What follows belongs to an exercise in optimizing a design on an open flow for small area; a production flow would make more cautious choices. RTL that was checked went through simulation tests only; none was proved equivalent to the original. Not every run is shown, and edits may drop behaviour that the tests do not exercise. Function not checked in run 15: the RTL went through the layout flow alone. Power is estimated from default activity; no workload was simulated.

**Run 1: clock routing**

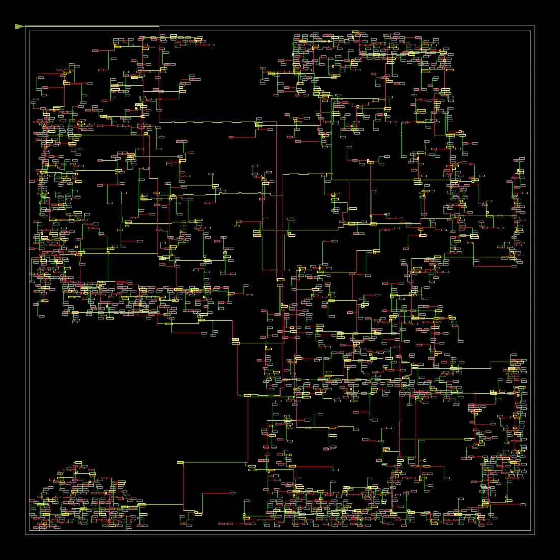
**Run 1: power grid**

The bar under the picture is 200 um long. Pins as bars on the die edge.
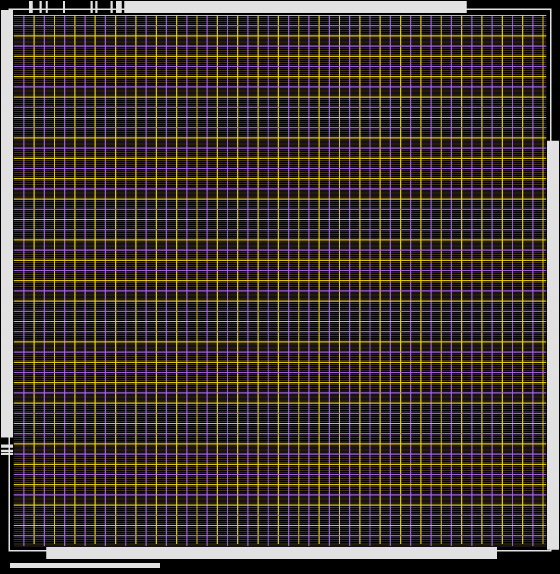
**Run 1: cell area per tile**

The die is cut into 36 by 36 equal tiles; black is low, pale yellow is high, 0 to 100% covered.
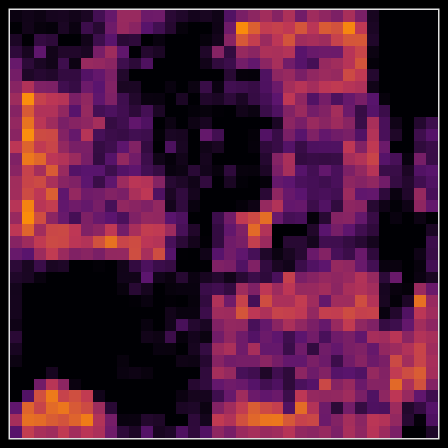
==> flow/design.v, too long to show whole: its modules and the start of the top module <==
// module reg_m_module: 21 lines
// module stage2_N_module: 130 lines
// module stage2_N_type_module: 37 lines
// module stage2_a_module: 51 lines
// module stage2_block_module: 246 lines
// module stage2_block_size_module: 190 lines
// module stage2_check_sum_module: 141 lines
// module stage2_d_module: 42 lines
// module stage2_k_module: 51 lines
// module stage2_message_mux_module: 37 lines
// module stage2_message_number_module: 10 lines
// module stage2_opra_encode_module: 249 lines
// module stage2_q_module: 45 lines
// module stage2_reg_module: 170 lines
// module stage2_seq_number_module: 21 lines
// module stage2_time_message_module: 5 lines
// module stage2_type_control_module: 96 lines
// module stage3_packet_ETX_module: 5 lines
// module stage3_fast_NL_module: 71 lines
// module stage3_fast_NM_module: 74 lines
// module stage3_fast_NN_module: 76 lines
// module stage3_fast_NR_module: 71 lines
// module stage3_fast_NS_module: 74 lines
// module stage3_fast_N_type_module: 69 lines
// module stage3_fast_a_module: 88 lines
// module stage3_fast_d_module: 82 lines
// module stage3_fast_encode_module: 541 lines
// module stage3_fast_k_module: 90 lines
// module stage3_fast_message_mux_module: 69 lines
// module stage3_fast_q_module: 86 lines
// module stage3_field_in_mux_module: 294 lines
// module stage3_field_reg_module: 420 lines
// module stage3_packet_head_module: 9 lines
// module stage3_packet_messages_module: 7 lines
// module stage3_packet_seq_num_module: 16 lines
// module stage3_reg_module: 133 lines
// module stage23_encode_module: 79 lines
module stage23_encode_module ( 
                       clk , rst_n , 
                       original_data_1 , original_data_2 , original_data_3 , 
                       message_en_in , 
                       message_en_out , 
                       packet_head_data_out , 
                       length_fast_1_out , length_fast_2_out , length_fast_3_out , 
                       message_fast_1_out , message_fast_2_out , message_fast_3_out , 
                       packet_ETX_data_out 
                       );
  // ...
==> flow/run.sh <==
#!/bin/bash
# synth_recipe.tcl (not shown) runs the flow's synth.tcl, then flattens the netlist and writes it again
# the make line also repeats each setting of config.mk as NAME=value (left out here)
make -C /OpenROAD-flow-scripts/flow DESIGN_CONFIG=/design/flow/config.mk WORK_HOME=/design/flow/orfs CLKGATE_MAP_FILE= SYNTH_SCRIPT=/design/flow/synth_recipe.tcl finish
==> flow/config.mk <==
export PLATFORM = sky130hd
export DESIGN_NAME = stage23_encode_module
export DESIGN_NICKNAME = stage23_encode_module
export VERILOG_FILES = /design/flow/design.v
export SDC_FILE = /design/flow/constraint.sdc
export NUM_CORES = 8
export LEC_CHECK = 0
export CAP_MARGIN = 20
export CORE_AREA = 5 5 715 715
export DIE_AREA = 0 0 720 720
export SLEW_MARGIN = 20
==> flow/constraint.sdc <==
create_clock -name core_clock -period 7.0 [get_ports {clk}]
set_input_delay 1.4000 -clock core_clock [delete_from_list [all_inputs] [get_ports {clk}]]
set_output_delay 1.4000 -clock core_clock [all_outputs]
set_load 0.01 [all_outputs]
==> run summary, run 1 <==
PwrDens=269 nW/um^2; TNS Setup=0 ns; crit path DAT=6.00 ns; max cap viols=0; first-pass GRT wire length=1020000 um; Final period util=0.742; worst vdd ir=0.000227 V; Final Max Slew Viols=0; Leak=44.8 nW; final hold vios=0; Die Span X=720 um; total die area=518000 um^2; fraction of registers with async set/reset=0; Synth Area per Inst=8.34 um^2; IO Port Bufs=1747; vias per cell=5.49; core area=502000 um^2; Area Growth Syn to Fin=34.4%; Setup CP Type=reg -> reg; nets=13100; antenna violation net count after detailed routing=0; post-layout util=0.250; Synth top cells by count=dfxtp_1 (1883), nor2_1 (1435), nand2_1 (934); synth warn=14; Clk pin slew, worst setup/hold paths=0.07 ns; status=complete, no violations; via count=106000; Reg2Reg Setup Slack=1.81 ns; Min Hold Slack=0.447 ns; gr ovfl total=0; H-tree depth=4; DRT iter0 DRCs=18100; antenna violations before repair=368; # resized after CTS=0; count of cell types in the netlist=107; Tot Pwr=33.7 mW; initial core utilization=0.186; total CTS buffers=234; post-CTS setup repair buffer count=0; leading area contributor after synthesis=dfxtp_1; relative slew slack=0.179; RD Place Congestion=1.03; Register Area=37700 um^2; worst endpoint required time=7.81 ns; fillers=54500; CTS Hold Bufs=0; Most used DFF post-synth=dfxtp_1; Met2 Routed Length=371000 um; GRT Util Overall=0.291; R2R cell count=8; RSZ-0062 raised after global routing=no; routed len/inst=41.3 um; io pins=1980; worst hold path depth=1; Post-Syn Instances=11200; final worst path period need=5.19 ns; row cnt=260; cell with the most instances after synthesis=dfxtp_1; largest net degree at the start of global routing=168; top-area cell type share of the netlist area=0.404; Worst Hold Class=reg -> reg; fin area=125000 um^2; peak fanout along the critical path=81; drc violations=0; Slew @ Worst Pin=1.23 ns; DR top layer=met5; layout cells sized above 1=0.0850; area of the multi-input gates=50100 um^2; root buf cell=clkbuf_16; CP endpoint kind=register; CTS tree=done; register area share after synthesis=0.404; setup violators final=0; vias in the first global route=97500; FMAX=193 MHz; dpl cell area=117000 um^2; drt first pass iters=20; metal3 WL=81100 um; wl on met1=286000 um; die span in y=720 um; Setup crit start kind=register; post-DP HPWL=641000 um; number of flops mapped to enable cells by yosys=0; leading post-synthesis cells by cell area=dfxtp_1 (40%), nor2_1 (5.8%), nand2_1 (3.8%); Clock Path Buffers=4; synthesized area=93200 um^2; final WL=799000 um; Seq cells post-synth=1883
About 'clock routing':
Sink Count: 1883
flip-flop and latch count: 1883
Clock Latency Late Sink: 1.00 ns
Clk power: 13.4 mW
final setup skew: 0.134 ns

About 'power grid':
Purple shows VSS. Yellow shows VDD.
52 straps on met5. 261 met1 rails follow the rows. 52 straps on met4. The core has 260 rows. 1980 signal pins sit on the boundary.

About 'cell area per tile':
The emptiest ninth of the die: lower left. The fullest tile reaches 76%. 0.20% of the tiles are over 75% full.

run 1: cell type report:
type,count,area share
Clock inverter,139,0.0149
Timing Repair Buffer,2054,0.160
Inverter,83,0.00269
Clock buffer,292,0.0513
Sequential cell,1883,0.301
Tap cell,6681,0.0667
Antenna cell,150,0.00300
Multi-Input combinational cell,8087,0.400
run 1: cell families (layout without fill, tap and decap cells):
group | count (synthesis) | in the layout | share of synthesized area
other cells | 1 | 384 | 0.0000402
fa+ha+maj | 7 | 7 | 0.00121
compound gates | 3639 | 3639 | 0.282
buf+inv | 1441 | 2568 | 0.0721
flops | 1883 | 1883 | 0.404
simple gates | 3668 | 3668 | 0.182
mux | 393 | 393 | 0.0439
xor+xnor | 146 | 146 | 0.0139
run 1: worst max-delay path: stages, from the launching register on:
cell	delay [ns]
dfxtp_1	0.81
xnor2_1	0.21
nand4_1	0.42
o211ai_2	0.83
and2_4	0.97
buf_4	0.56
o221ai_1	0.25
mux2_2	0.35
a211oi_1	0.58
run 1: per-stage QoR:
stage	instances	setup slack [ns]
after floorplan	11400	3.58
after global placement	18800	1.50
after detailed placement	18800	1.91
after CTS	19200	1.94
after global routing	19300	1.84
final	19400	1.81
run 1: where the power goes:
group | switching [mW] | internal, mW
sequential | 0.262 | 11.0
clock | 5.68 | 7.68
combinational | 6.40 | 2.64
total | 12.3 | 21.3
run 1: routing by layer:
layer / track usage / up-vias
li1: - / 43500
met3: 0.0807 / 2154
met2: 0.482 / 8578
met1: 0.330 / 52100
met4: 0.179 / 74
met5: 0 / -
run 1: placed cells by master, fill, tap and decap left out, drive strengths merged, types with 46 or more instances in the layout:
master,instances
a211oi,231
a21o,65
a21oi,690
a221oi,179
a222oi,202
a22o,212
a22oi,261
a31oi,82
and2,172
and3,379
buf,308
clkbuf,292
clkdlybuf4s50,1746
clkinv,67
conb,234
dfxtp,1883
diode,150
inv,105
mux2,108
mux2i,283
nand2,937
nand2b,245
nand3,113
nand4,47
nor2,1443
nor3,150
o211ai,122
o21ai,373
o221a,91
o221ai,288
o22a,47
o22ai,404
o31ai,46
xnor2,85
xor2,61
--- run 2 (changed files replaced; the others as in run 1) ---
removed: flow/run.sh
==> flow/design.v <==
module stage23_encode_module (
    clk , rst_n ,
    original_data_1 , original_data_2 , original_data_3 ,
    message_en_in ,
    message_en_out ,
    packet_head_data_out ,
    length_fast_1_out , length_fast_2_out , length_fast_3_out ,
    message_fast_1_out , message_fast_2_out , message_fast_3_out ,
    packet_ETX_data_out
    );
    input          clk , rst_n , message_en_in ;
    input  [263:0] original_data_1 , original_data_2 , original_data_3 ;
    output         message_en_out ;
    output [119:0] packet_head_data_out ;
    output [7:0]   length_fast_1_out , length_fast_2_out , length_fast_3_out ;
    output [343:0] message_fast_1_out , message_fast_2_out , message_fast_3_out ;
    output [7:0]   packet_ETX_data_out ;
    reg         en1 ;
    reg [263:0] s1_d1 , s1_d2 , s1_d3 ;
    always @( posedge clk ) begin
        en1   <= rst_n & message_en_in ;
        s1_d1 <= original_data_1 ;
        s1_d2 <= original_data_2 ;
        s1_d3 <= original_data_3 ;
    end
    reg  [7:0]  dict_pid , dict_mc , dict_mt ;
    wire [23:0] eh1 , eh2 , eh3 ;
    wire        v1 , v2 , v3 ;
    hdr_eff #( .SLOT3 ( 0 ) ) he1 ( .d ( s1_d1 ) , .d2 ( s1_d2 ) , .eh ( eh1 ) , .valid ( v1 ) );
    hdr_eff #( .SLOT3 ( 0 ) ) he2 ( .d ( s1_d2 ) , .d2 ( s1_d2 ) , .eh ( eh2 ) , .valid ( v2 ) );
    hdr_eff #( .SLOT3 ( 1 ) ) he3 ( .d ( s1_d3 ) , .d2 ( s1_d2 ) , .eh ( eh3 ) , .valid ( v3 ) );
    wire [2:0] ne1 = { eh1[23:16] != dict_pid , eh1[15:8] != dict_mc , eh1[7:0] != dict_mt } ;
    wire [2:0] ne2 = { eh2[23:16] != dict_pid , eh2[15:8] != dict_mc , eh2[7:0] != dict_mt } ;
    wire [2:0] ne3 = { eh3[23:16] != dict_pid , eh3[15:8] != dict_mc , eh3[7:0] != dict_mt } ;
    always @( posedge clk ) begin
        if ( !rst_n )
            { dict_pid , dict_mc , dict_mt } <= 24'd0 ;
        else if ( en1 ) begin
            if ( v3 )
                { dict_pid , dict_mc , dict_mt } <= eh3 ;
            else if ( v2 )
                { dict_pid , dict_mc , dict_mt } <= eh2 ;
            else if ( v1 )
                { dict_pid , dict_mc , dict_mt } <= eh1 ;
        end
    end
    reg [79:0] seq ;
    always @( posedge clk ) begin
        if ( !rst_n )
            seq <= { 80 { 1'b1 } } ;
        else if ( en1 )
            seq <= seq + 80'd1 ;
    end
    reg         en2 ;
    reg [263:0] s2_d1 , s2_d2 , s2_d3 ;
    reg [2:0]   s2_ne1 , s2_ne2 , s2_ne3 ;
    always @( posedge clk ) begin
        en2    <= rst_n & en1 ;
        s2_d1  <= s1_d1 ;
        s2_d2  <= s1_d2 ;
        s2_d3  <= s1_d3 ;
        s2_ne1 <= ne1 ;
        s2_ne2 <= ne2 ;
        s2_ne3 <= ne3 ;
    end
    fast_slot #( .QUIRK ( 1 ) ) fs1 ( .d ( s2_d1 ) , .qd ( s2_d1 ) , .ne ( s2_ne1 ) ,
                                      .msg ( message_fast_1_out ) , .len ( length_fast_1_out ) );
    fast_slot #( .QUIRK ( 0 ) ) fs2 ( .d ( s2_d2 ) , .qd ( s2_d2 ) , .ne ( s2_ne2 ) ,
                                      .msg ( message_fast_2_out ) , .len ( length_fast_2_out ) );
    fast_slot #( .QUIRK ( 0 ) ) fs3 ( .d ( s2_d3 ) , .qd ( s2_d2 ) , .ne ( s2_ne3 ) ,
                                      .msg ( message_fast_3_out ) , .len ( length_fast_3_out ) );
    wire [1:0] msg_count = { 1'b0 , s2_d1[255:248] != 8'd0 } +
                           { 1'b0 , s2_d2[255:248] != 8'd0 } +
                           { 1'b0 , s2_d3[255:248] != 8'd0 } ;
    assign message_en_out       = en2 ;
    assign packet_head_data_out = { 8'hAA , 8'h0F , seq , 16'h0000 , 6'b000000 , msg_count } ;
    assign packet_ETX_data_out  = 8'h55 ;
endmodule
module hdr_eff #( parameter SLOT3 = 0 ) ( d , d2 , eh , valid );
    input  [263:0] d , d2 ;
    output [23:0]  eh ;
    output         valid ;
    wire [7:0] c = d[255:248] ;
    wire [7:0] t = d[247:240] ;
    wire is_d = ( c == 8'h64 ) ;
    wire is_q = ( c == 8'h71 ) ;
    wire is_n = ( c == 8'h4e ) ;
    wire n_ok = ( t == 8'h4c ) | ( t == 8'h4d ) | ( t == 8'h4e ) | ( t == 8'h52 ) | ( t == 8'h53 ) ;
    assign valid = ( c == 8'h61 ) | is_d | ( c == 8'h6b ) | is_q | is_n ;
    wire zero = is_d | ( is_n & !n_ok ) ;
    wire [23:0] h = ( SLOT3 && is_q ) ? d2[263:240] : d[263:240] ;
    assign eh = zero ? 24'd0 : h ;
endmodule
module fast_slot #( parameter QUIRK = 0 ) ( d , qd , ne , msg , len );
    input  [263:0] d , qd ;
    input  [2:0]   ne ;
    output [343:0] msg ;
    output [7:0]   len ;
    wire [7:0] P = d[263:256] ;
    wire [7:0] C = d[255:248] ;
    wire [7:0] T = d[247:240] ;
    wire is_a = ( C == 8'h61 ) ;
    wire is_d = ( C == 8'h64 ) ;
    wire is_k = ( C == 8'h6b ) ;
    wire is_q = ( C == 8'h71 ) ;
    wire is_n = ( C == 8'h4e ) ;
    wire n_lr = is_n & ( ( T == 8'h4c ) | ( T == 8'h52 ) ) ;
    wire n_m  = is_n & ( T == 8'h4d ) ;
    wire n_ns = is_n & ( ( T == 8'h4e ) | ( T == 8'h53 ) ) ;
    wire fam  = is_a | is_k | n_lr | n_m | n_ns ;    
    wire nonq = fam | is_d ;
    wire [1:0] k = { 1'b0 , ne[2] } + { 1'b0 , ne[1] } + { 1'b0 , ne[0] } ;
    wire [5:0] base = is_a ? 6'd28 : is_k ? 6'd32 : ( is_d | is_q ) ? 6'd19 :
                      n_lr ? 6'd2 : n_m ? 6'd6 : n_ns ? 6'd10 : 6'd0 ;
    assign len = { 2'b00 , base } + { 6'd0 , ( nonq | is_q ) ? k : 2'd0 } ;
    wire [7:0] g2 = ne[0] ? T : ne[1] ? C : P ;
    wire [7:0] g1 = ( ne[0] & ne[1] ) ? C : P ;
    wire [7:0] g0 = P ;
    wire [135:0] dbody = { d[262:240] , 8'h00 , d[239:231] , d[222:200] , 8'h00 , d[199:135] } ;
    wire [7:0] y [0:37] ;
    genvar mi ;
    generate
        for ( mi = 0 ; mi <= 34 ; mi = mi + 1 ) begin : gy
            localparam integer m = mi - 2 ;
            wire [7:0] fv , dv , qv ;
            wire       fs , ds , qs ;
            if ( m < 0 ) begin : neg
                assign fv = 8'h00 ; assign fs = 1'b0 ;
            end else if ( m < 3 ) begin : hdr
                assign fv = ( m == 0 ) ? g0 : ( m == 1 ) ? g1 : g2 ;
                assign fs = fam ;
            end else begin : body
                assign fv = d[239 - 8 * ( m - 3 ) -: 8] ;
                assign fs = fam & ( base >= m ) ;
            end
            if ( m >= 3 && m <= 19 ) begin : dd
                assign dv = dbody[135 - 8 * ( m - 3 ) -: 8] ;
                assign ds = is_d ;
            end else begin : nd
                assign dv = 8'h00 ; assign ds = 1'b0 ;
            end
            if ( m <= 8 ) begin : qq
                assign qv = qd[239 - 8 * ( m + 8 ) -: 8] ;
                assign qs = ( m < 0 ) ? 1'b1 : is_q ;
            end else begin : nq
                assign qv = 8'h00 ; assign qs = 1'b0 ;
            end
            assign y[mi] = ( { 8 { fs } } & fv ) | ( { 8 { ds } } & dv ) | ( { 8 { qs } } & qv ) ;
        end
    endgenerate
    assign y[35] = 8'h00 ;
    assign y[36] = 8'h00 ;
    assign y[37] = 8'h00 ;
    wire [7:0] z [0:37] ;    
    genvar j ;
    generate
        for ( j = 0 ; j <= 37 ; j = j + 1 ) begin : gz
            if ( j == 0 ) begin : z0
                assign z[j] = k[0] ? 8'h00 : y[j] ;
            end else begin : zn
                assign z[j] = k[0] ? y[j - 1] : y[j] ;
            end
        end
    endgenerate
    wire [7:0] o [0:34] ;
    generate
        for ( j = 0 ; j <= 34 ; j = j + 1 ) begin : go
            wire [7:0] sh = k[1] ? z[j + 1] : z[j + 3] ;
            if ( j == 0 ) begin : pm0
                assign o[j] = is_q ? sh : { nonq , ~ne[2] & nonq , ~ne[1] & nonq , ~ne[0] & nonq , 4'b0000 } ;
            end else if ( j == 1 ) begin : pm1
                assign o[j] = is_q ? sh : 8'h00 ;
            end else begin : rest
                assign o[j] = sh ;
            end
        end
    endgenerate
    wire [343:0] norm ;
    generate
        for ( j = 0 ; j <= 34 ; j = j + 1 ) begin : gm
            assign norm[343 - 8 * j -: 8] = o[j] ;
        end
    endgenerate
    assign norm[63:0] = 64'd0 ;
    wire quirk = ( QUIRK != 0 ) & n_lr & ( ne == 3'b011 ) ;
    assign msg = quirk ? { 7'b0 , C , T , 321'b0 } : norm ;
endmodule
==> flow/flow/run.sh <==
#!/bin/bash
# Own layout flow: the standard flow, except that
#  - synthesis maps with an area-oriented ABC script (same Yosys passes and registers otherwise),
#  - the port buffers are the smallest buffer cell.
set -euo pipefail
W=$(pwd)
F=$W/flow

# ORFS's synth.tcl with the ABC call replaced
sed -e 's|log_cmd abc {\*}\$abc_args|log_cmd abc -script $::env(OWN_ABC_SCRIPT) {*}$lib_args {*}$lib_dont_use_args|' \
    "$FLOW_HOME/scripts/synth.tcl" > "$W/own_synth.tcl"
grep -q 'OWN_ABC_SCRIPT' "$W/own_synth.tcl"
export OWN_SYNTH_TCL=$W/own_synth.tcl
export OWN_ABC_SCRIPT=$F/abc_area.script

bash standard.sh SYNTH_SCRIPT="$F/synth_wrap.tcl" synth > "$W/own_synth.log" 2>&1
bash standard.sh BUFFER_PORTS_ARGS="-buffer_cell sky130_fd_sc_hd__buf_1" finish > "$W/own_layout.log" 2>&1
test -s out/final.def
==> flow/flow/abc_area.script <==
strash
dc2
dch -f
amap
==> flow/flow/synth_wrap.tcl <==
proc synth {args} { yosys synth -nofsm -noshare {*}$args }
source $::env(OWN_SYNTH_TCL)
# left out here: clear keep_hierarchy, flatten, clean up, hide names made inside functions, write 1_2_yosys.v
==> flow/standard.sh <==
#!/bin/bash
# synth_recipe.tcl (not shown) runs the flow's synth.tcl, then flattens the netlist and writes it again
# the make line also repeats each setting of config.mk as NAME=value (left out here)
make -C /OpenROAD-flow-scripts/flow DESIGN_CONFIG=/design/flow/config.mk WORK_HOME=/design/flow/orfs CLKGATE_MAP_FILE= SYNTH_SCRIPT=/design/flow/synth_recipe.tcl "${@:-finish}"
**Run 2: clock routing**

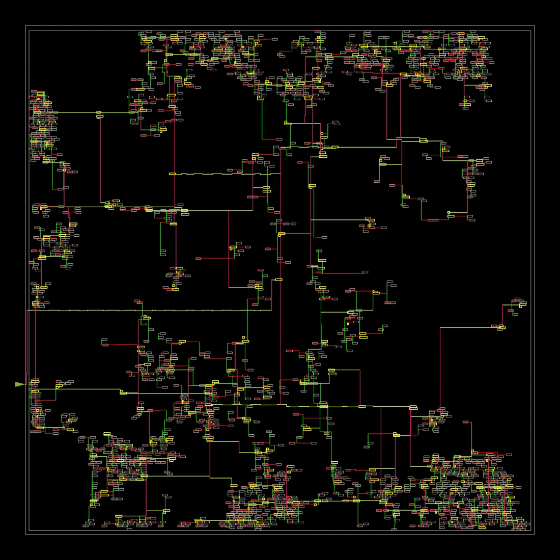
Clk power: 11.7 mW
Sink Count: 1699
flip-flop and latch count: 1699
final setup skew: 0.0445 ns

**Run 2: power grid**

The bar under the picture is 200 um long. Pins as bars on the die edge.
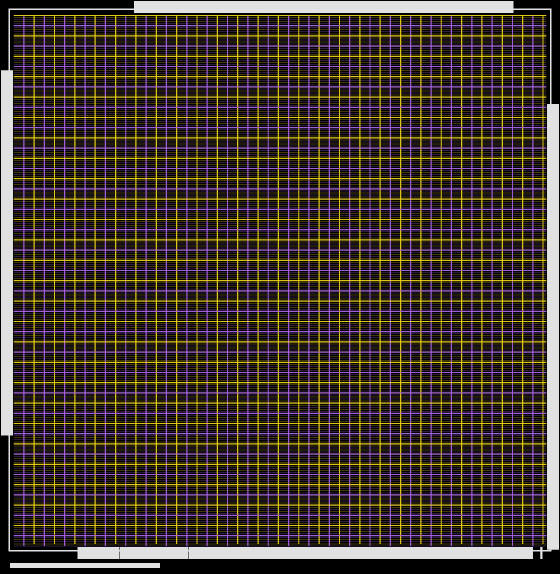
Purple shows VSS. Yellow shows VDD.
52 straps on met5. The core has 260 rows.

==> run 2 against run 1 <==
Net effect:
- global-route usage shrank 9.7 points
- clock power shrank 13%
- largest power group unchanged
- sequential share of layout area grew 11 points
- still clean on timing, DRC and antenna
- routed wire length shrank 34%
- highest routed layer unchanged
==> run summary, run 2 <==
synth warn=3; commonest non-fill, non-tap cell in the layout=buf_1; worst vdd ir=0.000228 V; Area Growth Syn to Fin=39.7%; worst endpoint required time=5.60 ns; drc violations=0; crit path DAT=5.33 ns; Synth top cells by count=dfxtp_1 (1699), o22ai_1 (1174), o22a_1 (446); row cnt=260; initial core utilization=0.119; CTS tree=done; crit-path cells=nand2b_1 -> or3_1 -> nor3_2 -> clkinv_1 -> nand2_4 -> or2_4 -> a222oi_1 -> buf_2 -> buf_6 -> o22a_1 -> o22ai_1 -> buf_1; io pins=1980; Post-Syn Instances=5974; IO Port Bufs=1735; Clock Latency Late Sink=0.93 ns; post-DP HPWL=449000 um; clock network fraction of total power=0.491; setup violators final=0; CP endpoint kind=output pin; CP bufs+invs=4; Worst Hold Class=reg -> reg; antenna violation net count after detailed routing=0; drt first pass iters=7; Synth Area per Inst=10.0 um^2; PwrDens=285 nW/um^2; CTS Hold Bufs=0; layout cells sized above 1=0.0771; Switching Share=0.269; post-route insts no fill=15100; count of cell types in the netlist=52; nets=8882; root buf cell=clkbuf_16; RSZ-0062 raised after global routing=no; worst hold path depth=0; vias per cell=4.19; status=complete, no violations; Seq cells post-synth=1699; DRT iter0 DRCs=7003; Setup WS pre-CTS=0.733 ns; cell with the most instances after synthesis=dfxtp_1; Seq pwr share=0.450; leading post-synthesis cells by cell area=dfxtp_1 (57%), o22ai_1 (12%), o22a_1 (6.5%); H-tree depth=4; number of flops mapped to enable cells by yosys=0; Final period util=0.962; Reg2Reg Setup Slack=2.59 ns; final WL=530000 um; RD Place Congestion=0.959; max cap viols=0; peak fanout along the critical path=15; FMAX=148 MHz; slowest cell delay on critical path=0.84 ns; DP Cell Count=14500; via count=63200; WP depth=12; core area=502000 um^2; final worst path period need=6.73 ns; total net switching power=6.43 mW; largest net degree at the start of global routing=203; register area share after synthesis=0.567; relative slew slack=0.0910; power share of the combinational group=0.060; post-CTS setup repair buffer count=0; routed len/inst=35.1 um; synthesized area=60000 um^2; Slew @ Worst Pin=1.36 ns; fillers=56700; Clk pin slew, worst setup/hold paths=0.07 ns; Most used DFF post-synth=dfxtp_1; first-pass GRT wire length=656000 um; Final Max Slew Viols=0; total die area=518000 um^2; Leak=27.6 nW; Min Hold Slack=0.286 ns; leading area contributor after synthesis=dfxtp_1
## run 2: cell types whose count changed after synthesis, moves of 399 or more
| cell | before | now |
|---|---|---|
| a21oi_1 | 687 | 155 |
| clkbuf_1 | 756 | 0 |
| nand2_1 | 934 | 403 |
| nor2_1 | 1435 | 349 |
| o22a_1 | 47 | 446 |
| o22ai_1 | 404 | 1174 |
## run 2: what timing repair did
| item | 4_1_cts | 5_1_grt |
|---|---|---|
| resized for setup | 3 | 0 |
| setup endpoints to repair | 17 | 0 |
| endpoints found under the hold margin | 0 | 0 |
## run 2: cells by family after synthesis
logic type,after synthesis,share of synthesized area
flip-flops,1699,0.567
adder cells (fa/ha/maj),14,0.00380
other,2,0.000125
buffers and inverters,581,0.0516
AND/OR/NAND/NOR,1223,0.0949
AO/OA/AOI/OAI,2454,0.282
XOR/XNOR,1,0.000146
## run 2: worst reg2reg max path, cell delays in order (launching register included)
cell,delay [ns]
dfxtp_1,0.69
clkinv_1,0.60
or3_1,0.56
nor2_1,0.20
nand3b_1,0.17
nor4_1,0.36
clkinv_1,0.22
nor2_1,0.27
clkinv_1,0.12
or3_1,0.51
or3_1,0.42
nand2_1,0.08
o211ai_1,0.07
## run 2: area by class of cell
| cell class | count | area [um^2] | share of cell area |
|---|---|---|---|
| Timing Repair Buffer | 1891 | 8200 | 0.0978 |
| Clock buffer | 255 | 5660 | 0.0675 |
| Multi-Input combinational cell | 3936 | 24100 | 0.287 |
| Clock inverter | 133 | 1780 | 0.0212 |
| Sequential cell | 1699 | 34000 | 0.406 |
| Tap cell | 6681 | 8360 | 0.0997 |
| Inverter | 337 | 1320 | 0.0157 |
| Antenna cell | 152 | 380 | 0.00454 |
## run 2: power by group through the flow
stage                     logic, mW  registers (mW)  clock network (mW)
final                          1.42            10.7                11.7
after global routing           1.53            10.8                12.4
after CTS                      1.43            10.8                12.1
after detailed placement       1.42            11.0                   0
after global placement         1.42            11.0                   0
after floorplan               0.759            10.6                   0
## run 2: metrics by stage
stage / total power, mW / utilization / area (um^2)
after floorplan: 11.4 / - / 61000
after global placement: 12.4 / 0.151 / 75800
after detailed placement: 12.4 / 0.151 / 76000
after CTS: 24.3 / 0.166 / 83400
after global routing: 24.7 / 0.167 / 83700
final: 23.9 / 0.167 / 83800
## run 2: routing by layer
layer / GRT usage / routed length (um) / vias to the layer above
li1: - / - / 27200
met1: 0.199 / 181000 / 31000
met2: 0.365 / 281000 / 4004
met3: 0.0352 / 33500 / 979
met4: 0.108 / 33500 / 8
met5: 0 / 63 / -
--- run 3 (diff from run 2) ---
==> flow/run.sh (new file) <==
#!/bin/bash
# synth_recipe.tcl (not shown) runs the flow's synth.tcl, then flattens the netlist and writes it again
# the make line also repeats each setting of config.mk as NAME=value (left out here)
make -C /OpenROAD-flow-scripts/flow DESIGN_CONFIG=/design/flow/config.mk WORK_HOME=/design/flow/orfs CLKGATE_MAP_FILE= SYNTH_SCRIPT=/design/flow/synth_recipe.tcl finish
removed: flow/flow/run.sh
removed: flow/flow/abc_area.script
removed: flow/flow/synth_wrap.tcl
removed: flow/standard.sh
**Run 3: clock routing**

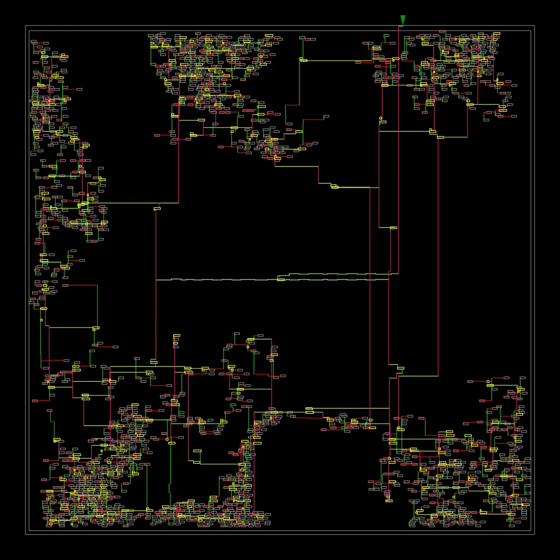
Clock Latency Late Sink: 0.98 ns
Clk power: 11.4 mW

**Run 3: M3 wires**

The bar under the picture is 200 um long.
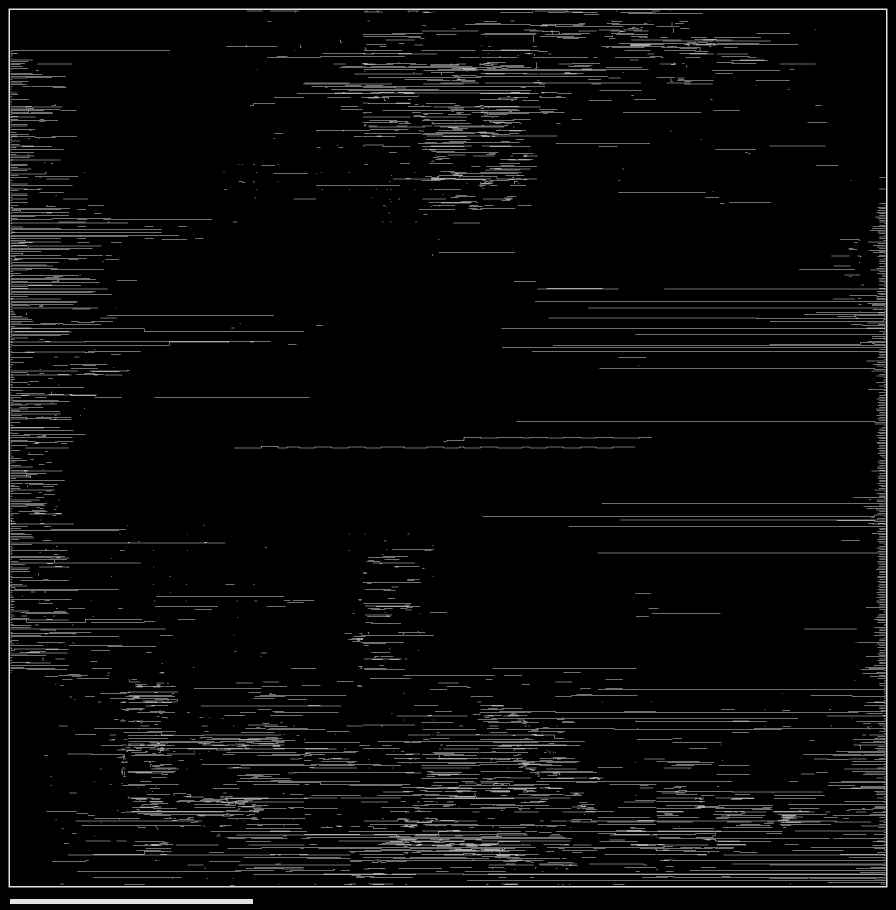
1980 nets have wire on it. The wires run mostly horizontal. The layer holds 11% of the routed length.

==> run 3 against run 2 <==
Net effect:
- still clean on timing, DRC and antenna
- maximum frequency is 0.89% lower
- synthesized cell count increased by 7.8%
- via count grew 2.3%
- area after synthesis up 14%
- first-iteration DRC count grew 24%
- global-route usage decreased by 0.34 points
- final cell count decreased by 0.67%
- sequential share of layout area shrank 6.5 points
- power grew 1.9%
- sequential power rose by 4%
- combinational power is 33% higher
- non-clock buffer count down 25
- critical path type unchanged
- largest cell class unchanged
==> run summary, run 3 <==
setup violators final=0; crit path DAT=5.40 ns; drt first pass iters=9; vias in the first global route=60200; crit-path cells=fa_4 -> buf_12 -> buf_4 -> a221o_1 -> nand2_1 -> o21ai_0 -> clkdlybuf4s50_1; Worst Hold Class=reg -> reg; Slew @ Worst Pin=1.09 ns; Setup CP Type=reg -> out; row cnt=260; Most used DFF post-synth=dfxtp_1; max cap viols=0; Final Max Slew Viols=0; TNS Setup=0 ns; final hold vios=0; CTS tree=done; via count=64700; clock network fraction of total power=0.467; R2R cell count=8; fillers=54900; Synth top cells by count=dfxtp_1 (1699), mux2i_1 (568), nand2_1 (402); post-CTS setup repair buffer count=0; final WL=522000 um; worst hold path depth=0; final setup skew=0.128 ns; Seq cells post-synth=1699; worst endpoint required time=5.60 ns; Leak=37.6 nW; IO Port Bufs=1735; core area=502000 um^2; layout cells sized above 1=0.112; metal3 WL=54900 um; Area Growth Syn to Fin=46.3%; antenna violation net count after detailed routing=0; DRT iter0 DRCs=8656; post-DP HPWL=435000 um; Die Span X=720 um; RD Place Congestion=1.03; routed len/inst=34.9 um; root buf cell=clkbuf_16; CP endpoint kind=output pin; Sink Count=1699; io pins=1980; CTS Hold Bufs=0; Clock Path Buffers=4; final worst path period need=6.80 ns; leading post-synthesis cells by cell area=dfxtp_1 (50%), mux2i_1 (8.3%), mux4_2 (4.7%); post-layout util=0.199; gr ovfl total=0; Slowest-stage cell, CP=fa_4; nets=8813; count of cell types in the netlist=88; Reg2Reg Setup Slack=3.24 ns; leading area contributor after synthesis=dfxtp_1; largest net degree at the start of global routing=110; Met2 Routed Length=232000 um; total CTS buffers=198; H-tree depth=4; Synth Area per Inst=10.6 um^2; commonest non-fill, non-tap cell in the layout=clkdlybuf4s50_1; commonest cells after routing, fill and taps aside=clkdlybuf4s50_1 (1706), dfxtp_1 (1699), mux2i_1 (568); fin area=99700 um^2; register area share after synthesis=0.499; DR top layer=met5; Clk pin slew, worst setup/hold paths=0.07 ns; die span in y=720 um; Final period util=0.971; first-pass GRT wire length=654000 um; # resized after CTS=0; Post-Syn Instances=6442; Seq pwr share=0.456; FMAX=147 MHz; worst vdd ir=0.000235 V; power share of the combinational group=0.078; number of flops mapped to enable cells by yosys=0; synthesized area=68200 um^2; dpl cell area=92300 um^2; total net switching power=6.59 mW; PwrDens=244 nW/um^2; top-area cell type share of the netlist area=0.499; Switching Share=0.271; RSZ-0062 raised after global routing=no; initial core utilization=0.136; relative slew slack=0.267; cell with the most instances after synthesis=dfxtp_1; peak fanout along the critical path=107; total die area=518000 um^2; fraction of registers with async set/reset=0; antenna violations before repair=229; Power Internal=17.8 mW; vias per cell=4.32; wl on met1=206000 um; Setup crit start kind=register; slowest cell delay on critical path=1.18 ns; GRT Util Overall=0.190; status=complete, no violations; synth warn=3; drc violations=0
[run 3: cell families (layout without fill, tap and decap cells)]
group	count (synthesis)	in the layout	synth area share
buffers and inverters	801	2286	0.0585
AND/OR/NAND/NOR	1302	1302	0.0971
multiplexers	917	917	0.165
other	2	377	0.000110
AO/OA/AOI/OAI	1601	1601	0.164
adder cells (fa/ha/maj)	14	14	0.00334
flip-flops	1699	1699	0.499
XOR/XNOR	106	106	0.0136
[run 3: routing by layer]
| metal | vias up | GRT usage |
|---|---|---|
| met2 | 4481 | 0.292 |
| met4 | 94 | 0.0981 |
| li1 | 26500 | - |
| met3 | 971 | 0.0649 |
| met5 | - | 0 |
| met1 | 32600 | 0.234 |
[run 3: area by class of cell]
| class | count | area [um^2] | area share |
|---|---|---|---|
| Sequential cell | 1699 | 34000 | 0.341 |
| Multi-Input combinational cell | 4184 | 31200 | 0.313 |
| Timing Repair Buffer | 1866 | 18500 | 0.185 |
| Tap cell | 6681 | 8360 | 0.0838 |
| Clock buffer | 249 | 5440 | 0.0545 |
| Clock inverter | 116 | 1670 | 0.0168 |
| Antenna cell | 133 | 333 | 0.00334 |
| Inverter | 55 | 236 | 0.00237 |
[run 3: through the flow]
step	hold WS (ns)	instances	power, mW	setup slack [ns]
floorplan	0.310	6684	11.6	2.55
global placement	0.310	14500	13.1	0.863
detailed placement	0.312	14500	13.1	1.10
CTS	0.230	14900	24.7	0.0745
global route	0.251	15000	25.1	0.000468
finish	0.257	15000	24.4	0.205
[run 3: worst max-delay path: cells and delay by family, from the launching register on]
family	cells	cell delay, ns
buf+inv	3	1.68
simple gates	1	0.10
flops	1	0.51
fa+ha+maj	1	1.18
compound gates	2	0.88
[run 3: power by group through the flow]
stage / registers [mW] / clock network [mW] / logic [mW]
CTS: 11.1 / 11.7 / 1.88
global placement: 11.3 / 0 / 1.87
finish: 11.1 / 11.4 / 1.89
global route: 11.1 / 12.0 / 2.00
detailed placement: 11.3 / 0 / 1.87
floorplan: 10.7 / 0 / 0.944
--- run 4 (diff from run 3) ---
--- a/flow/design.v
+++ b/flow/design.v
@@ -54,6 +54,7 @@
     reg         en2 ;
     reg [263:0] s2_d1 , s2_d2 , s2_d3 ;
     reg [2:0]   s2_ne1 , s2_ne2 , s2_ne3 ;
+    reg [1:0]   s2_k1 , s2_k2 , s2_k3 ;       
     always @( posedge clk ) begin
         en2    <= rst_n & en1 ;
         s2_d1  <= s1_d1 ;
@@ -62,12 +63,15 @@
         s2_ne1 <= ne1 ;
         s2_ne2 <= ne2 ;
         s2_ne3 <= ne3 ;
+        s2_k1  <= { 1'b0 , ne1[2] } + { 1'b0 , ne1[1] } + { 1'b0 , ne1[0] } ;
+        s2_k2  <= { 1'b0 , ne2[2] } + { 1'b0 , ne2[1] } + { 1'b0 , ne2[0] } ;
+        s2_k3  <= { 1'b0 , ne3[2] } + { 1'b0 , ne3[1] } + { 1'b0 , ne3[0] } ;
     end
-    fast_slot #( .QUIRK ( 1 ) ) fs1 ( .d ( s2_d1 ) , .qd ( s2_d1 ) , .ne ( s2_ne1 ) ,
+    fast_slot #( .QUIRK ( 1 ) ) fs1 ( .d ( s2_d1 ) , .qd ( s2_d1 ) , .ne ( s2_ne1 ) , .k ( s2_k1 ) ,
                                       .msg ( message_fast_1_out ) , .len ( length_fast_1_out ) );
-    fast_slot #( .QUIRK ( 0 ) ) fs2 ( .d ( s2_d2 ) , .qd ( s2_d2 ) , .ne ( s2_ne2 ) ,
+    fast_slot #( .QUIRK ( 0 ) ) fs2 ( .d ( s2_d2 ) , .qd ( s2_d2 ) , .ne ( s2_ne2 ) , .k ( s2_k2 ) ,
                                       .msg ( message_fast_2_out ) , .len ( length_fast_2_out ) );
-    fast_slot #( .QUIRK ( 0 ) ) fs3 ( .d ( s2_d3 ) , .qd ( s2_d2 ) , .ne ( s2_ne3 ) ,
+    fast_slot #( .QUIRK ( 0 ) ) fs3 ( .d ( s2_d3 ) , .qd ( s2_d2 ) , .ne ( s2_ne3 ) , .k ( s2_k3 ) ,
                                       .msg ( message_fast_3_out ) , .len ( length_fast_3_out ) );
     wire [1:0] msg_count = { 1'b0 , s2_d1[255:248] != 8'd0 } +
                            { 1'b0 , s2_d2[255:248] != 8'd0 } +
@@ -91,9 +95,10 @@
     wire [23:0] h = ( SLOT3 && is_q ) ? d2[263:240] : d[263:240] ;
     assign eh = zero ? 24'd0 : h ;
 endmodule
-module fast_slot #( parameter QUIRK = 0 ) ( d , qd , ne , msg , len );
+module fast_slot #( parameter QUIRK = 0 ) ( d , qd , ne , k , msg , len );
     input  [263:0] d , qd ;
     input  [2:0]   ne ;
+    input  [1:0]   k ;
     output [343:0] msg ;
     output [7:0]   len ;
     wire [7:0] P = d[263:256] ;
@@ -109,7 +114,6 @@
     wire n_ns = is_n & ( ( T == 8'h4e ) | ( T == 8'h53 ) ) ;
     wire fam  = is_a | is_k | n_lr | n_m | n_ns ;    
     wire nonq = fam | is_d ;
-    wire [1:0] k = { 1'b0 , ne[2] } + { 1'b0 , ne[1] } + { 1'b0 , ne[0] } ;
     wire [5:0] base = is_a ? 6'd28 : is_k ? 6'd32 : ( is_d | is_q ) ? 6'd19 :
                       n_lr ? 6'd2 : n_m ? 6'd6 : n_ns ? 6'd10 : 6'd0 ;
     assign len = { 2'b00 , base } + { 6'd0 , ( nonq | is_q ) ? k : 2'd0 } ;
--- a/flow/config.mk
+++ b/flow/config.mk
@@ -7,5 +7,6 @@
 export LEC_CHECK = 0
 export CAP_MARGIN = 20
 export CORE_AREA = 5 5 715 715
+export CTS_BUF_LIST = sky130_fd_sc_hd__clkbuf_4 sky130_fd_sc_hd__clkbuf_8
 export DIE_AREA = 0 0 720 720
 export SLEW_MARGIN = 20
**Run 4: power grid**

The bar under the picture is 200 um long. Pins as bars on the die edge.
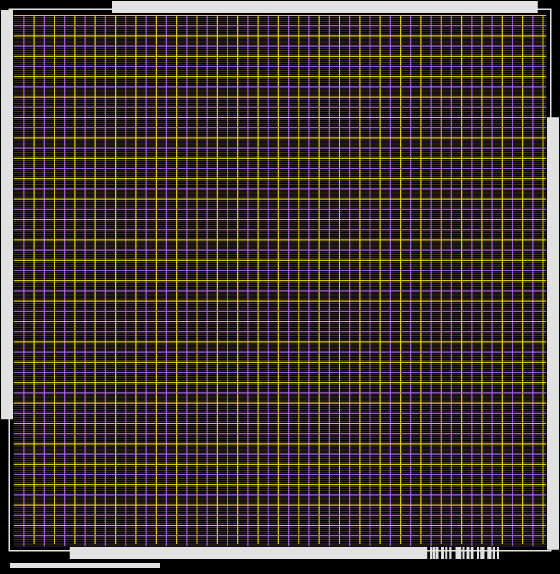
Yellow shows VDD. Purple shows VSS.
The core has 260 rows. 52 straps on met5. 261 met1 rails follow the rows. 1980 signal pins sit on the boundary. 52 straps on met4.

**Run 4: clock routing**

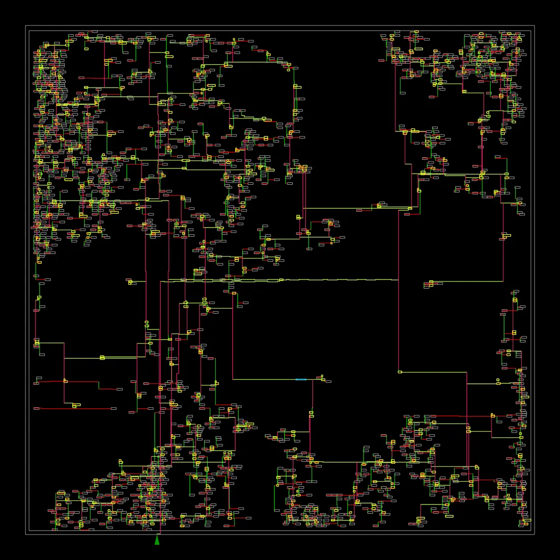
final setup skew: 0.188 ns
Clock Latency Late Sink: 1.23 ns
Clk power: 12.1 mW
flip-flop and latch count: 1705
Sink Count: 1705

==> run 4 against run 3 <==
Net effect:
- still clean
- sequential power about the same
- via count is 6.9% higher
- clock-buffer cell count is 232 higher
- critical path type unchanged
==> run summary, run 4 <==
status=complete, no violations; Setup crit start kind=register; top-area cell type share of the netlist area=0.495; H-tree depth=5; GRT Util Overall=0.217; layout cells sized above 1=0.130; CP bufs+invs=2; gr ovfl total=0; Post-Synth XOR/XNOR Area=0.0127; final hold vios=0; max cap viols=0; die span in y=720 um; synthesized area=69000 um^2; Synth Area per Inst=10.4 um^2; fillers=54900; setup violators final=0; cell with the most instances after synthesis=dfxtp_1; worst vdd ir=0.000190 V; largest net degree at the start of global routing=137; first-pass GRT wire length=739000 um; Worst Hold Class=reg -> reg; Setup CP Type=reg -> out; drc violations=0; io pins=1980; nets=9163; Final Max Slew Viols=0; WP depth=6; synth warn=3; vias per cell=4.49; routed len/inst=38.7 um; vias in the first global route=64400; TNS Setup=0 ns; Area Growth Syn to Fin=47.1%; CTS tree=done; final WL=596000 um; Synth Area in Adders=0.00330; leading area contributor after synthesis=dfxtp_1; commonest non-fill, non-tap cell in the layout=clkdlybuf4s50_1; Slowest-stage cell, CP=o22ai_1; fraction of registers with async set/reset=0; row cnt=260; FMAX=147 MHz; Final period util=0.970; via count=69100; post-DP HPWL=502000 um; RSZ-0062 raised after global routing=no; Seq cells post-synth=1705; register area share after synthesis=0.495; Leak=38.4 nW; area of the multi-input gates=31500 um^2; Reg2Reg Setup Slack=3.34 ns; worst endpoint required time=5.60 ns; initial core utilization=0.137; total die area=518000 um^2; Slew @ Worst Pin=1.37 ns; slowest cell delay on critical path=0.85 ns; R2R cell count=7; peak fanout along the critical path=51; simple logic cell fraction of the synthesized area=0.0998; relative slew slack=0.0841; Most used DFF post-synth=dfxtp_1; Die Span X=720 um; largest family of logic cells by synthesized area=compound AO/OA/AOI/OAI gates; RD Place Congestion=1.02; largest delay contributor family on the critical path=simple AND/OR/NAND/NOR gates; drt first pass iters=8; Post-Syn Instances=6648; post-CTS setup repair buffer count=0; Tot Pwr=25.2 mW; count of cell types in the netlist=105; Clk pin slew, worst setup/hold paths=0.06 ns; worst hold path depth=0; number of flops mapped to enable cells by yosys=0; IO Port Bufs=1735; Synth Area in Compound Gates=0.208; core area=502000 um^2; antenna violation net count after detailed routing=0; commonest cells after routing, fill and taps aside=clkdlybuf4s50_1 (1725), dfxtp_1 (1690), mux2i_1 (514); CP endpoint kind=output pin; crit-path cells=nor3b_1 -> and3_4 -> buf_12 -> nand2_1 -> o22ai_1 -> clkdlybuf4s50_1; crit path DAT=5.39 ns; PwrDens=249 nW/um^2; mux share of post-synthesis cell area=0.118; DRT iter0 DRCs=9319; Register Area=34200 um^2; root buf cell=clkbuf_8; total CTS buffers=331; antenna violations before repair=402; Clock Path Buffers=4; Synth top cells by count=dfxtp_1 (1705), mux2i_1 (518), clkbuf_1 (369); final worst path period need=6.79 ns; leading post-synthesis cells by cell area=dfxtp_1 (50%), mux2i_1 (7.5%), a211oi_1 (3.0%)
-- run 4: area by class of cell --
class                      count  share of cell area
sequential                  1705               0.337
multi-input combinational   4328               0.311
timing repair buffer        1931               0.187
tap                         6681              0.0824
clock buffer                 481              0.0611
clock inverter               117              0.0171
inverter                      57             0.00241
antenna                       93             0.00229
-- run 4: kinds of logic after synthesis --
kind of cell | Yosys count
AOI/OAI and AO/OA | 1961
DFF | 1705
and+or+nand+nor | 1294
buffers and inverters | 857
muxes | 715
xor gates and xnor gates | 100
adders and majority gates | 14
other | 2
-- run 4: per-layer routing --
metal | GRT usage | part of all wire | vias up
met3 | 0.100 | 0.13 | 1460
met1 | 0.268 | 0.40 | 34100
met5 | 0 | 0.0031 | -
met2 | 0.328 | 0.42 | 5368
met4 | 0.0847 | 0.047 | 250
li1 | - | - | 28000
-- run 4: timing repair --
| action | in CTS | in global routing |
|---|---|---|
| hold buffers | 0 | 0 |
| pin swaps | 0 | 1 |
| endpoints found under the setup margin | 1 | 4 |
| resized for setup | 1 | 4 |
-- run 4: per-stage QoR --
stage	cells	util	worst slack, ns	area [um^2]	hold WS [ns]
finish	15400	0.202	0.210	101000	0.179
floorplan	6890	-	2.78	69900	0.310
global placement	14700	0.186	1.27	93200	0.310
global route	15300	0.202	0.101	101000	0.208
CTS	15300	0.202	0.00377	101000	0.211
detailed placement	14700	0.186	1.16	93200	0.312
-- run 4: report_power, final --
part           total (mW)  internal (mW)  switching, mW
combinational        2.03          0.942           1.09
clock                12.1           7.01           5.09
sequential           11.1           10.3          0.824
--- run 5 (diff from run 4) ---
==> flow/flow/run.sh (new file) <==
#!/bin/bash
# Own layout flow: the standard flow, except that
#  - synthesis maps with an area-oriented ABC script (same Yosys passes and registers otherwise),
#  - the port buffers are the smallest buffer cell.
set -euo pipefail
W=$(pwd)
F=$W/flow

# ORFS's synth.tcl with the ABC call replaced
sed -e 's|log_cmd abc {\*}\$abc_args|log_cmd abc -script $::env(OWN_ABC_SCRIPT) {*}$lib_args {*}$lib_dont_use_args|' \
    "$FLOW_HOME/scripts/synth.tcl" > "$W/own_synth.tcl"
grep -q 'OWN_ABC_SCRIPT' "$W/own_synth.tcl"
export OWN_SYNTH_TCL=$W/own_synth.tcl
export OWN_ABC_SCRIPT=$F/abc_area.script

bash standard.sh SYNTH_SCRIPT="$F/synth_wrap.tcl" synth > "$W/own_synth.log" 2>&1
bash standard.sh BUFFER_PORTS_ARGS="-buffer_cell sky130_fd_sc_hd__buf_1" finish > "$W/own_layout.log" 2>&1
test -s out/final.def
==> flow/flow/abc_area.script (new file) <==
strash
dc2
dch -f
amap
==> flow/flow/synth_wrap.tcl (new file) <==
proc synth {args} { yosys synth -nofsm -noshare {*}$args }
source $::env(OWN_SYNTH_TCL)
# left out here: clear keep_hierarchy, flatten, clean up, hide names made inside functions, write 1_2_yosys.v
==> flow/standard.sh (new file) <==
#!/bin/bash
# synth_recipe.tcl (not shown) runs the flow's synth.tcl, then flattens the netlist and writes it again
# the make line also repeats each setting of config.mk as NAME=value (left out here)
make -C /OpenROAD-flow-scripts/flow DESIGN_CONFIG=/design/flow/config.mk WORK_HOME=/design/flow/orfs CLKGATE_MAP_FILE= SYNTH_SCRIPT=/design/flow/synth_recipe.tcl "${@:-finish}"
--- a/flow/config.mk
+++ b/flow/config.mk
@@ -7,6 +7,9 @@
 export LEC_CHECK = 0
 export CAP_MARGIN = 20
 export CORE_AREA = 5 5 715 715
-export CTS_BUF_LIST = sky130_fd_sc_hd__clkbuf_4 sky130_fd_sc_hd__clkbuf_8
+export CTS_BUF_LIST = sky130_fd_sc_hd__clkbuf_16
+export CTS_CLUSTER_DIAMETER = 100
+export CTS_CLUSTER_SIZE = 20
 export DIE_AREA = 0 0 720 720
+export PLACE_DENSITY = 0.85
 export SLEW_MARGIN = 20
removed: flow/run.sh
**Run 5: clock routing**

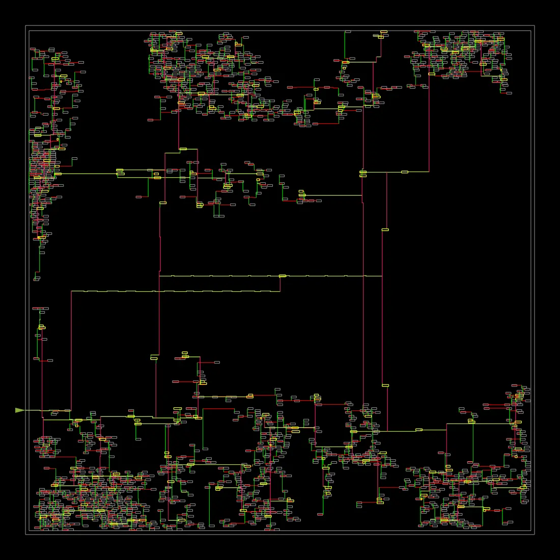
# clk buffers: 120
final setup skew: 0.0826 ns
Clock Latency Late Sink: 0.91 ns
Clk power: 7.26 mW
total CTS buffers: 119

**Run 5: cell area per tile**

The die is cut into 36 by 36 equal tiles; black is low, pale yellow is high, 0 to 100% covered.
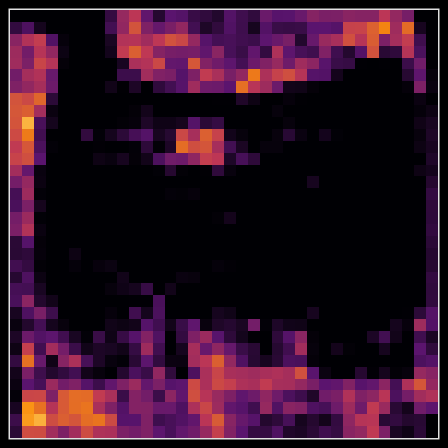
The densest ninth of the die: lower left. The fullest tile reaches 84%. 0.30% of the tiles are over 75% full. 50% of the tiles are nearly empty. The emptiest ninth of the die: middle right.

==> run 5 against run 4 <==
Net effect:
- worst setup slack better by 0.043 ns
- final cell count down 3.4%
- clock power down about 40%
- first-iteration DRC count up 6.6%
- global-route usage down 3.4 points
- sequential power about the same
- critical endpoint is now length_fast_3_out[3]
- largest power group is now sequential cells
==> run summary, run 5 <==
status=complete, no violations; Setup crit start kind=register; register area share after synthesis=0.567; dpl cell area=76200 um^2; total die area=518000 um^2; drt first pass iters=10; Final period util=0.964; relative slew slack=0.130; leading post-synthesis cells by cell area=dfxtp_1 (57%), o22ai_1 (12%), o22a_1 (5.7%); nets=8792; cell with the most instances after synthesis=dfxtp_1; routed len/inst=34.1 um; peak fanout along the critical path=21; Synth top cells by count=dfxtp_1 (1705), o22ai_1 (1180), nand2_1 (420); final WL=507000 um; RSZ-0062 raised after global routing=no; vias in the first global route=59100; worst hold path depth=0; PnR worst setup slack=0.253 ns; Reg2Reg Setup Slack=2.14 ns; initial core utilization=0.120; PwrDens=243 nW/um^2; R2R cell count=13; CTS tree=done; Area Growth Syn to Fin=33.4%; Setup CP Type=reg -> out; synthesized area=60200 um^2; H-tree depth=3; max cap viols=0; Die Span X=720 um; final hold vios=0; drc violations=0; post-DP HPWL=431000 um; commonest non-fill, non-tap cell in the layout=dfxtp_1; Slew @ Worst Pin=1.31 ns; via count=65000; fillers=56900; crit path DAT=5.35 ns; worst vdd ir=0.000218 V; vias per cell=4.37; Most used DFF post-synth=dfxtp_1; Leak=26.0 nW; gr ovfl total=0; core area=502000 um^2; Most common cell on crit path=nor2_1; Seq cells post-synth=1705; antenna violation net count after detailed routing=0; row cnt=260; CP endpoint kind=output pin; largest net degree at the start of global routing=173; count of cell types in the netlist=54; CTS Hold Bufs=0; final worst path period need=6.75 ns; number of flops mapped to enable cells by yosys=0; worst endpoint required time=5.60 ns; top-area cell type share of the netlist area=0.567; die span in y=720 um; io pins=1980; Post-Syn Instances=6008; fraction of registers with async set/reset=0; setup violators final=0; Setup WS pre-CTS=0.217 ns; DRT iter0 DRCs=9935; Clk pin slew, worst setup/hold paths=0.09 ns; Clock Path Buffers=4; root buf cell=clkbuf_16; leading area contributor after synthesis=dfxtp_1; post-CTS setup repair buffer count=0; layout cells sized above 1=0.0523; RD Place Congestion=1.01; IO Port Bufs=1735; antenna violations before repair=246; synth warn=3; commonest cells after routing, fill and taps aside=dfxtp_1 (1698), buf_1 (1672), o22ai_1 (1174); Worst Hold Class=reg -> reg; fin area=80300 um^2; Sink Count=1705; Final Max Slew Viols=0; Synth Area per Inst=10.0 um^2
run 5: repair_timing:
item                                    in CTS  in global routing
endpoints found under the setup margin      21                 80
pin swaps                                    0                  0
resized for setup                            8                  3
run 5: routing by layer:
| metal | global-route usage | up-vias | routed length [um] |
|---|---|---|---|
| met5 | 0 | - | 799 |
| met1 | 0.223 | 32100 | 198000 |
| met3 | 0.0884 | 978 | 68500 |
| met2 | 0.274 | 4883 | 214000 |
| met4 | 0.0743 | 109 | 25700 |
| li1 | - | 26900 | - |
run 5: per-stage QoR:
| stage | std cells | util | power (mW) | setup TNS, ns |
|---|---|---|---|---|
| 3_5_place_dp | 14500 | 0.152 | 12.4 | 0 |
| 4_1_cts | 14700 | 0.159 | 19.7 | 0 |
| 2_1_floorplan | 6250 | - | 11.4 | -1729.43 |
| 5_1_grt | 14800 | 0.160 | 20.1 | 0 |
| 6_report | 14900 | 0.160 | 19.5 | 0 |
| 3_3_place_gp | 14500 | 0.152 | 12.4 | 0 |
run 5: cell families (layout without fill, tap and decap cells):
family | after synthesis | count (layout) | share of synthesized area
DFF | 1705 | 1705 | 0.567
and+or+nand+nor | 1256 | 1256 | 0.0966
xor gates and xnor gates | 1 | 1 | 0.000146
buffers and inverters | 569 | 2351 | 0.0507
adders and majority gates | 14 | 14 | 0.00378
other | 2 | 395 | 0.000125
AOI/OAI and AO/OA | 2461 | 2461 | 0.281
run 5: layout make-up:
type | count | area [um^2] | area share
Tap cell | 6681 | 8360 | 0.104
Inverter | 325 | 1280 | 0.0160
Antenna cell | 151 | 378 | 0.00471
Timing Repair Buffer | 1856 | 8190 | 0.102
Multi-Input combinational cell | 3976 | 24200 | 0.302
Clock buffer | 120 | 3000 | 0.0374
Clock inverter | 50 | 698 | 0.00870
Sequential cell | 1705 | 34200 | 0.425
run 5: worst max-delay path, delay by kind of cell, from the launching register on:
family	cells	cell delay (ns)
adder cells (fa/ha/maj)	1	0.34
AO/OA/AOI/OAI	3	0.66
AND/OR/NAND/NOR	8	1.51
buffers and inverters	6	1.50
flip-flops	1	0.44
run 5: power by group:
part | internal (mW) | switching (mW) | total (mW)
Clock | 3.36 | 3.91 | 7.26
Sequential | 10.2 | 0.583 | 10.8
Combinational | 0.458 | 0.971 | 1.43
Total | 14.0 | 5.46 | 19.5
--- run 6 (diff from run 5) ---
--- a/flow/config.mk
+++ b/flow/config.mk
@@ -11,5 +11,4 @@
 export CTS_CLUSTER_DIAMETER = 100
 export CTS_CLUSTER_SIZE = 20
 export DIE_AREA = 0 0 720 720
-export PLACE_DENSITY = 0.85
 export SLEW_MARGIN = 20
**Run 6: cell area per tile**

The die is cut into 36 by 36 equal tiles; black is low, pale yellow is high, 0 to 100% covered.
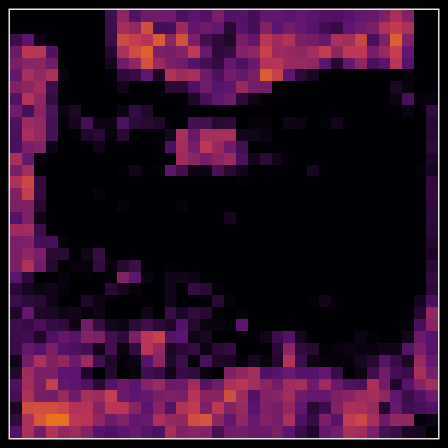
The densest ninth of the die: lower left. The mean over all tiles is 14%. The fullest tile reaches 67%. 47% of the tiles are nearly empty. The emptiest ninth of the die: middle right.

**Run 6: M3 wires**

The bar under the picture is 200 um long.
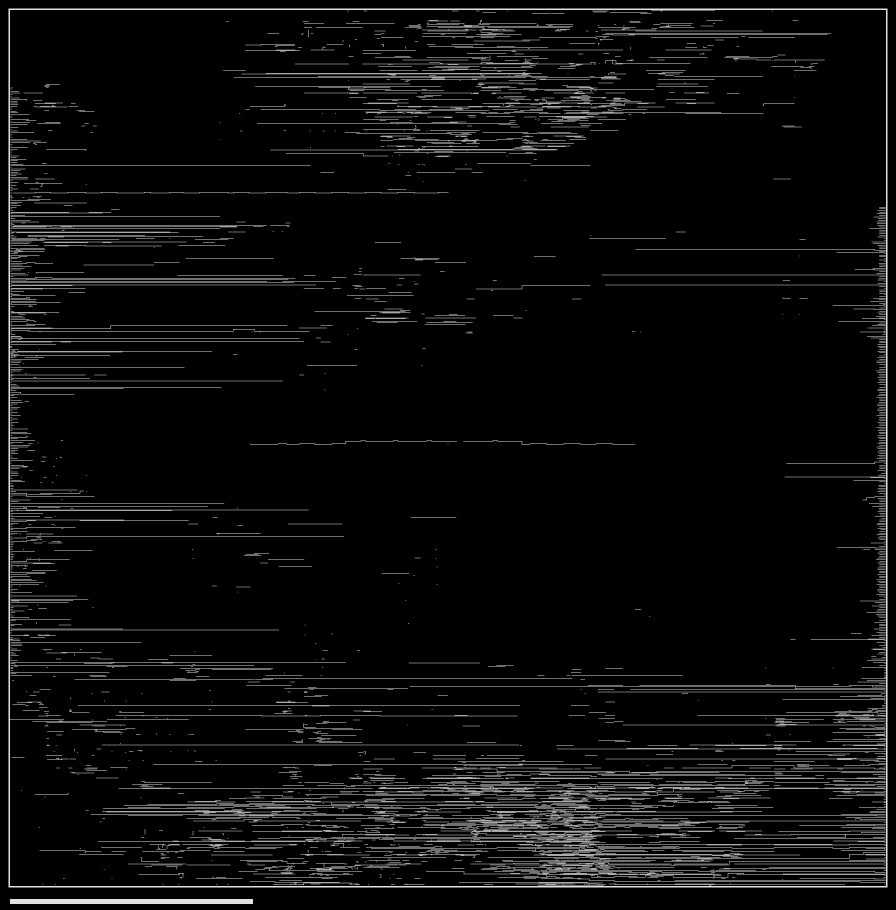
The layer carries 61.7 mm of wire. The layer holds 12% of the routed length.

==> run 6 against run 5 <==
Net effect:
- sequential share of layout area up 0.21 points
- clock power up 3.0%
- area after synthesis unchanged
- critical path type unchanged
- largest power group unchanged
- highest routed layer unchanged
==> run summary, run 6 <==
Clock Latency Late Sink=0.95 ns; DR top layer=met5; largest net degree at the start of global routing=186; vias per cell=4.36; CP endpoint kind=output pin; antenna violation net count after detailed routing=0; core area=502000 um^2; Leak=25.9 nW; Sink Count=1705; routed len/inst=33.7 um; vias in the first global route=59000; Synth top cells by count=dfxtp_1 (1705), o22ai_1 (1180), nand2_1 (420); worst vdd ir=0.000211 V; CP bufs+invs=3; max cap viols=0; Post-Syn Instances=6008; Setup CP Type=reg -> out; total CTS buffers=122; synthesized area=60200 um^2; drc violations=0; layout cells sized above 1=0.0479; Met2 Routed Length=216000 um; via count=64600; synth warn=3; Slowest-stage cell, CP=or3_2; Final Max Slew Viols=0; slowest cell delay on critical path=0.76 ns; die span in y=720 um; crit-path cells=nand2b_1 -> nand2b_1 -> or2_0 -> nor2_1 -> clkinv_1 -> o21ai_0 -> or3_2 -> buf_4 -> a222oi_1 -> nor2_1 -> a21oi_1 -> o22ai_2 -> buf_1; post-CTS setup repair buffer count=0; RSZ-0062 raised after global routing=no; top-area cell type share of the netlist area=0.567; commonest non-fill, non-tap cell in the layout=dfxtp_1; Seq cells post-synth=1705; largest delay contributor family on the critical path=simple AND/OR/NAND/NOR gates; antenna violations before repair=268; Tot Pwr=19.8 mW; worst endpoint required time=5.60 ns; RD Place Congestion=1.05; final worst path period need=6.80 ns; WP depth=13; status=complete, no violations; peak fanout along the critical path=22; R2R cell count=13; Slew @ Worst Pin=1.19 ns; Clock Path Buffers=4; Final period util=0.971; final hold vios=0; io pins=1980; leading area contributor after synthesis=dfxtp_1; wl on met1=198000 um; Setup crit start kind=register; root buf cell=clkbuf_16; commonest cells after routing, fill and taps aside=dfxtp_1 (1697), buf_1 (1695), o22ai_1 (1175); final setup skew=0.169 ns; post-route insts no fill=14800; drt first pass iters=14; Synth Area per Inst=10.0 um^2; register area share after synthesis=0.567; CTS tree=done; PwrDens=247 nW/um^2; gr ovfl total=0; H-tree depth=3; Worst Hold Class=reg -> reg; setup violators final=0
[run 6: cell count changes in the layout (fill, tap and decap cells not counted), sizes merged]
cell	delta
clkinvlp	-1
bufinv	-1
clkbuf	+2
inv	+8
diode	-41
buf	-18
[run 6: logic make-up after synthesis]
family / Yosys count / synth area share
AND/OR/NAND/NOR: 1256 / 0.0966
XOR/XNOR: 1 / 0.000146
AO/OA/AOI/OAI: 2461 / 0.281
other: 2 / 0.000125
adder cells (fa/ha/maj): 14 / 0.00378
flip-flops: 1705 / 0.567
buffers and inverters: 569 / 0.0507
[run 6: per-stage QoR]
step	area, um^2	setup TNS [ns]	worst slack [ns]	hold slack, ns	util
floorplan	61200	-1729.43	-2.49	0.310	-
global placement	75700	0	0.264	0.310	0.151
detailed placement	75800	0	0.848	0.312	0.151
CTS	79600	0	0.0434	0.300	0.159
global route	79700	0	0.0123	0.290	0.159
finish	79900	0	0.204	0.289	0.159
[run 6: layout make-up]
class / count / area, um^2
Antenna cell: 110 / 275
Clock buffer: 122 / 3050
Clock inverter: 56 / 769
Fill cell: 57200 / 422000
Inverter: 325 / 1290
Multi-Input combinational cell: 3976 / 24200
Sequential cell: 1705 / 34200
Tap cell: 6681 / 8360
Timing Repair Buffer: 1838 / 7820
[run 6: timing repair]
item,4_1_cts,5_1_grt
gates resized for setup,3,3
hold buffers,0,0
setup endpoints to repair,4,8
endpoints found under the hold margin,0,0
[run 6: power breakdown]
part | switching (mW) | internal (mW) | total (mW)
Combinational | 1.00 | 0.456 | 1.46
Clock | 4.08 | 3.41 | 7.48
Sequential | 0.599 | 10.2 | 10.8
[run 6: per-layer routing]
layer / up-vias / track usage
met5: - / 0
met4: 114 / 0.0701
met3: 962 / 0.0784
met2: 4660 / 0.275
met1: 32000 / 0.224
li1: 26900 / -
--- run 7 (diff from run 6) ---
--- a/flow/config.mk
+++ b/flow/config.mk
@@ -6,9 +6,9 @@
 export NUM_CORES = 8
 export LEC_CHECK = 0
 export CAP_MARGIN = 20
-export CORE_AREA = 5 5 715 715
+export CORE_AREA = 5 5 445 445
 export CTS_BUF_LIST = sky130_fd_sc_hd__clkbuf_16
 export CTS_CLUSTER_DIAMETER = 100
 export CTS_CLUSTER_SIZE = 20
-export DIE_AREA = 0 0 720 720
+export DIE_AREA = 0 0 450 450
 export SLEW_MARGIN = 20
==> run 7 against run 6 <==
Net effect:
- the flow now stops in I/O pin placement
- synthesized cell count is the same
- area after synthesis is the same
==> run summary, run 7 <==
number of flops mapped to enable cells by yosys=0; Synth Area per Inst=10.0 um^2; leading area contributor after synthesis=dfxtp_1; leading post-synthesis cells by cell area=dfxtp_1 (57%), o22ai_1 (12%), o22a_1 (5.7%); die span in y=450 um; row cnt=161; Post-Syn Instances=6008; status=did not finish; register area share after synthesis=0.567; Die Span X=450 um; fraction of registers with async set/reset=0; synthesized area=60200 um^2; count of cell types in the netlist=54; Seq cells post-synth=1705; Most used DFF post-synth=dfxtp_1; cell with the most instances after synthesis=dfxtp_1; top-area cell type share of the netlist area=0.567; Stopped at=I/O pin placement; initial core utilization=0.313; Synth top cells by count=dfxtp_1 (1705), o22ai_1 (1180), nand2_1 (420); stop err=[ERROR PPL-0024] Number of IO pins (1980) exceeds maximum number of available positions (1628). Increase the die perimeter from 1800.00um to 2692.80um.; synth warn=3
-- run 7: logic make-up after synthesis --
logic type / Yosys count / share of synthesized area
adders and majority gates: 14 / 0.00378
AOI/OAI and AO/OA: 2461 / 0.281
xor gates and xnor gates: 1 / 0.000146
and+or+nand+nor: 1256 / 0.0966
buffers and inverters: 569 / 0.0507
other: 2 / 0.000125
DFF: 1705 / 0.567
--- run 8 (diff from run 7) ---
--- a/flow/design.v
+++ b/flow/design.v
@@ -44,12 +44,27 @@
                 { dict_pid , dict_mc , dict_mt } <= eh1 ;
         end
     end
-    reg [79:0] seq ;
+    reg  [79:0] seq ;
+    wire [9:0]  seq_all ;
+    wire [10:0] seq_tg ;
+    wire [79:0] seq_t ;
+    assign seq_tg[0] = en1 ;
+    genvar sg , si ;
+    generate
+        for ( sg = 0 ; sg < 10 ; sg = sg + 1 ) begin : gsq
+            assign seq_all[sg]    = &seq[8 * sg + 7 : 8 * sg] ;
+            assign seq_tg[sg + 1] = seq_tg[sg] & seq_all[sg] ;
+            assign seq_t[8 * sg]  = seq_tg[sg] ;
+            for ( si = 1 ; si < 8 ; si = si + 1 ) begin : gsb
+                assign seq_t[8 * sg + si] = seq_t[8 * sg + si - 1] & seq[8 * sg + si - 1] ;
+            end
+        end
+    endgenerate
     always @( posedge clk ) begin
         if ( !rst_n )
             seq <= { 80 { 1'b1 } } ;
-        else if ( en1 )
-            seq <= seq + 80'd1 ;
+        else
+            seq <= seq ^ seq_t ;
     end
     reg         en2 ;
     reg [263:0] s2_d1 , s2_d2 , s2_d3 ;
--- a/flow/config.mk
+++ b/flow/config.mk
@@ -6,9 +6,9 @@
 export NUM_CORES = 8
 export LEC_CHECK = 0
 export CAP_MARGIN = 20
-export CORE_AREA = 5 5 445 445
+export CORE_AREA = 5 5 715 715
 export CTS_BUF_LIST = sky130_fd_sc_hd__clkbuf_16
 export CTS_CLUSTER_DIAMETER = 100
 export CTS_CLUSTER_SIZE = 20
-export DIE_AREA = 0 0 450 450
+export DIE_AREA = 0 0 720 720
 export SLEW_MARGIN = 20
**Run 8: clock routing**

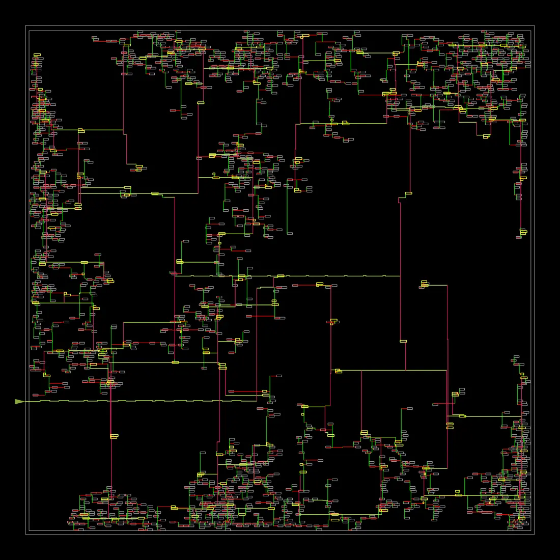
final setup skew: 0.0966 ns
total CTS buffers: 136

**Run 8: power grid**

The bar under the picture is 200 um long. Pins as bars on the die edge.
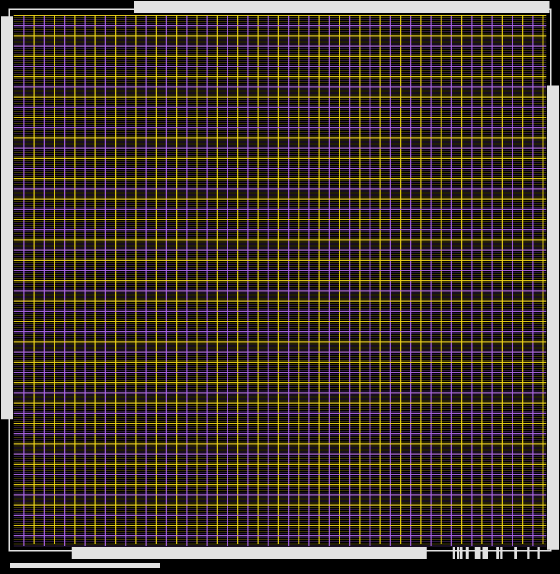
Purple shows VSS. Yellow shows VDD.
52 straps on met5. 1980 signal pins sit on the boundary. 52 straps on met4. 261 met1 rails follow the rows.

==> run 8 against run 7 <==
Net effect:
- now clean on timing, DRC and antenna
- area after synthesis is 1.3% lower
- synthesized cell count is 4.7% lower
==> run summary, run 8 <==
status=complete, no violations; via count=61500; leading post-synthesis cells by cell area=dfxtp_1 (57%), o22ai_1 (13%), o22a_1 (5.7%); largest net degree at the start of global routing=233; crit path DAT=5.25 ns; drt first pass iters=8; antenna violations before repair=398; CTS Hold Bufs=0; FMAX=150 MHz; worst vdd ir=0.000210 V; top-area cell type share of the netlist area=0.575; peak fanout along the critical path=147; final worst path period need=6.65 ns; vias in the first global route=56800; relative slew slack=0.204; Most used DFF post-synth=dfxtp_1; leading area contributor after synthesis=dfxtp_1; PnR worst setup slack=0.353 ns; post-DP HPWL=464000 um; number of flops mapped to enable cells by yosys=0; Worst Hold Class=reg -> reg; Setup WS pre-CTS=0.921 ns; H-tree depth=4; final hold vios=0; drc violations=0; Sink Count=1705; CP bufs+invs=3; RSZ-0062 raised after global routing=no; nets=8620; IO Port Bufs=1735; gr ovfl total=0; fraction of registers with async set/reset=0; Clock Path Buffers=4; largest delay contributor family on the critical path=compound AO/OA/AOI/OAI gates; initial core utilization=0.118; antenna violation net count after detailed routing=0; Final period util=0.950; crit-path cells=nand3_1 -> or2_0 -> nor4_4 -> clkinv_1 -> o21ai_4 -> buf_12 -> a22oi_1 -> o22a_1 -> o22ai_1 -> buf_4; post-CTS setup repair buffer count=0; cell with the most instances after synthesis=dfxtp_1; CP endpoint kind=output pin; commonest non-fill, non-tap cell in the layout=dfxtp_1; max cap viols=0; root buf cell=clkbuf_16; worst endpoint required time=5.60 ns; layout cells sized above 1=0.0863; count of cell types in the netlist=50; Leak=27.2 nW; Setup CP Type=reg -> out; final WL=546000 um; Seq cells post-synth=1705; Clock Latency Late Sink=0.86 ns; Slew @ Worst Pin=1.19 ns; GRT Util Overall=0.199; slowest cell delay on critical path=0.63 ns; routed len/inst=37.3 um; row cnt=260; Post-Syn Instances=5723; fin area=82900 um^2; Slowest-stage cell, CP=o22ai_1; Synth top cells by count=dfxtp_1 (1705), o22ai_1 (1250), o22a_1 (385); first-pass GRT wire length=667000 um; total die area=518000 um^2; dpl cell area=78200 um^2; setup violators final=0; PwrDens=245 nW/um^2; register area share after synthesis=0.575; CTS tree=done; WP depth=10; Clk pin slew, worst setup/hold paths=0.08 ns; die span in y=720 um; io pins=1980; Synth Area per Inst=10.4 um^2; worst hold path depth=0; DRT iter0 DRCs=7578; Area Growth Syn to Fin=39.7%; Setup crit start kind=register; RD Place Congestion=1.05; synthesized area=59400 um^2; vias per cell=4.20; R2R cell count=19; synth warn=3; core area=502000 um^2
run 8: cell type report:
| type | count | area, um^2 |
|---|---|---|
| Antenna cell | 137 | 343 |
| Timing Repair Buffer | 1883 | 11000 |
| Clock inverter | 69 | 946 |
| Inverter | 336 | 1310 |
| Clock buffer | 139 | 3480 |
| Multi-Input combinational cell | 3680 | 23300 |
| Tap cell | 6681 | 8360 |
| Fill cell | 56700 | 419000 |
| Sequential cell | 1705 | 34200 |
run 8: timing repair:
action / in CTS / in global routing
endpoints found under the setup margin: 1 / 0
hold endpoints to repair: 0 / 0
gates resized for setup: 1 / 0
run 8: logic make-up after synthesis:
| kind of cell | synth area share |
|---|---|
| and+or+nand+nor | 0.0770 |
| buffers and inverters | 0.0521 |
| adders and majority gates | 0.0184 |
| other | 0.000126 |
| AOI/OAI and AO/OA | 0.278 |
| DFF | 0.575 |
run 8: per-layer routing:
layer | share of wire | GRT usage | wire length (um) | vias to the layer above
met3 | 0.088 | 0.0579 | 47800 | 1149
met4 | 0.063 | 0.0937 | 34300 | 96
met2 | 0.50 | 0.360 | 273000 | 4220
met1 | 0.35 | 0.211 | 190000 | 30000
li1 | - | - | - | 26000
met5 | 0.0012 | 0 | 629 | -
run 8: report_power, final:
| part | switching, mW | total [mW] | internal, mW |
|---|---|---|---|
| Clock | 4.39 | 8.32 | 3.93 |
| Combinational | 0.780 | 1.17 | 0.395 |
| Sequential | 0.573 | 10.8 | 10.2 |
| Total | 5.74 | 20.3 | 14.6 |
run 8: stage by stage:
step	total power, mW	instances	util	hold WS (ns)	setup TNS [ns]
6_report	20.3	14600	0.165	0.299	0
5_1_grt	21.1	14600	0.165	0.307	0
4_1_cts	20.7	14500	0.165	0.298	0
3_5_place_dp	12.2	14300	0.156	0.312	0
3_3_place_gp	12.2	14300	0.156	0.310	0
2_1_floorplan	11.2	5965	-	0.310	-1699.64
--- run 9 (diff from run 8) ---
--- a/flow/config.mk
+++ b/flow/config.mk
@@ -11,4 +11,5 @@
 export CTS_CLUSTER_DIAMETER = 100
 export CTS_CLUSTER_SIZE = 20
 export DIE_AREA = 0 0 720 720
+export GPL_TIMING_DRIVEN = 0
 export SLEW_MARGIN = 20
**Run 9: clock routing**

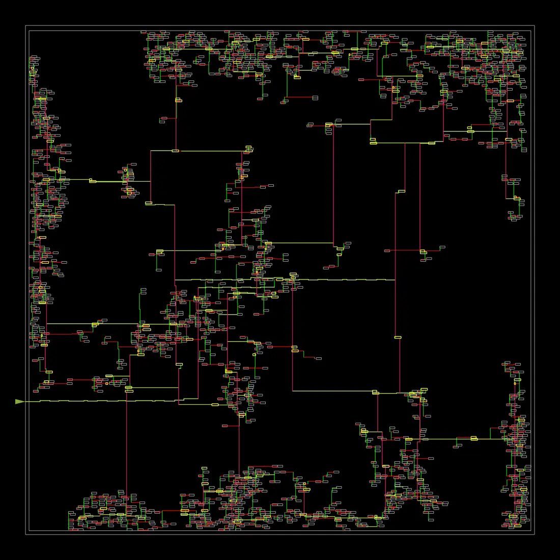
total CTS buffers: 119
Clock Latency Late Sink: 0.94 ns

**Run 9: cell area per tile**

The die is cut into 36 by 36 equal tiles; black is low, pale yellow is high, 0 to 100% covered.
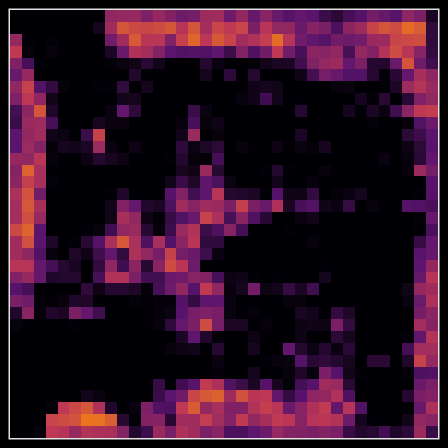
The mean over all tiles is 14%. 48% of the tiles are nearly empty. The emptiest ninth of the die: middle right. The densest ninth of the die: upper right. The fullest tile reaches 68%.

==> run 9 against run 8 <==
Net effect:
- hold slack better by 0.0033 ns
- still clean on timing, DRC and antenna
- first-iteration DRC count down 0.79%
- critical endpoint is now message_fast_3_out[324]
- die area unchanged
- clock power down 13%
- highest routed layer unchanged
==> run summary, run 9 <==
status=complete, no violations; simple logic cell fraction of the synthesized area=0.0770; power share of the combinational group=0.060; Setup crit start kind=register; crit path DAT=5.42 ns; via count=62300; worst endpoint required time=5.60 ns; worst vdd ir=0.000214 V; first-pass GRT wire length=650000 um; Synth top cells by count=dfxtp_1 (1705), o22ai_1 (1250), o22a_1 (385); Switching Share=0.272; Slew @ Worst Pin=1.27 ns; routed len/inst=35.8 um; IO Port Bufs=1735; Most common cell on crit path=clkinv_1; PnR worst setup slack=0.178 ns; Leak=27.3 nW; Power Internal=14.0 mW; WP depth=12; antenna violation net count after detailed routing=0; RSZ-0062 raised after global routing=no; Area Growth Syn to Fin=39.1%; Setup WS pre-CTS=-2.20 ns; relative slew slack=0.146; leading post-synthesis cells by cell area=dfxtp_1 (57%), o22ai_1 (13%), o22a_1 (5.7%); root buf cell=clkbuf_16; CP endpoint kind=output pin; Final Max Slew Viols=0; mux share of post-synthesis cell area=0; CP bufs+invs=4; top-area cell type share of the netlist area=0.575; final WL=533000 um; FMAX=147 MHz; largest net degree at the start of global routing=126; register area share after synthesis=0.575; layout cells sized above 1=0.0893; row cnt=260; number of flops mapped to enable cells by yosys=0; gr ovfl total=0; fillers=56700; post-DP HPWL=459000 um; Reg2Reg Setup Slack=1.37 ns; total net switching power=5.22 mW; Final period util=0.975; synth warn=3; Die Span X=720 um; RD Place Congestion=1.08; synthesized area=59400 um^2; setup violators final=0; total die area=518000 um^2; fraction of registers with async set/reset=0; Seq cells post-synth=1705; DRT iter0 DRCs=7518; peak fanout along the critical path=19; PwrDens=232 nW/um^2; leading area contributor after synthesis=dfxtp_1; vias in the first global route=56100; worst hold path depth=0; Slowest-stage cell, CP=nor2_2; die span in y=720 um; Clk pin slew, worst setup/hold paths=0.08 ns; largest delay contributor family on the critical path=simple AND/OR/NAND/NOR gates; DP Cell Count=14500; largest family of logic cells by synthesized area=compound AO/OA/AOI/OAI gates; vias per cell=4.19; Worst Hold Class=reg -> reg; initial core utilization=0.118; H-tree depth=3; R2R cell count=11; TNS Setup=0 ns; io pins=1980; final hold vios=0; antenna violations before repair=405; count of cell types in the netlist=50; nets=8872; crit-path cells=clkinv_1 -> or3_1 -> nor2_2 -> nor2_4 -> clkinv_1 -> or3_4 -> buf_12 -> a222oi_1 -> nor2_1 -> a21oi_1 -> o22ai_1 -> buf_1; CTS Hold Bufs=0; Sink Count=1705; Synth Area in Compound Gates=0.278; drc violations=0; GRT Util Overall=0.195; drt first pass iters=10; max cap viols=0; Synth Area in Adders=0.0184; post-route insts no fill=14900; Post-Synth XOR/XNOR Area=0; clock network fraction of total power=0.378; Post-Syn Instances=5723; commonest non-fill, non-tap cell in the layout=buf_1; final worst path period need=6.82 ns; Setup CP Type=reg -> out; Synth Area per Inst=10.4 um^2; commonest cells after routing, fill and taps aside=buf_1 (1718), dfxtp_1 (1686), o22ai_1 (1241); core area=502000 um^2; cell with the most instances after synthesis=dfxtp_1; CTS tree=done; slowest cell delay on critical path=0.76 ns; Most used DFF post-synth=dfxtp_1; Clock Path Buffers=4; Min Hold Slack=0.303 ns; Seq pwr share=0.562; final setup skew=0.103 ns
-- run 9: power groups by stage --
stage               Clock (mW)  Combinational, mW  Sequential (mW)
floorplan                    0              0.560             10.7
global placement             0               1.09             11.1
detailed placement           0               1.14             11.0
CTS                       7.54               1.15             10.8
global route              7.82               1.26             10.8
finish                    7.25               1.15             10.8
-- run 9: timing repair --
action / 4_1_cts / 5_1_grt
hold endpoints to repair: 0 / 0
buffers inserted: 12 / 7
resized for setup: 72 / 12
gates cloned: 0 / 1
setup endpoints to repair: 432 / 28
pin swaps: 10 / 4
-- run 9: layout make-up --
cell class                      count  area [um^2]  share of cell area
Timing Repair inverter              1         8.76            0.000106
Antenna cell                      147          368             0.00445
Timing Repair Buffer             1907         9330               0.113
Inverter                          336         1400              0.0169
Multi-Input combinational cell   3680        23500               0.285
Clock buffer                      119         2980              0.0360
Tap cell                         6681         8360               0.101
Clock inverter                     50          659             0.00798
Sequential cell                  1705        34200               0.414
Buffer                            244         1830              0.0222
-- run 9: logic make-up after synthesis --
logic type	Yosys count
buffers and inverters	580
flip-flops	1705
adder cells (fa/ha/maj)	83
other	2
AND/OR/NAND/NOR	979
AO/OA/AOI/OAI	2374
-- run 9: worst reg2reg max path: cells and delay by family, from the launching register on --
kind | cells | cell delay [ns]
simple gates | 5 | 1.94
compound gates | 2 | 0.85
buf+inv | 4 | 2.17
flops | 1 | 0.61
-- run 9: routing by layer --
| metal | wire, um | track usage | vias to the layer above | part of all wire |
|---|---|---|---|---|
| met2 | 259000 | 0.338 | 4556 | 0.49 |
| met3 | 53300 | 0.0691 | 1206 | 0.10 |
| met1 | 180000 | 0.201 | 29900 | 0.34 |
| li1 | - | - | 26500 | - |
| met4 | 39800 | 0.115 | 120 | 0.075 |
| met5 | 808 | 0 | - | 0.0015 |
-- run 9: through the flow --
step                      power, mW   util  cell area, um^2
after global routing           19.9  0.164            82400
final                          19.2  0.165            82600
after global placement         12.1  0.150            75300
after detailed placement       12.2  0.156            78100
after floorplan                11.2      -            60400
after CTS                      19.5  0.164            82100
--- run 10 (diff from run 9) ---
--- a/flow/config.mk
+++ b/flow/config.mk
@@ -11,5 +11,5 @@
 export CTS_CLUSTER_DIAMETER = 100
 export CTS_CLUSTER_SIZE = 20
 export DIE_AREA = 0 0 720 720
-export GPL_TIMING_DRIVEN = 0
+export PLACE_DENSITY = 0.3
 export SLEW_MARGIN = 20
**Run 10: M3 wires**

The bar under the picture is 200 um long.
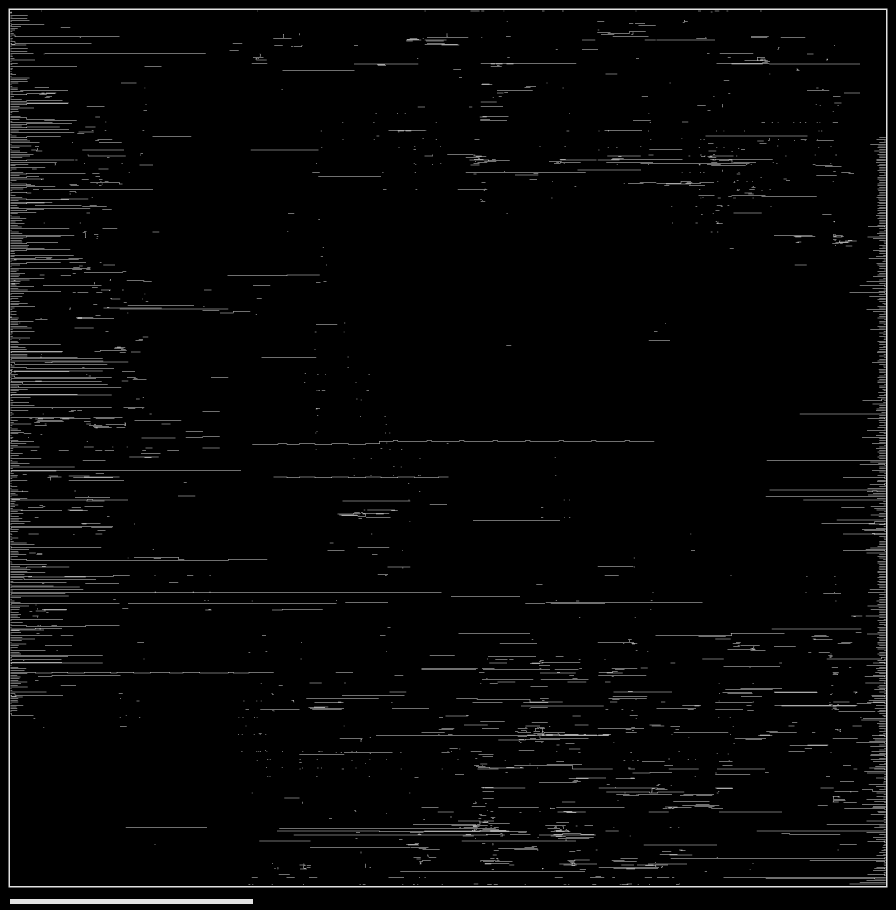
The layer holds 5.5% of the routed length. The longest straight run is 354 um.

**Run 10: power grid**

The bar under the picture is 200 um long. Pins as bars on the die edge.
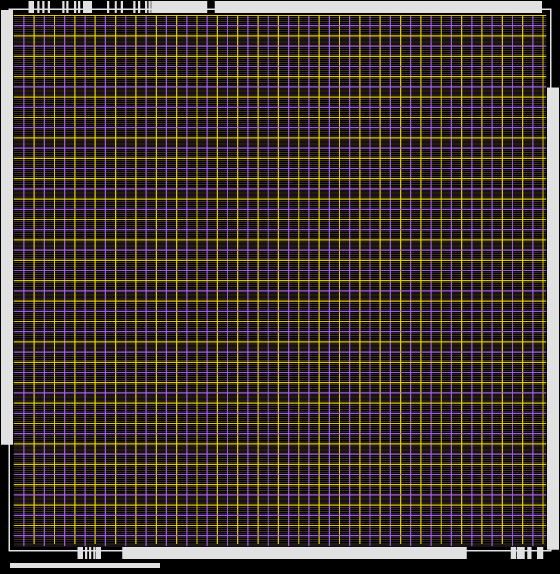
Purple shows VSS. Yellow shows VDD.
52 straps on met4. 1980 signal pins sit on the boundary.

==> run 10 against run 9 <==
Net effect:
- combinational power decreased by 7%
- flip-flop and latch count unchanged
- largest power group unchanged
- critical endpoint is now message_fast_2_out[312]
- utilization decreased by 0.42 points
- clock-buffer cell count increased by 28
- largest cell class unchanged
- via count decreased by 3.8%
- routed wire length decreased by 7.3%
- still clean
- area after synthesis unchanged
- first-iteration DRC count decreased by 25%
- final cell count decreased by 2.0%
- highest routed layer unchanged
- power increased by 6.6%
- cell area decreased by 2.5%
==> run summary, run 10 <==
layout cells sized above 1=0.0653; first-pass GRT wire length=624000 um; Seq cells post-synth=1705; mux share of post-synthesis cell area=0; R2R cell count=19; commonest cells after routing, fill and taps aside=dfxtp_1 (1700), buf_1 (1632), o22ai_1 (1243); Sink Count=1705; die span in y=720 um; Tot Pwr=20.5 mW; worst vdd ir=0.000155 V; RSZ-0062 raised after global routing=no; Synth Area in Compound Gates=0.278; CP endpoint kind=output pin; post-DP HPWL=412000 um; total die area=518000 um^2; Slew @ Worst Pin=1.18 ns; Synth Area in Adders=0.0184; final WL=494000 um; peak fanout along the critical path=22; Synth top cells by count=dfxtp_1 (1705), o22ai_1 (1250), o22a_1 (385); gr ovfl total=0; largest net degree at the start of global routing=149; relative slew slack=0.205; Leak=26.2 nW; worst hold path depth=0; synthesized area=59400 um^2; largest family of logic cells by synthesized area=compound AO/OA/AOI/OAI gates; top-area cell type share of the netlist area=0.575; CTS tree=done; Worst Hold Class=reg -> reg; leading area contributor after synthesis=dfxtp_1; IO Port Bufs=1735; PwrDens=254 nW/um^2; cell with the most instances after synthesis=dfxtp_1; root buf cell=clkbuf_16; H-tree depth=4; Die Span X=720 um; crit path DAT=5.45 ns; vias in the first global route=59400; post-route insts no fill=14600; Post-Syn Instances=5723; number of flops mapped to enable cells by yosys=0; antenna violation net count after detailed routing=0; status=complete, no violations; total CTS buffers=144; Final period util=0.978; core area=502000 um^2; FMAX=146 MHz; count of cell types in the netlist=50; Most used DFF post-synth=dfxtp_1; Reg2Reg Setup Slack=2.34 ns; DP Cell Count=14300; CTS Hold Bufs=0; Area Growth Syn to Fin=35.6%; row cnt=260; final worst path period need=6.85 ns; fillers=57100; Setup crit start kind=register; routed len/inst=33.9 um; fraction of registers with async set/reset=0; vias per cell=4.11; RD Place Congestion=0.928; drt first pass iters=7; Post-Synth XOR/XNOR Area=0; Clock Path Buffers=4; area of the multi-input gates=23300 um^2; final hold vios=0; antenna violations before repair=278; leading post-synthesis cells by cell area=dfxtp_1 (57%), o22ai_1 (13%), o22a_1 (5.7%); setup violators final=0; worst endpoint required time=5.60 ns; initial core utilization=0.118; simple logic cell fraction of the synthesized area=0.0770; DRT iter0 DRCs=5670; Final Max Slew Viols=0; Register Area=34200 um^2; synth warn=3; final setup skew=0.0749 ns; Clk pin slew, worst setup/hold paths=0.08 ns; max cap viols=0
## run 10: power by group
part	total (mW)	switching [mW]	internal [mW]	leakage [nW]
Sequential	10.8	0.562	10.2	14.3
Clock	8.59	4.44	4.15	2.24
Combinational	1.07	0.712	0.356	9.59
## run 10: stage by stage
step                      setup WS [ns]  cell area [um^2]  hold WS [ns]
after global routing             0.0389             80400         0.291
after detailed placement          0.885             75700         0.312
after CTS                        0.0256             80300         0.292
after global placement            0.859             75600         0.310
after floorplan                   -2.60             60400         0.310
final                             0.154             80500         0.285
## run 10: repair_timing
item,in CTS,in global routing
endpoints found under the setup margin,3,6
gates resized for setup,3,2
setup buffers,0,1
pin swaps,0,1
gates cloned,0,0
## run 10: worst max-delay path: stages, from the launching register on
cell and delay [ns]:
dfxtp_1 0.58, nand2b_1 0.22, or3_1 0.16, nor3_1 0.07, a31oi_1 0.22, a31oi_1 0.18, nor2_2 0.15, clkinv_1 0.11
a21oi_1 0.37, nand2_2 0.72, a222oi_1 1.18, o22a_1 0.28, o22ai_1 0.09, buf_1 0.19
## run 10: logic make-up (layout without fill, tap and decap cells)
| logic type | Yosys count | after routing |
|---|---|---|
| flops | 1705 | 1705 |
| buf+inv | 580 | 2428 |
| compound gates | 2374 | 2374 |
| simple gates | 979 | 979 |
| other cells | 2 | 328 |
| fa+ha+maj | 83 | 83 |
## run 10: layer usage
metal | wire length [um] | up-vias | global-route usage | part of all wire
met4 | 24900 | 30 | 0.0722 | 0.050
met2 | 267000 | 3237 | 0.352 | 0.54
met3 | 27100 | 882 | 0.0305 | 0.055
met5 | 191 | - | 0 | 0.00039
li1 | - | 25900 | - | -
met1 | 175000 | 29900 | 0.188 | 0.35
## run 10: cell type report
cell class	count	area share
repair buffers	1871	0.107
clock inverters	74	0.0113
multi-input cells	3680	0.289
well taps	6681	0.104
flip-flops and latches	1705	0.424
inverters	336	0.0163
diodes	84	0.00261
clock buffers	147	0.0457
--- run 11 (diff from run 10) ---
--- a/flow/config.mk
+++ b/flow/config.mk
@@ -6,10 +6,9 @@
 export NUM_CORES = 8
 export LEC_CHECK = 0
 export CAP_MARGIN = 20
-export CORE_AREA = 5 5 715 715
+export CORE_AREA = 5 5 1095 255
 export CTS_BUF_LIST = sky130_fd_sc_hd__clkbuf_16
 export CTS_CLUSTER_DIAMETER = 100
 export CTS_CLUSTER_SIZE = 20
-export DIE_AREA = 0 0 720 720
-export PLACE_DENSITY = 0.3
+export DIE_AREA = 0 0 1100 260
 export SLEW_MARGIN = 20
**Run 11: cell area per tile**

The die is cut into 28 by 6 equal tiles; black is low, pale yellow is high, 0 to 100% covered.
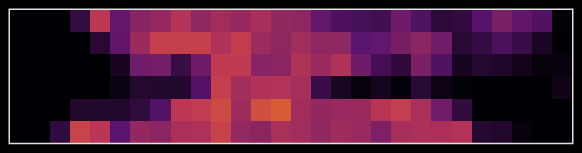
The fullest tile reaches 61%. The densest ninth of the die: bottom center. 23% of the tiles are nearly empty.

**Run 11: power grid**

The bar under the picture is 200 um long. Pins as bars on the die edge.
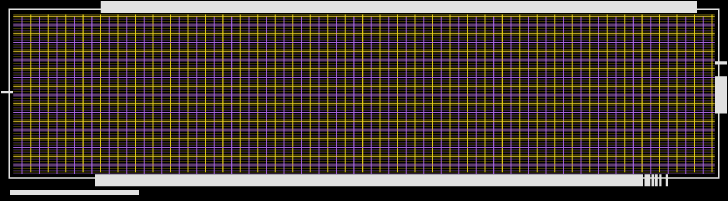
Yellow shows VDD. Purple shows VSS.
The core has 91 rows. 80 straps on met4. 18 straps on met5.

==> run 11 against run 10 <==
Net effect:
- still clean
- flip-flop and latch count unchanged
- via count increased by 2.1%
- area after synthesis unchanged
- sequential power about the same
- final cell count decreased by 22%
- sequential share of layout area increased by 4.2 points
- combinational power decreased by 8%
- critical path depth decreased by 2
- utilization increased by 11 points
- critical endpoint is now message_fast_3_out[116]
- highest routed layer unchanged
==> run summary, run 11 <==
fraction of registers with async set/reset=0; worst endpoint required time=5.60 ns; Post-Synth XOR/XNOR Area=0; CP bufs+invs=4; first-pass GRT wire length=509000 um; crit-path cells=clkinv_1 -> nand3_1 -> or2_0 -> nor4_4 -> clkinv_1 -> o21ai_4 -> buf_12 -> nand2_1 -> o22a_1 -> o22ai_1 -> buf_1; H-tree depth=3; nets=8505; Synth Area in Compound Gates=0.278; Synth top cells by count=dfxtp_1 (1705), o22ai_1 (1250), o22a_1 (385); CTS Hold Bufs=0; cell with the most instances after synthesis=dfxtp_1; largest family of logic cells by synthesized area=compound AO/OA/AOI/OAI gates; Worst Hold Class=reg -> reg; PwrDens=244 nW/um^2; worst vdd ir=0.000194 V; Sink Count=1705; Reg2Reg Setup Slack=1.72 ns; R2R cell count=19; final hold vios=0; IO Port Bufs=1735; gr ovfl total=0; commonest non-fill, non-tap cell in the layout=buf_1; RD Place Congestion=1.10; post-route insts no fill=11400; vias per cell=5.38; post-CTS setup repair buffer count=0; initial core utilization=0.220; via count=61200; DRT iter0 DRCs=10800; top-area cell type share of the netlist area=0.575; GRT Util Overall=0.261; final worst path period need=6.71 ns; total CTS buffers=95; dpl cell area=70400 um^2; commonest cells after routing, fill and taps aside=buf_1 (1733), dfxtp_1 (1700), o22ai_1 (1250); routed len/inst=35.4 um; Most used DFF post-synth=dfxtp_1; total die area=286000 um^2; setup violators final=0; die span in y=260 um; fillers=29300; post-DP HPWL=330000 um; count of cell types in the netlist=50; RSZ-0062 raised after global routing=no; Leak=24.4 nW; drt first pass iters=10; Setup CP Type=reg -> out; vias in the first global route=53800; Synth Area in Adders=0.0184; Post-Syn Instances=5723; layout cells sized above 1=0.0299; mux share of post-synthesis cell area=0; fin area=73300 um^2; synthesized area=59400 um^2; max cap viols=0; Area Growth Syn to Fin=23.4%; crit path DAT=5.31 ns; leading post-synthesis cells by cell area=dfxtp_1 (57%), o22ai_1 (13%), o22a_1 (5.7%); Slowest-stage cell, CP=clkinv_1; Seq cells post-synth=1705; FMAX=149 MHz; slowest cell delay on critical path=0.75 ns; final WL=402000 um; peak fanout along the critical path=145; Slew @ Worst Pin=1.17 ns; simple logic cell fraction of the synthesized area=0.0770; io pins=1980; row cnt=91; antenna violation net count after detailed routing=0; relative slew slack=0.219; area of the multi-input gates=23200 um^2; register area share after synthesis=0.575; Clock Latency Late Sink=0.80 ns; Clk pin slew, worst setup/hold paths=0.10 ns; root buf cell=clkbuf_16; status=complete, no violations; final setup skew=0.0533 ns; CP endpoint kind=output pin; Register Area=34200 um^2; Setup crit start kind=register; largest net degree at the start of global routing=240; post-layout util=0.272; Clock Path Buffers=3; CTS tree=done; leading area contributor after synthesis=dfxtp_1; synth warn=3; drc violations=0; largest delay contributor family on the critical path=buffers and inverters; Synth Area per Inst=10.4 um^2; antenna violations before repair=184; worst hold path depth=0; # resized after CTS=0; Final Max Slew Viols=0; Die Span X=1100 um; Most common cell on crit path=clkinv_1; DP Cell Count=11200; WP depth=11; core area=270000 um^2; number of flops mapped to enable cells by yosys=0; Final period util=0.959
run 11: layer usage:
layer	GRT usage	routed length (um)	vias up
li1	-	-	25600
met1	0.349	169000	30200
met2	0.371	164000	4347
met3	0.122	51900	980
met4	0.0837	16400	78
met5	0.00700	833	-
run 11: stage by stage:
stage	hold slack, ns	total power, mW	setup TNS (ns)	setup WS, ns
3_5_place_dp	0.312	11.9	0	1.32
2_1_floorplan	0.310	11.2	-1699.64	-2.60
6_report	0.291	17.9	0	0.288
5_1_grt	0.300	18.4	0	0.212
3_3_place_gp	0.310	11.9	0	1.42
4_1_cts	0.295	17.9	0	0.430
run 11: final cells by class:
cell class,count,share of cell area
inverter,336,0.0179
clock buffer,95,0.0324
tap,3627,0.0619
antenna,102,0.00348
multi-input combinational,3680,0.317
timing repair buffer,1809,0.0982
sequential,1705,0.466
clock inverter,12,0.00338
run 11: cell families after synthesis:
family	Yosys count
flip-flops	1705
buffers and inverters	580
other	2
AND/OR/NAND/NOR	979
adder cells (fa/ha/maj)	83
AO/OA/AOI/OAI	2374
run 11: power by group:
group          internal [mW]  leakage, nW  total [mW]  switching [mW]
clock network           2.52         1.28        6.07            3.55
logic                  0.340         8.73       0.985           0.645
registers               10.2         14.3        10.8           0.556
--- run 12 (diff from run 11) ---
--- a/flow/config.mk
+++ b/flow/config.mk
@@ -11,4 +11,5 @@
 export CTS_CLUSTER_DIAMETER = 100
 export CTS_CLUSTER_SIZE = 20
 export DIE_AREA = 0 0 1100 260
+export PLACE_DENSITY = 0.35
 export SLEW_MARGIN = 20
**Run 12: M3 wires**

The bar under the picture is 200 um long.
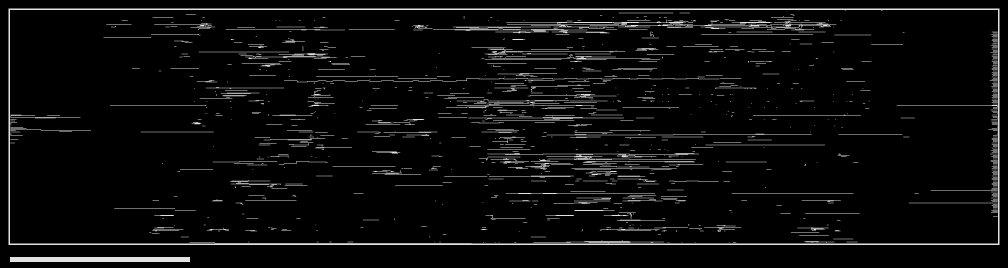
The longest straight run is 286 um. 945 nets have wire on it.

**Run 12: power grid**

The bar under the picture is 200 um long. Pins as bars on the die edge.
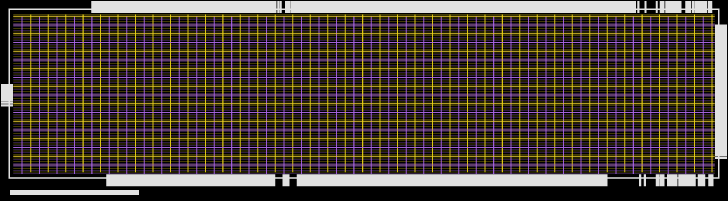
Yellow shows VDD. Purple shows VSS.
92 met1 rails follow the rows. 80 straps on met4. The core has 91 rows.

==> run 12 against run 11 <==
Net effect:
- synthesized cell count is the same
- clock skew shrank 0.0084 ns
- sequential power is essentially flat
- flip-flop and latch count is the same
- clock-buffer cell count grew 2
- clock power grew 2%
- register-to-register slack gained 0.15 ns
- final cell count shrank 0.42%
- maximum frequency shrank 0.65%
- cell area is essentially flat
- highest routed layer unchanged
==> run summary, run 12 <==
final hold vios=0; final setup skew=0.0449 ns; max cap viols=0; peak fanout along the critical path=77; top-area cell type share of the netlist area=0.575; FMAX=148 MHz; Reg2Reg Setup Slack=1.87 ns; clock network fraction of total power=0.348; crit path DAT=5.36 ns; status=complete, no violations; setup violators final=0; Min Hold Slack=0.296 ns; Setup crit start kind=register; Area Growth Syn to Fin=23.4%; post-DP HPWL=272000 um; Post-Syn Instances=5723; Final Max Slew Viols=0; worst endpoint required time=5.60 ns; initial core utilization=0.220; CTS tree=done; final worst path period need=6.76 ns; vias in the first global route=54300; number of flops mapped to enable cells by yosys=0; R2R cell count=12; total die area=286000 um^2; Clk pin slew, worst setup/hold paths=0.10 ns; Slew @ Worst Pin=1.22 ns; Power Internal=13.1 mW; relative slew slack=0.186; gr ovfl total=0; count of cell types in the netlist=50; Synth top cells by count=dfxtp_1 (1705), o22ai_1 (1250), o22a_1 (385); RD Place Congestion=0.920; GRT Util Overall=0.226; drt first pass iters=8; drc violations=0; synthesized area=59400 um^2; power share of the combinational group=0.054; commonest cells after routing, fill and taps aside=buf_1 (1733), dfxtp_1 (1700), o22ai_1 (1250); Tot Pwr=17.7 mW; antenna violations before repair=99; Leak=24.4 nW; Worst Hold Class=reg -> reg; IO Port Bufs=1735; Most used DFF post-synth=dfxtp_1; cell with the most instances after synthesis=dfxtp_1; Final period util=0.965; worst hold path depth=0; slowest cell delay on critical path=0.78 ns; die span in y=260 um; Clock Path Buffers=3; final WL=348000 um; worst vdd ir=0.000164 V; Synth Area per Inst=10.4 um^2; core area=270000 um^2; routed len/inst=30.7 um; row cnt=91; DP Cell Count=11200; io pins=1980; Most common cell on crit path=buf_4; PwrDens=242 nW/um^2; fin area=73300 um^2; fillers=29400; vias per cell=5.06; RSZ-0062 raised after global routing=no; Setup CP Type=reg -> out; post-route insts no fill=11300; CP endpoint kind=output pin; Clock Latency Late Sink=0.79 ns; H-tree depth=3; DRT iter0 DRCs=6320; register area share after synthesis=0.575; leading area contributor after synthesis=dfxtp_1; total net switching power=4.63 mW; dpl cell area=70600 um^2; commonest non-fill, non-tap cell in the layout=buf_1; via count=57300; root buf cell=clkbuf_16; fraction of registers with async set/reset=0; leading post-synthesis cells by cell area=dfxtp_1 (57%), o22ai_1 (13%), o22a_1 (5.7%); synth warn=3; Die Span X=1100 um; nets=8517; Sink Count=1705; layout cells sized above 1=0.0323; antenna violation net count after detailed routing=0; post-layout util=0.272; crit-path cells=nand2b_1 -> nand2b_1 -> or2_0 -> nor3_2 -> buf_4 -> nor2_4 -> buf_4 -> buf_4 -> nor2b_1 -> o22ai_1 -> o22ai_1 -> buf_1; Seq pwr share=0.598; total CTS buffers=95; largest net degree at the start of global routing=230; Seq cells post-synth=1705; first-pass GRT wire length=461000 um; Switching Share=0.261; Slowest-stage cell, CP=buf_4; CTS Hold Bufs=0
run 12: critical path, delay by kind of cell, from the launching register on:
kind	cells	cell delay (ns)
buf+inv	4	1.95
simple gates	6	1.11
compound gates	2	0.98
flops	1	0.40
run 12: logic make-up after synthesis:
group           synth area share
simple gates              0.0770
other cells             0.000126
compound gates             0.278
fa+ha+maj                 0.0184
flops                      0.575
buf+inv                   0.0521
run 12: layer usage:
layer  wire, um  GRT usage  vias up
met2     173000      0.399     2487
li1           -          -    25600
met1     144000      0.290    28700
met4       9590     0.0593       12
met5         77          0        -
met3      20300     0.0344      460
run 12: cell type report:
class | instances | area (um^2) | area share
flip-flops and latches | 1705 | 34200 | 0.466
multi-input cells | 3680 | 23200 | 0.317
repair buffers | 1821 | 7360 | 0.101
well taps | 3627 | 4540 | 0.0619
clock buffers | 97 | 2430 | 0.0331
inverters | 336 | 1310 | 0.0179
clock inverters | 10 | 139 | 0.00190
diodes | 42 | 105 | 0.00143
run 12: stage by stage:
| step | setup WS (ns) | setup TNS [ns] |
|---|---|---|
| after floorplan | -2.60 | -1699.64 |
| after global placement | 1.21 | 0 |
| after detailed placement | 1.15 | 0 |
| after CTS | 0.271 | 0 |
| after global routing | 0.0728 | 0 |
| final | 0.244 | 0 |
run 12: power by group through the flow:
stage               logic [mW]  registers [mW]  clock network (mW)
global placement         0.948            10.8                   0
detailed placement       0.948            10.8                   0
CTS                      0.954            10.6                6.34
floorplan                0.560            10.7                   0
finish                   0.957            10.6                6.17
global route              1.06            10.7                6.74
run 12: repair_timing:
action	CTS	global route
setup endpoints to repair	0	1
resized for setup	0	1
setup buffers	0	0
--- run 13 (diff from run 12) ---
--- a/flow/config.mk
+++ b/flow/config.mk
@@ -8,8 +8,7 @@
 export CAP_MARGIN = 20
 export CORE_AREA = 5 5 1095 255
 export CTS_BUF_LIST = sky130_fd_sc_hd__clkbuf_16
-export CTS_CLUSTER_DIAMETER = 100
+export CTS_CLUSTER_DIAMETER = 60
 export CTS_CLUSTER_SIZE = 20
 export DIE_AREA = 0 0 1100 260
-export PLACE_DENSITY = 0.35
 export SLEW_MARGIN = 20
**Run 13: cell area per tile**

The die is cut into 28 by 6 equal tiles; black is low, pale yellow is high, 0 to 100% covered.
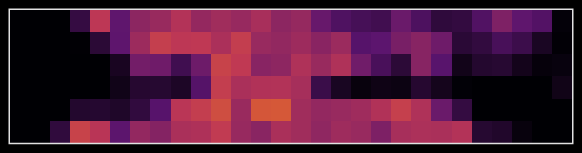
The mean over all tiles is 24%. 22% of the tiles are nearly empty. The densest ninth of the die: bottom center. The fullest tile reaches 60%.

**Run 13: M3 wires**

The bar under the picture is 200 um long.
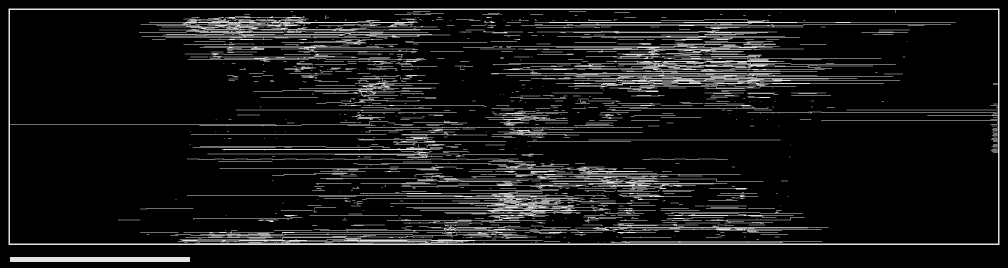
The layer carries 52.7 mm of wire. The layer holds 13% of the routed length. The longest straight run is 333 um. The wires run mostly horizontal.

==> run 13 against run 12 <==
Net effect:
- still clean
- final cell count grew 0.57%
- clock power about the same
- die area unchanged
- clock-buffer cell count rose by 1
- via count is 6.6% higher
- hold slack got worse by 0.0041 ns
- routed wire length rose by 16%
- critical endpoint is now message_fast_3_out[116]
==> run summary, run 13 <==
Switching Share=0.267; Clk pin slew, worst setup/hold paths=0.10 ns; row cnt=91; Min Hold Slack=0.292 ns; Synth Area in Adders=0.0184; CTS Hold Bufs=0; Die Span X=1100 um; Seq cells post-synth=1705; Post-Synth XOR/XNOR Area=0; Most used DFF post-synth=dfxtp_1; largest family of logic cells by synthesized area=compound AO/OA/AOI/OAI gates; Clock Path Buffers=3; slowest cell delay on critical path=0.75 ns; # resized after CTS=0; Reg2Reg Setup Slack=1.76 ns; Register Area=34200 um^2; Power Internal=13.2 mW; gr ovfl total=0; core area=270000 um^2; largest net degree at the start of global routing=240; Setup crit start kind=register; total net switching power=4.80 mW; Slowest-stage cell, CP=clkinv_1; number of flops mapped to enable cells by yosys=0; area of the multi-input gates=23200 um^2; DP Cell Count=11200; WP depth=11; vias in the first global route=53800; Setup WS pre-CTS=1.32 ns; Tot Pwr=18.0 mW; routed len/inst=35.3 um; Synth Area in Compound Gates=0.278; Final period util=0.962; layout cells sized above 1=0.0309; CP bufs+invs=4; commonest non-fill, non-tap cell in the layout=buf_1; synth warn=3; post-CTS setup repair buffer count=0; die span in y=260 um; Worst Hold Class=reg -> reg; crit path DAT=5.34 ns; total CTS buffers=98; RSZ-0062 raised after global routing=no; IO Port Bufs=1735; Synth top cells by count=dfxtp_1 (1705), o22ai_1 (1250), o22a_1 (385); count of cell types in the netlist=50; H-tree depth=3; Leak=24.4 nW; Seq pwr share=0.600; mux share of post-synthesis cell area=0; Clock Latency Late Sink=0.79 ns; Sink Count=1705; PwrDens=245 nW/um^2; max cap viols=0; drt first pass iters=13; total die area=286000 um^2; cell with the most instances after synthesis=dfxtp_1; power share of the combinational group=0.055; antenna violation net count after detailed routing=0; Synth Area per Inst=10.4 um^2; first-pass GRT wire length=509000 um; CTS tree=done; final setup skew=0.0507 ns; worst vdd ir=0.000223 V; crit-path cells=clkinv_1 -> nand3_1 -> or2_0 -> nor4_4 -> clkinv_1 -> o21ai_4 -> buf_12 -> nand2_1 -> o22a_1 -> o22ai_1 -> buf_1; Setup CP Type=reg -> out; drc violations=0; final WL=402000 um; post-layout util=0.272; nets=8508; root buf cell=clkbuf_16; FMAX=148 MHz; Most common cell on crit path=clkinv_1; vias per cell=5.36; worst hold path depth=0; RD Place Congestion=1.10; clock network fraction of total power=0.345; R2R cell count=19; synthesized area=59400 um^2; via count=61100; peak fanout along the critical path=145; Slew @ Worst Pin=1.14 ns; status=complete, no violations; largest delay contributor family on the critical path=buffers and inverters; post-route insts no fill=11400; io pins=1980; GRT Util Overall=0.261; fillers=29200
[run 13: cell count changes in the layout (fill, tap and decap cells not counted), sizes merged]
cell / change
buf: -12
inv: +1
clkbuf: +1
clkinv: +10
diode: +65
clkinvlp: -1
[run 13: cell type report]
cell class | count | area share
sequential | 1705 | 0.465
multi-input combinational | 3680 | 0.316
timing repair buffer | 1809 | 0.0980
tap | 3627 | 0.0618
clock buffer | 98 | 0.0334
inverter | 336 | 0.0178
clock inverter | 20 | 0.00424
antenna | 107 | 0.00365
[run 13: layer usage]
layer / GRT usage / wire [um] / vias to the layer above
met4: 0.0816 / 16200 / 72
met5: 0.0142 / 694 / -
met1: 0.345 / 168000 / 30000
met2: 0.372 / 164000 / 4359
li1: - / - / 25600
met3: 0.126 / 52700 / 969
[run 13: power by group through the flow]
| stage | Sequential, mW | Clock [mW] | Combinational, mW |
|---|---|---|---|
| final | 10.8 | 6.20 | 0.987 |
| after global routing | 10.8 | 6.66 | 1.07 |
| after CTS | 10.8 | 6.30 | 0.964 |
| after detailed placement | 11.0 | 0 | 0.956 |
| after global placement | 11.0 | 0 | 0.951 |
| after floorplan | 10.7 | 0 | 0.560 |
[run 13: per-stage QoR]
stage               TNS [ns]  instance area (um^2)
detailed placement         0                 70400
global placement           0                 70400
finish                     0                 73400
floorplan           -1699.64                 60400
global route               0                 73300
CTS                        0                 73200
[run 13: worst reg2reg max path, delay by kind of cell (launching register included)]
kind,cells,cell delay (ns)
DFF,1,0.51
and+or+nand+nor,11,2.91
adders and majority gates,7,1.55
buffers and inverters,1,0.18
[run 13: logic make-up after synthesis]
| logic type | after synthesis |
|---|---|
| AOI/OAI and AO/OA | 2374 |
| other | 2 |
| adders and majority gates | 83 |
| DFF | 1705 |
| and+or+nand+nor | 979 |
| buffers and inverters | 580 |
--- run 14 (diff from run 13) ---
--- a/flow/config.mk
+++ b/flow/config.mk
@@ -6,9 +6,9 @@
 export NUM_CORES = 8
 export LEC_CHECK = 0
 export CAP_MARGIN = 20
-export CORE_AREA = 5 5 1095 255
+export CORE_AREA = 5 5 1395 195
 export CTS_BUF_LIST = sky130_fd_sc_hd__clkbuf_16
-export CTS_CLUSTER_DIAMETER = 60
+export CTS_CLUSTER_DIAMETER = 100
 export CTS_CLUSTER_SIZE = 20
-export DIE_AREA = 0 0 1100 260
+export DIE_AREA = 0 0 1400 200
 export SLEW_MARGIN = 20
**Run 14: M3 wires**

The bar under the picture is 500 um long.
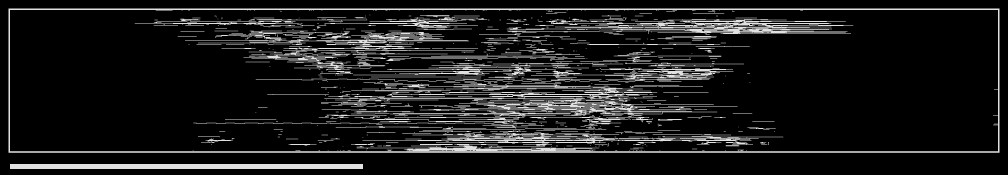
The layer carries 46.6 mm of wire. The longest straight run is 291 um. The wires run mostly horizontal. The layer holds 14% of the routed length. 1282 nets have wire on it.

**Run 14: power grid**

The bar under the picture is 500 um long. Pins as bars on the die edge.
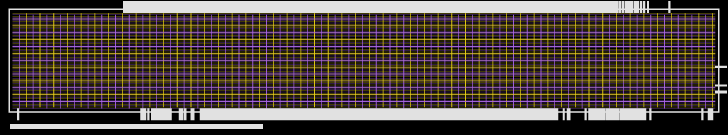
Purple shows VSS. Yellow shows VDD.
13 straps on met5. The core has 69 rows. 102 straps on met4. 70 met1 rails follow the rows. 1980 signal pins sit on the boundary.

==> run 14 against run 13 <==
Net effect:
- still clean
- clock skew increased by 0.061 ns
- utilization increased by 0.90 points
- flip-flop and latch count unchanged
- critical path depth decreased by 2
- clock power decreased by 1%
- global-route usage decreased by 3.3 points
- power decreased by 0.83%
- worst setup slack got worse by 0.081 ns
- maximum frequency decreased by 1.2%
- critical path type unchanged
- critical endpoint is now message_fast_1_out[242]
==> run summary, run 14 <==
final WL=345000 um; crit path DAT=5.42 ns; worst hold path depth=0; largest delay contributor family on the critical path=buffers and inverters; peak fanout along the critical path=130; setup violators final=0; GRT Util Overall=0.228; Setup CP Type=reg -> out; Seq cells post-synth=1705; commonest cells after routing, fill and taps aside=buf_1 (1722), dfxtp_1 (1700), o22ai_1 (1250); FMAX=147 MHz; Tot Pwr=17.8 mW; PwrDens=243 nW/um^2; gr ovfl total=0; initial core utilization=0.228; io pins=1980; post-CTS setup repair buffer count=0; commonest non-fill, non-tap cell in the layout=buf_1; Clk pin slew, worst setup/hold paths=0.10 ns; final worst path period need=6.82 ns; post-layout util=0.281; count of cell types in the netlist=50; WP depth=9; via count=59700; Setup WS pre-CTS=0.805 ns; synth warn=3; crit-path cells=clkinv_1 -> nor2_2 -> clkinv_1 -> nor3_1 -> clkinvlp_4 -> nand2_4 -> buf_12 -> o22ai_1 -> buf_1; first-pass GRT wire length=448000 um; fin area=73300 um^2; routed len/inst=30.6 um; Final period util=0.974; drt first pass iters=10; CP bufs+invs=5; drc violations=0; top-area cell type share of the netlist area=0.575; root buf cell=clkbuf_16; DRT iter0 DRCs=9519; H-tree depth=3; dpl cell area=70500 um^2; Die Span X=1400 um; total die area=280000 um^2; Most common cell on crit path=clkinv_1; PnR worst setup slack=0.182 ns; Clock Path Buffers=4; worst endpoint required time=5.60 ns; final hold vios=0; relative slew slack=0.181; vias in the first global route=52300; CP endpoint kind=output pin; Setup crit start kind=register; worst vdd ir=0.000227 V; vias per cell=5.29; status=complete, no violations; total CTS buffers=99; synthesized area=59400 um^2; register area share after synthesis=0.575; CTS tree=done; Synth Area per Inst=10.4 um^2; core area=261000 um^2; Sink Count=1705; antenna violation net count after detailed routing=0; Leak=24.5 nW; row cnt=69; final setup skew=0.111 ns; largest net degree at the start of global routing=215; antenna violations before repair=85; number of flops mapped to enable cells by yosys=0; Area Growth Syn to Fin=23.5%; layout cells sized above 1=0.0333; cell with the most instances after synthesis=dfxtp_1; Final Max Slew Viols=0; Most used DFF post-synth=dfxtp_1; Slew @ Worst Pin=1.23 ns; post-DP HPWL=276000 um; Worst Hold Class=reg -> reg; TNS Setup=0 ns; leading post-synthesis cells by cell area=dfxtp_1 (57%), o22ai_1 (13%), o22a_1 (5.7%); fraction of registers with async set/reset=0; max cap viols=0; Clock Latency Late Sink=0.90 ns; R2R cell count=19; nets=8519; RSZ-0062 raised after global routing=no; Reg2Reg Setup Slack=1.61 ns; IO Port Bufs=1735; Post-Syn Instances=5723; slowest cell delay on critical path=0.60 ns; leading area contributor after synthesis=dfxtp_1; die span in y=200 um; Synth top cells by count=dfxtp_1 (1705), o22ai_1 (1250), o22a_1 (385); RD Place Congestion=1.04; Slowest-stage cell, CP=clkinvlp_4
[run 14: changes by cell type in the layout (fill, tap and decap cells not counted), sizes merged]
cell      delta
bufinv       -1
clkbuf       +2
clkinv      -11
buf          +9
nand2        +1
diode       -22
clkinvlp     +2
inv          -3
[run 14: logic make-up (layout without fill, tap and decap cells)]
family                   count (synthesis)  after routing  synth area share
AO/OA/AOI/OAI                         2374           2374             0.278
flip-flops                            1705           1705             0.575
AND/OR/NAND/NOR                        979            980            0.0770
buffers and inverters                  580           2261            0.0521
adder cells (fa/ha/maj)                 83             83            0.0184
other                                    2            329          0.000126
[run 14: stage by stage]
stage	std cells	hold slack [ns]
after floorplan	5965	0.310
after global placement	11100	0.309
after detailed placement	11100	0.312
after CTS	11200	0.272
after global routing	11200	0.274
final	11300	0.252
[run 14: power by group]
group          total, mW  switching (mW)  internal (mW)  leakage [nW]
clock network       6.11            3.54           2.57          1.28
registers           10.7           0.497           10.2          14.3
logic              0.988           0.643          0.345          8.84
total               17.8            4.68           13.2          24.5
[run 14: routing by layer]
metal,up-vias,GRT usage,routed length [um]
met3,690,0.104,46600
met5,-,0.0144,535
met2,4109,0.320,140000
met4,34,0.0694,12900
li1,25700,-,-
met1,29200,0.310,146000
[run 14: timing repair]
| action | CTS | global route |
|---|---|---|
| endpoints found under the setup margin | 163 | 232 |
| resized for setup | 1 | 3 |
| hold buffers | 0 | 0 |
| pin swaps | 0 | 1 |
| hold endpoints to repair | 0 | 0 |
| gates cloned | 0 | 1 |
[run 14: final cells by class]
class,count,area (um^2)
fillers,28100,187000
well taps,3550,4440
multi-input cells,3681,23300
clock inverters,7,86.3
inverters,336,1320
repair buffers,1818,7380
flip-flops and latches,1705,34200
clock buffers,100,2500
diodes,85,213
[run 14: worst reg2reg max path, delay by kind of cell (launching register included)]
kind | cells | cell delay [ns]
adder cells (fa/ha/maj) | 7 | 1.32
flip-flops | 1 | 0.50
AND/OR/NAND/NOR | 11 | 3.30
buffers and inverters | 1 | 0.17
--- run 15 (diff from run 14) ---
--- a/flow/design.v
+++ b/flow/design.v
@@ -141,36 +141,26 @@
     generate
         for ( mi = 0 ; mi <= 34 ; mi = mi + 1 ) begin : gy
             localparam integer m = mi - 2 ;
-            wire [7:0] fv , dv , qv ;
-            wire       fs , ds , qs ;
-            if ( m < 0 ) begin : neg
-                assign fv = 8'h00 ; assign fs = 1'b0 ;
-            end else if ( m < 3 ) begin : hdr
-                assign fv = ( m == 0 ) ? g0 : ( m == 1 ) ? g1 : g2 ;
-                assign fs = fam ;
-            end else begin : body
-                assign fv = d[239 - 8 * ( m - 3 ) -: 8] ;
-                assign fs = fam & ( base >= m ) ;
-            end
-            if ( m >= 3 && m <= 19 ) begin : dd
-                assign dv = dbody[135 - 8 * ( m - 3 ) -: 8] ;
-                assign ds = is_d ;
-            end else begin : nd
-                assign dv = 8'h00 ; assign ds = 1'b0 ;
-            end
-            if ( m <= 8 ) begin : qq
-                assign qv = qd[239 - 8 * ( m + 8 ) -: 8] ;
-                assign qs = ( m < 0 ) ? 1'b1 : is_q ;
-            end else begin : nq
-                assign qv = 8'h00 ; assign qs = 1'b0 ;
-            end
-            assign y[mi] = ( { 8 { fs } } & fv ) | ( { 8 { ds } } & dv ) | ( { 8 { qs } } & qv ) ;
+            wire [7:0] fv = ( m == 0 ) ? g0 : ( m == 1 ) ? g1 : ( m == 2 ) ? g2 :
+                            ( m >= 3 ) ? d[239 - 8 * ( m - 3 ) -: 8] : 8'h00 ;
+            wire [7:0] dv = ( m >= 3 && m <= 19 ) ? dbody[135 - 8 * ( m - 3 ) -: 8] : 8'h00 ;
+            wire [7:0] qv = ( m <= 8 ) ? qd[239 - 8 * ( m + 8 ) -: 8] : 8'h00 ;
+            if ( m < 0 ) begin : yq
+                assign y[mi] = qv ;
+            end else if ( m <= 8 ) begin : yqdf
+                wire fsel = ~is_q & ~is_d ;
+                assign y[mi] = ( { 8 { is_q } } & qv ) | ( { 8 { is_d } } & dv ) | ( { 8 { fsel } } & fv ) ;
+            end else if ( m <= 19 ) begin : ydf
+                assign y[mi] = is_d ? dv : fv ;
+            end else begin : yf
+                assign y[mi] = fv ;
+            end
         end
     endgenerate
     assign y[35] = 8'h00 ;
     assign y[36] = 8'h00 ;
     assign y[37] = 8'h00 ;
-    wire [7:0] z [0:37] ;    
+    wire [7:0] z [0:37] ;
     genvar j ;
     generate
         for ( j = 0 ; j <= 37 ; j = j + 1 ) begin : gz
@@ -181,12 +171,17 @@
             end
         end
     endgenerate
+    wire quirk = ( QUIRK != 0 ) & n_lr & ( ne == 3'b011 ) ;
+    wire pm    = nonq & ~quirk ;
+    wire [5:0] lim = quirk ? 6'd0 : is_q ? { 4'd0 , k } + 6'd8 : len[5:0] ;
     wire [7:0] o [0:34] ;
     generate
         for ( j = 0 ; j <= 34 ; j = j + 1 ) begin : go
-            wire [7:0] sh = k[1] ? z[j + 1] : z[j + 3] ;
+            wire       gj = ( lim > j ) ;
+            wire       sa = gj & k[1] , sb = gj & ~k[1] ;
+            wire [7:0] sh = ( { 8 { sa } } & z[j + 1] ) | ( { 8 { sb } } & z[j + 3] ) ;
             if ( j == 0 ) begin : pm0
-                assign o[j] = is_q ? sh : { nonq , ~ne[2] & nonq , ~ne[1] & nonq , ~ne[0] & nonq , 4'b0000 } ;
+                assign o[j] = is_q ? sh : { pm , ~ne[2] & pm , ~ne[1] & pm , ~ne[0] & pm , 4'b0000 } ;
             end else if ( j == 1 ) begin : pm1
                 assign o[j] = is_q ? sh : 8'h00 ;
             end else begin : rest
@@ -201,6 +196,5 @@
         end
     endgenerate
     assign norm[63:0] = 64'd0 ;
-    wire quirk = ( QUIRK != 0 ) & n_lr & ( ne == 3'b011 ) ;
-    assign msg = quirk ? { 7'b0 , C , T , 321'b0 } : norm ;
+    assign msg = norm | { 7'b0 , { 16 { quirk } } & { C , T } , 321'b0 } ;
 endmodule
==> flow/flow/run.sh (replaced) <==
#!/bin/bash
# Own layout flow: the standard flow (standard.sh), except that
#  - synthesis maps with an area-oriented ABC script and without ORFS's adder
#    extraction (same Yosys passes, registers and names otherwise),
#  - the port buffers are the smallest buffer cell,
#  - clock tree synthesis uses no dummy loads.
set -euo pipefail
W=$(pwd)
F=$W/flow

# ORFS's synth.tcl with the ABC call replaced
sed -e 's|log_cmd abc {\*}\$abc_args|log_cmd abc -script $::env(OWN_ABC_SCRIPT) {*}$lib_args {*}$lib_dont_use_args|' \
    "$FLOW_HOME/scripts/synth.tcl" > "$W/own_synth.tcl"
grep -q 'OWN_ABC_SCRIPT' "$W/own_synth.tcl"
export OWN_SYNTH_TCL=$W/own_synth.tcl
export OWN_ABC_SCRIPT=$F/abc_area.script

bash standard.sh SYNTH_SCRIPT="$F/synth_wrap.tcl" ADDER_MAP_FILE= SYNTH_INSBUF=0 synth > "$W/own_synth.log" 2>&1

CTS="-sink_clustering_enable -repair_clock_nets -sink_clustering_size 20 -sink_clustering_max_diameter 60"
CTS="$CTS -buf_list sky130_fd_sc_hd__clkbuf_16 -dont_use_dummy_load"
bash standard.sh BUFFER_PORTS_ARGS="-buffer_cell sky130_fd_sc_hd__buf_1" CTS_ARGS="$CTS" finish > "$W/own_layout.log" 2>&1
test -s out/final.def
==> flow/config.mk (replaced) <==
export PLATFORM = sky130hd
export DESIGN_NAME = stage23_encode_module
export DESIGN_NICKNAME = stage23_encode_module
export VERILOG_FILES = /design/flow/design.v
export SDC_FILE = /design/flow/constraint.sdc
export NUM_CORES = 8
export LEC_CHECK = 0
export CAP_MARGIN = 30
export CORE_AREA = 5 5 1095 255
export DIE_AREA = 0 0 1100 260
export SLEW_MARGIN = 30
**Run 15: cell area per tile**

The die is cut into 28 by 6 equal tiles; black is low, pale yellow is high, 0 to 100% covered.
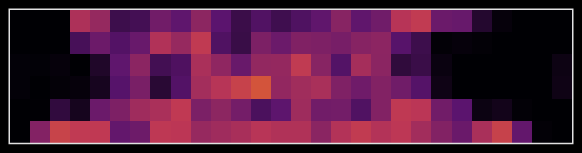
The mean over all tiles is 24%. The fullest tile reaches 59%. 26% of the tiles are nearly empty. The emptiest ninth of the die: middle right.

**Run 15: power grid**

The bar under the picture is 200 um long. Pins as bars on the die edge.
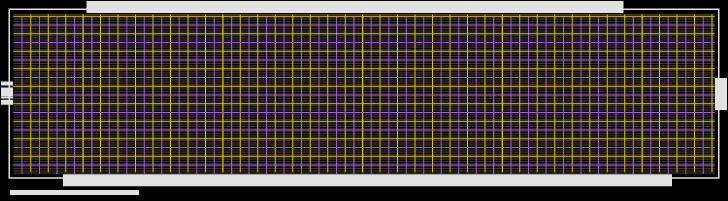
Yellow shows VDD. Purple shows VSS.
18 straps on met5. 80 straps on met4. 92 met1 rails follow the rows. 1980 signal pins sit on the boundary. The core has 91 rows.

==> run 15 against run 14 <==
Net effect:
- now fails the layout checks on negative setup slack
- cell area is 0.90% higher
- sequential share of layout area fell by 0.42 points
- critical path depth increased by 29
- synthesized cell count decreased by 2.8%
- combinational power up 64%
- final cell count grew 2.4%
- largest power group unchanged
==> run summary, run 15 <==
status=complete, but fails checks; SO Viols=negative setup slack; CP bufs+invs=2; Post-Syn Instances=5564; root buf cell=clkbuf_16; final worst path period need=7.03 ns; fraction of registers with async set/reset=0; vias per cell=5.36; PnR worst setup slack=-0.0346 ns; Seq cells post-synth=1705; Clock Latency Late Sink=0.78 ns; Area Growth Syn to Fin=32.4%; post-layout util=0.274; die span in y=260 um; Final period util=1.00; commonest cells after routing, fill and taps aside=buf_1 (1728), dfxtp_1 (1701), o22ai_1 (1613); RSZ-0062 raised after global routing=yes; leading post-synthesis cells by cell area=dfxtp_1 (61%), o22ai_1 (19%), clkinv_1 (2.7%); Leak=26.3 nW; first-pass GRT wire length=513000 um; Setup CP Type=reg -> reg; io pins=1980; leading area contributor after synthesis=dfxtp_1; nets=8638; gr ovfl total=0; total die area=286000 um^2; via count=61900; setup violators final=3; Most common cell on crit path=and3_4; synthesized area=55900 um^2; IO Port Bufs=1735; DP Cell Count=11300; largest net degree at the start of global routing=177; Final Max Slew Viols=0; Reg2Reg Setup Slack=-0.03 ns; worst endpoint required time=7.66 ns; fin area=74000 um^2; R2R cell count=38; cell with the most instances after synthesis=o22ai_1; Worst Hold Class=reg -> reg; Clock Path Buffers=3; H-tree depth=3; count of cell types in the netlist=50; worst vdd ir=0.000222 V; Synth top cells by count=o22ai_1 (1725), dfxtp_1 (1705), clkinv_1 (407); Synth Area per Inst=10.0 um^2; largest delay contributor family on the critical path=simple AND/OR/NAND/NOR gates; CTS tree=done; max cap viols=0; core area=270000 um^2; post-route insts no fill=11600; WP depth=38; peak fanout along the critical path=4; drc violations=0; number of flops mapped to enable cells by yosys=0; final WL=402000 um; top-area cell type share of the netlist area=0.611; routed len/inst=34.8 um; crit path DAT=7.69 ns; register area share after synthesis=0.611; initial core utilization=0.207; RD Place Congestion=1.04; post-DP HPWL=331000 um; Slew @ Worst Pin=1.12 ns; drt first pass iters=14; slowest cell delay on critical path=0.36 ns; Die Span X=1100 um; GRT Util Overall=0.262; Most used DFF post-synth=dfxtp_1; antenna violation net count after detailed routing=0; Clk pin slew, worst setup/hold paths=0.09 ns; PwrDens=248 nW/um^2; vias in the first global route=55200; Setup crit start kind=register; fillers=29300; Slowest-stage cell, CP=dfxtp_2; row cnt=91; final setup skew=0.0707 ns; dpl cell area=70900 um^2; DRT iter0 DRCs=10200; antenna violations before repair=155
[run 15: cell count changes in the layout (fill, tap and decap cells not counted), sizes merged, moves of 76 or more]
| cell | before | now |
|---|---|---|
| o21ai | 115 | 277 |
| nand2 | 325 | 220 |
| buf | 1818 | 1929 |
| ha | 76 | 0 |
| nor2b | 159 | 31 |
| nor2 | 270 | 407 |
| o22a | 385 | 99 |
| o22ai | 1250 | 1725 |
| a22oi | 225 | 58 |
[run 15: cell type report]
cell class	count	area (um^2)	area share
well taps	3627	4540	0.0613
multi-input cells	3695	22900	0.309
clock buffers	101	2530	0.0341
inverters	407	1580	0.0214
flip-flops and latches	1705	34100	0.461
repair buffers	1933	8130	0.110
diodes	83	208	0.00281
[run 15: repair_timing]
action,in CTS,in global routing
pin swaps,5,5
cloned,0,1
gates resized for setup,33,22
endpoints found under the setup margin,11,51
buffers inserted,10,14
[run 15: stage by stage]
step           TNS [ns]  hold slack [ns]  setup WS (ns)
2_1_floorplan  -2535.11            0.310          -5.04
3_3_place_gp      -1.38            0.310         -0.334
3_5_place_dp      -2.22            0.312         -0.425
4_1_cts        -0.00247            0.279       -0.00247
5_1_grt           -2.22            0.281         -0.354
6_report        -0.0717            0.299        -0.0346
[run 15: cells by family (layout without fill, tap and decap cells)]
group / after synthesis / in the layout / synth area share
AOI/OAI and AO/OA: 2515 / 2515 / 0.286
DFF: 1705 / 1705 / 0.611
and+or+nand+nor: 932 / 933 / 0.0750
buffers and inverters: 407 / 2441 / 0.0273
xor gates and xnor gates: 3 / 3 / 0.000470
other: 2 / 327 / 0.000134
[run 15: report_power, final]
group	total [mW]	leakage [nW]	internal (mW)	switching, mW
logic	1.62	10.7	0.506	1.11
clock network	5.95	1.25	2.56	3.40
registers	10.8	14.3	10.2	0.535
[run 15: metal layers]
metal | GRT usage | vias up | wire length (um)
met5 | 0 | - | 364
met4 | 0.105 | 54 | 19500
met3 | 0.0864 | 922 | 44300
met2 | 0.394 | 4284 | 173000
met1 | 0.345 | 30600 | 165000
li1 | - | 26100 | -

==> re-timing with driven ports <==
No port has a modelled driver above. Below, the same layouts with a new extraction and two added sets of constraints.
Step 1 assumes that a clkbuf_16 drives the clock port and a buf_2 every other input.
Step 2 moves the port delays by t, midway between the first and last clock arrival at a register: inputs arrive t later, outputs are due t later. That takes back most of the time a late clock gives input paths.
a / b / c = no drivers / after step 1 / after step 2; a / b = the first two.
run | shift t [ns] | setup slack, ns | slew at the worst register clock pin (ns) | worst data-port slew with drivers (ns) | pins driven straight from the clock port
run 1 | 1.050 | 1.808 / 1.808 / 1.627 | 0.07 / 0.07 | 0.39 | 1
run 2 | 1.000 | 0.265 / 0.170 / 1.169 | 0.08 / 0.08 | 0.44 | 1
run 3 | 0.977 | 0.205 / 0.111 / 1.088 | 0.08 / 0.08 | 0.53 | 1
run 4 | 1.192 | 0.210 / 0.115 / 1.308 | 0.07 / 0.07 | 0.46 | 1
run 5 | 0.957 | 0.253 / 0.144 / 1.101 | 0.09 / 0.09 | 0.53 | 1
run 6 | 0.990 | 0.204 / 0.090 / 1.080 | 0.10 / 0.10 | 0.48 | 1
run 8 | 0.918 | 0.353 / 0.259 / 1.178 | 0.10 / 0.10 | 0.49 | 1
run 9 | 0.983 | 0.178 / 0.083 / 1.066 | 0.10 / 0.10 | 0.53 | 1
run 10 | 0.932 | 0.154 / 0.058 / 0.990 | 0.09 / 0.09 | 0.40 | 1
run 11 | 0.873 | 0.288 / 0.180 / 1.054 | 0.11 / 0.11 | 0.60 | 1
run 12 | 0.863 | 0.244 / 0.153 / 1.016 | 0.12 / 0.12 | 0.22 | 1
run 13 | 0.868 | 0.263 / 0.155 / 1.023 | 0.11 / 0.11 | 0.61 | 1
run 14 | 0.946 | 0.182 / 0.072 / 1.019 | 0.12 / 0.12 | 0.50 | 1
run 15 | 0.834 | -0.035 / -0.035 / -0.035 | 0.10 / 0.10 | 0.53 | 1
The setup slack of run 1, which loses most, moves by 0.000 ns with the drivers and by -0.181 ns with both steps.
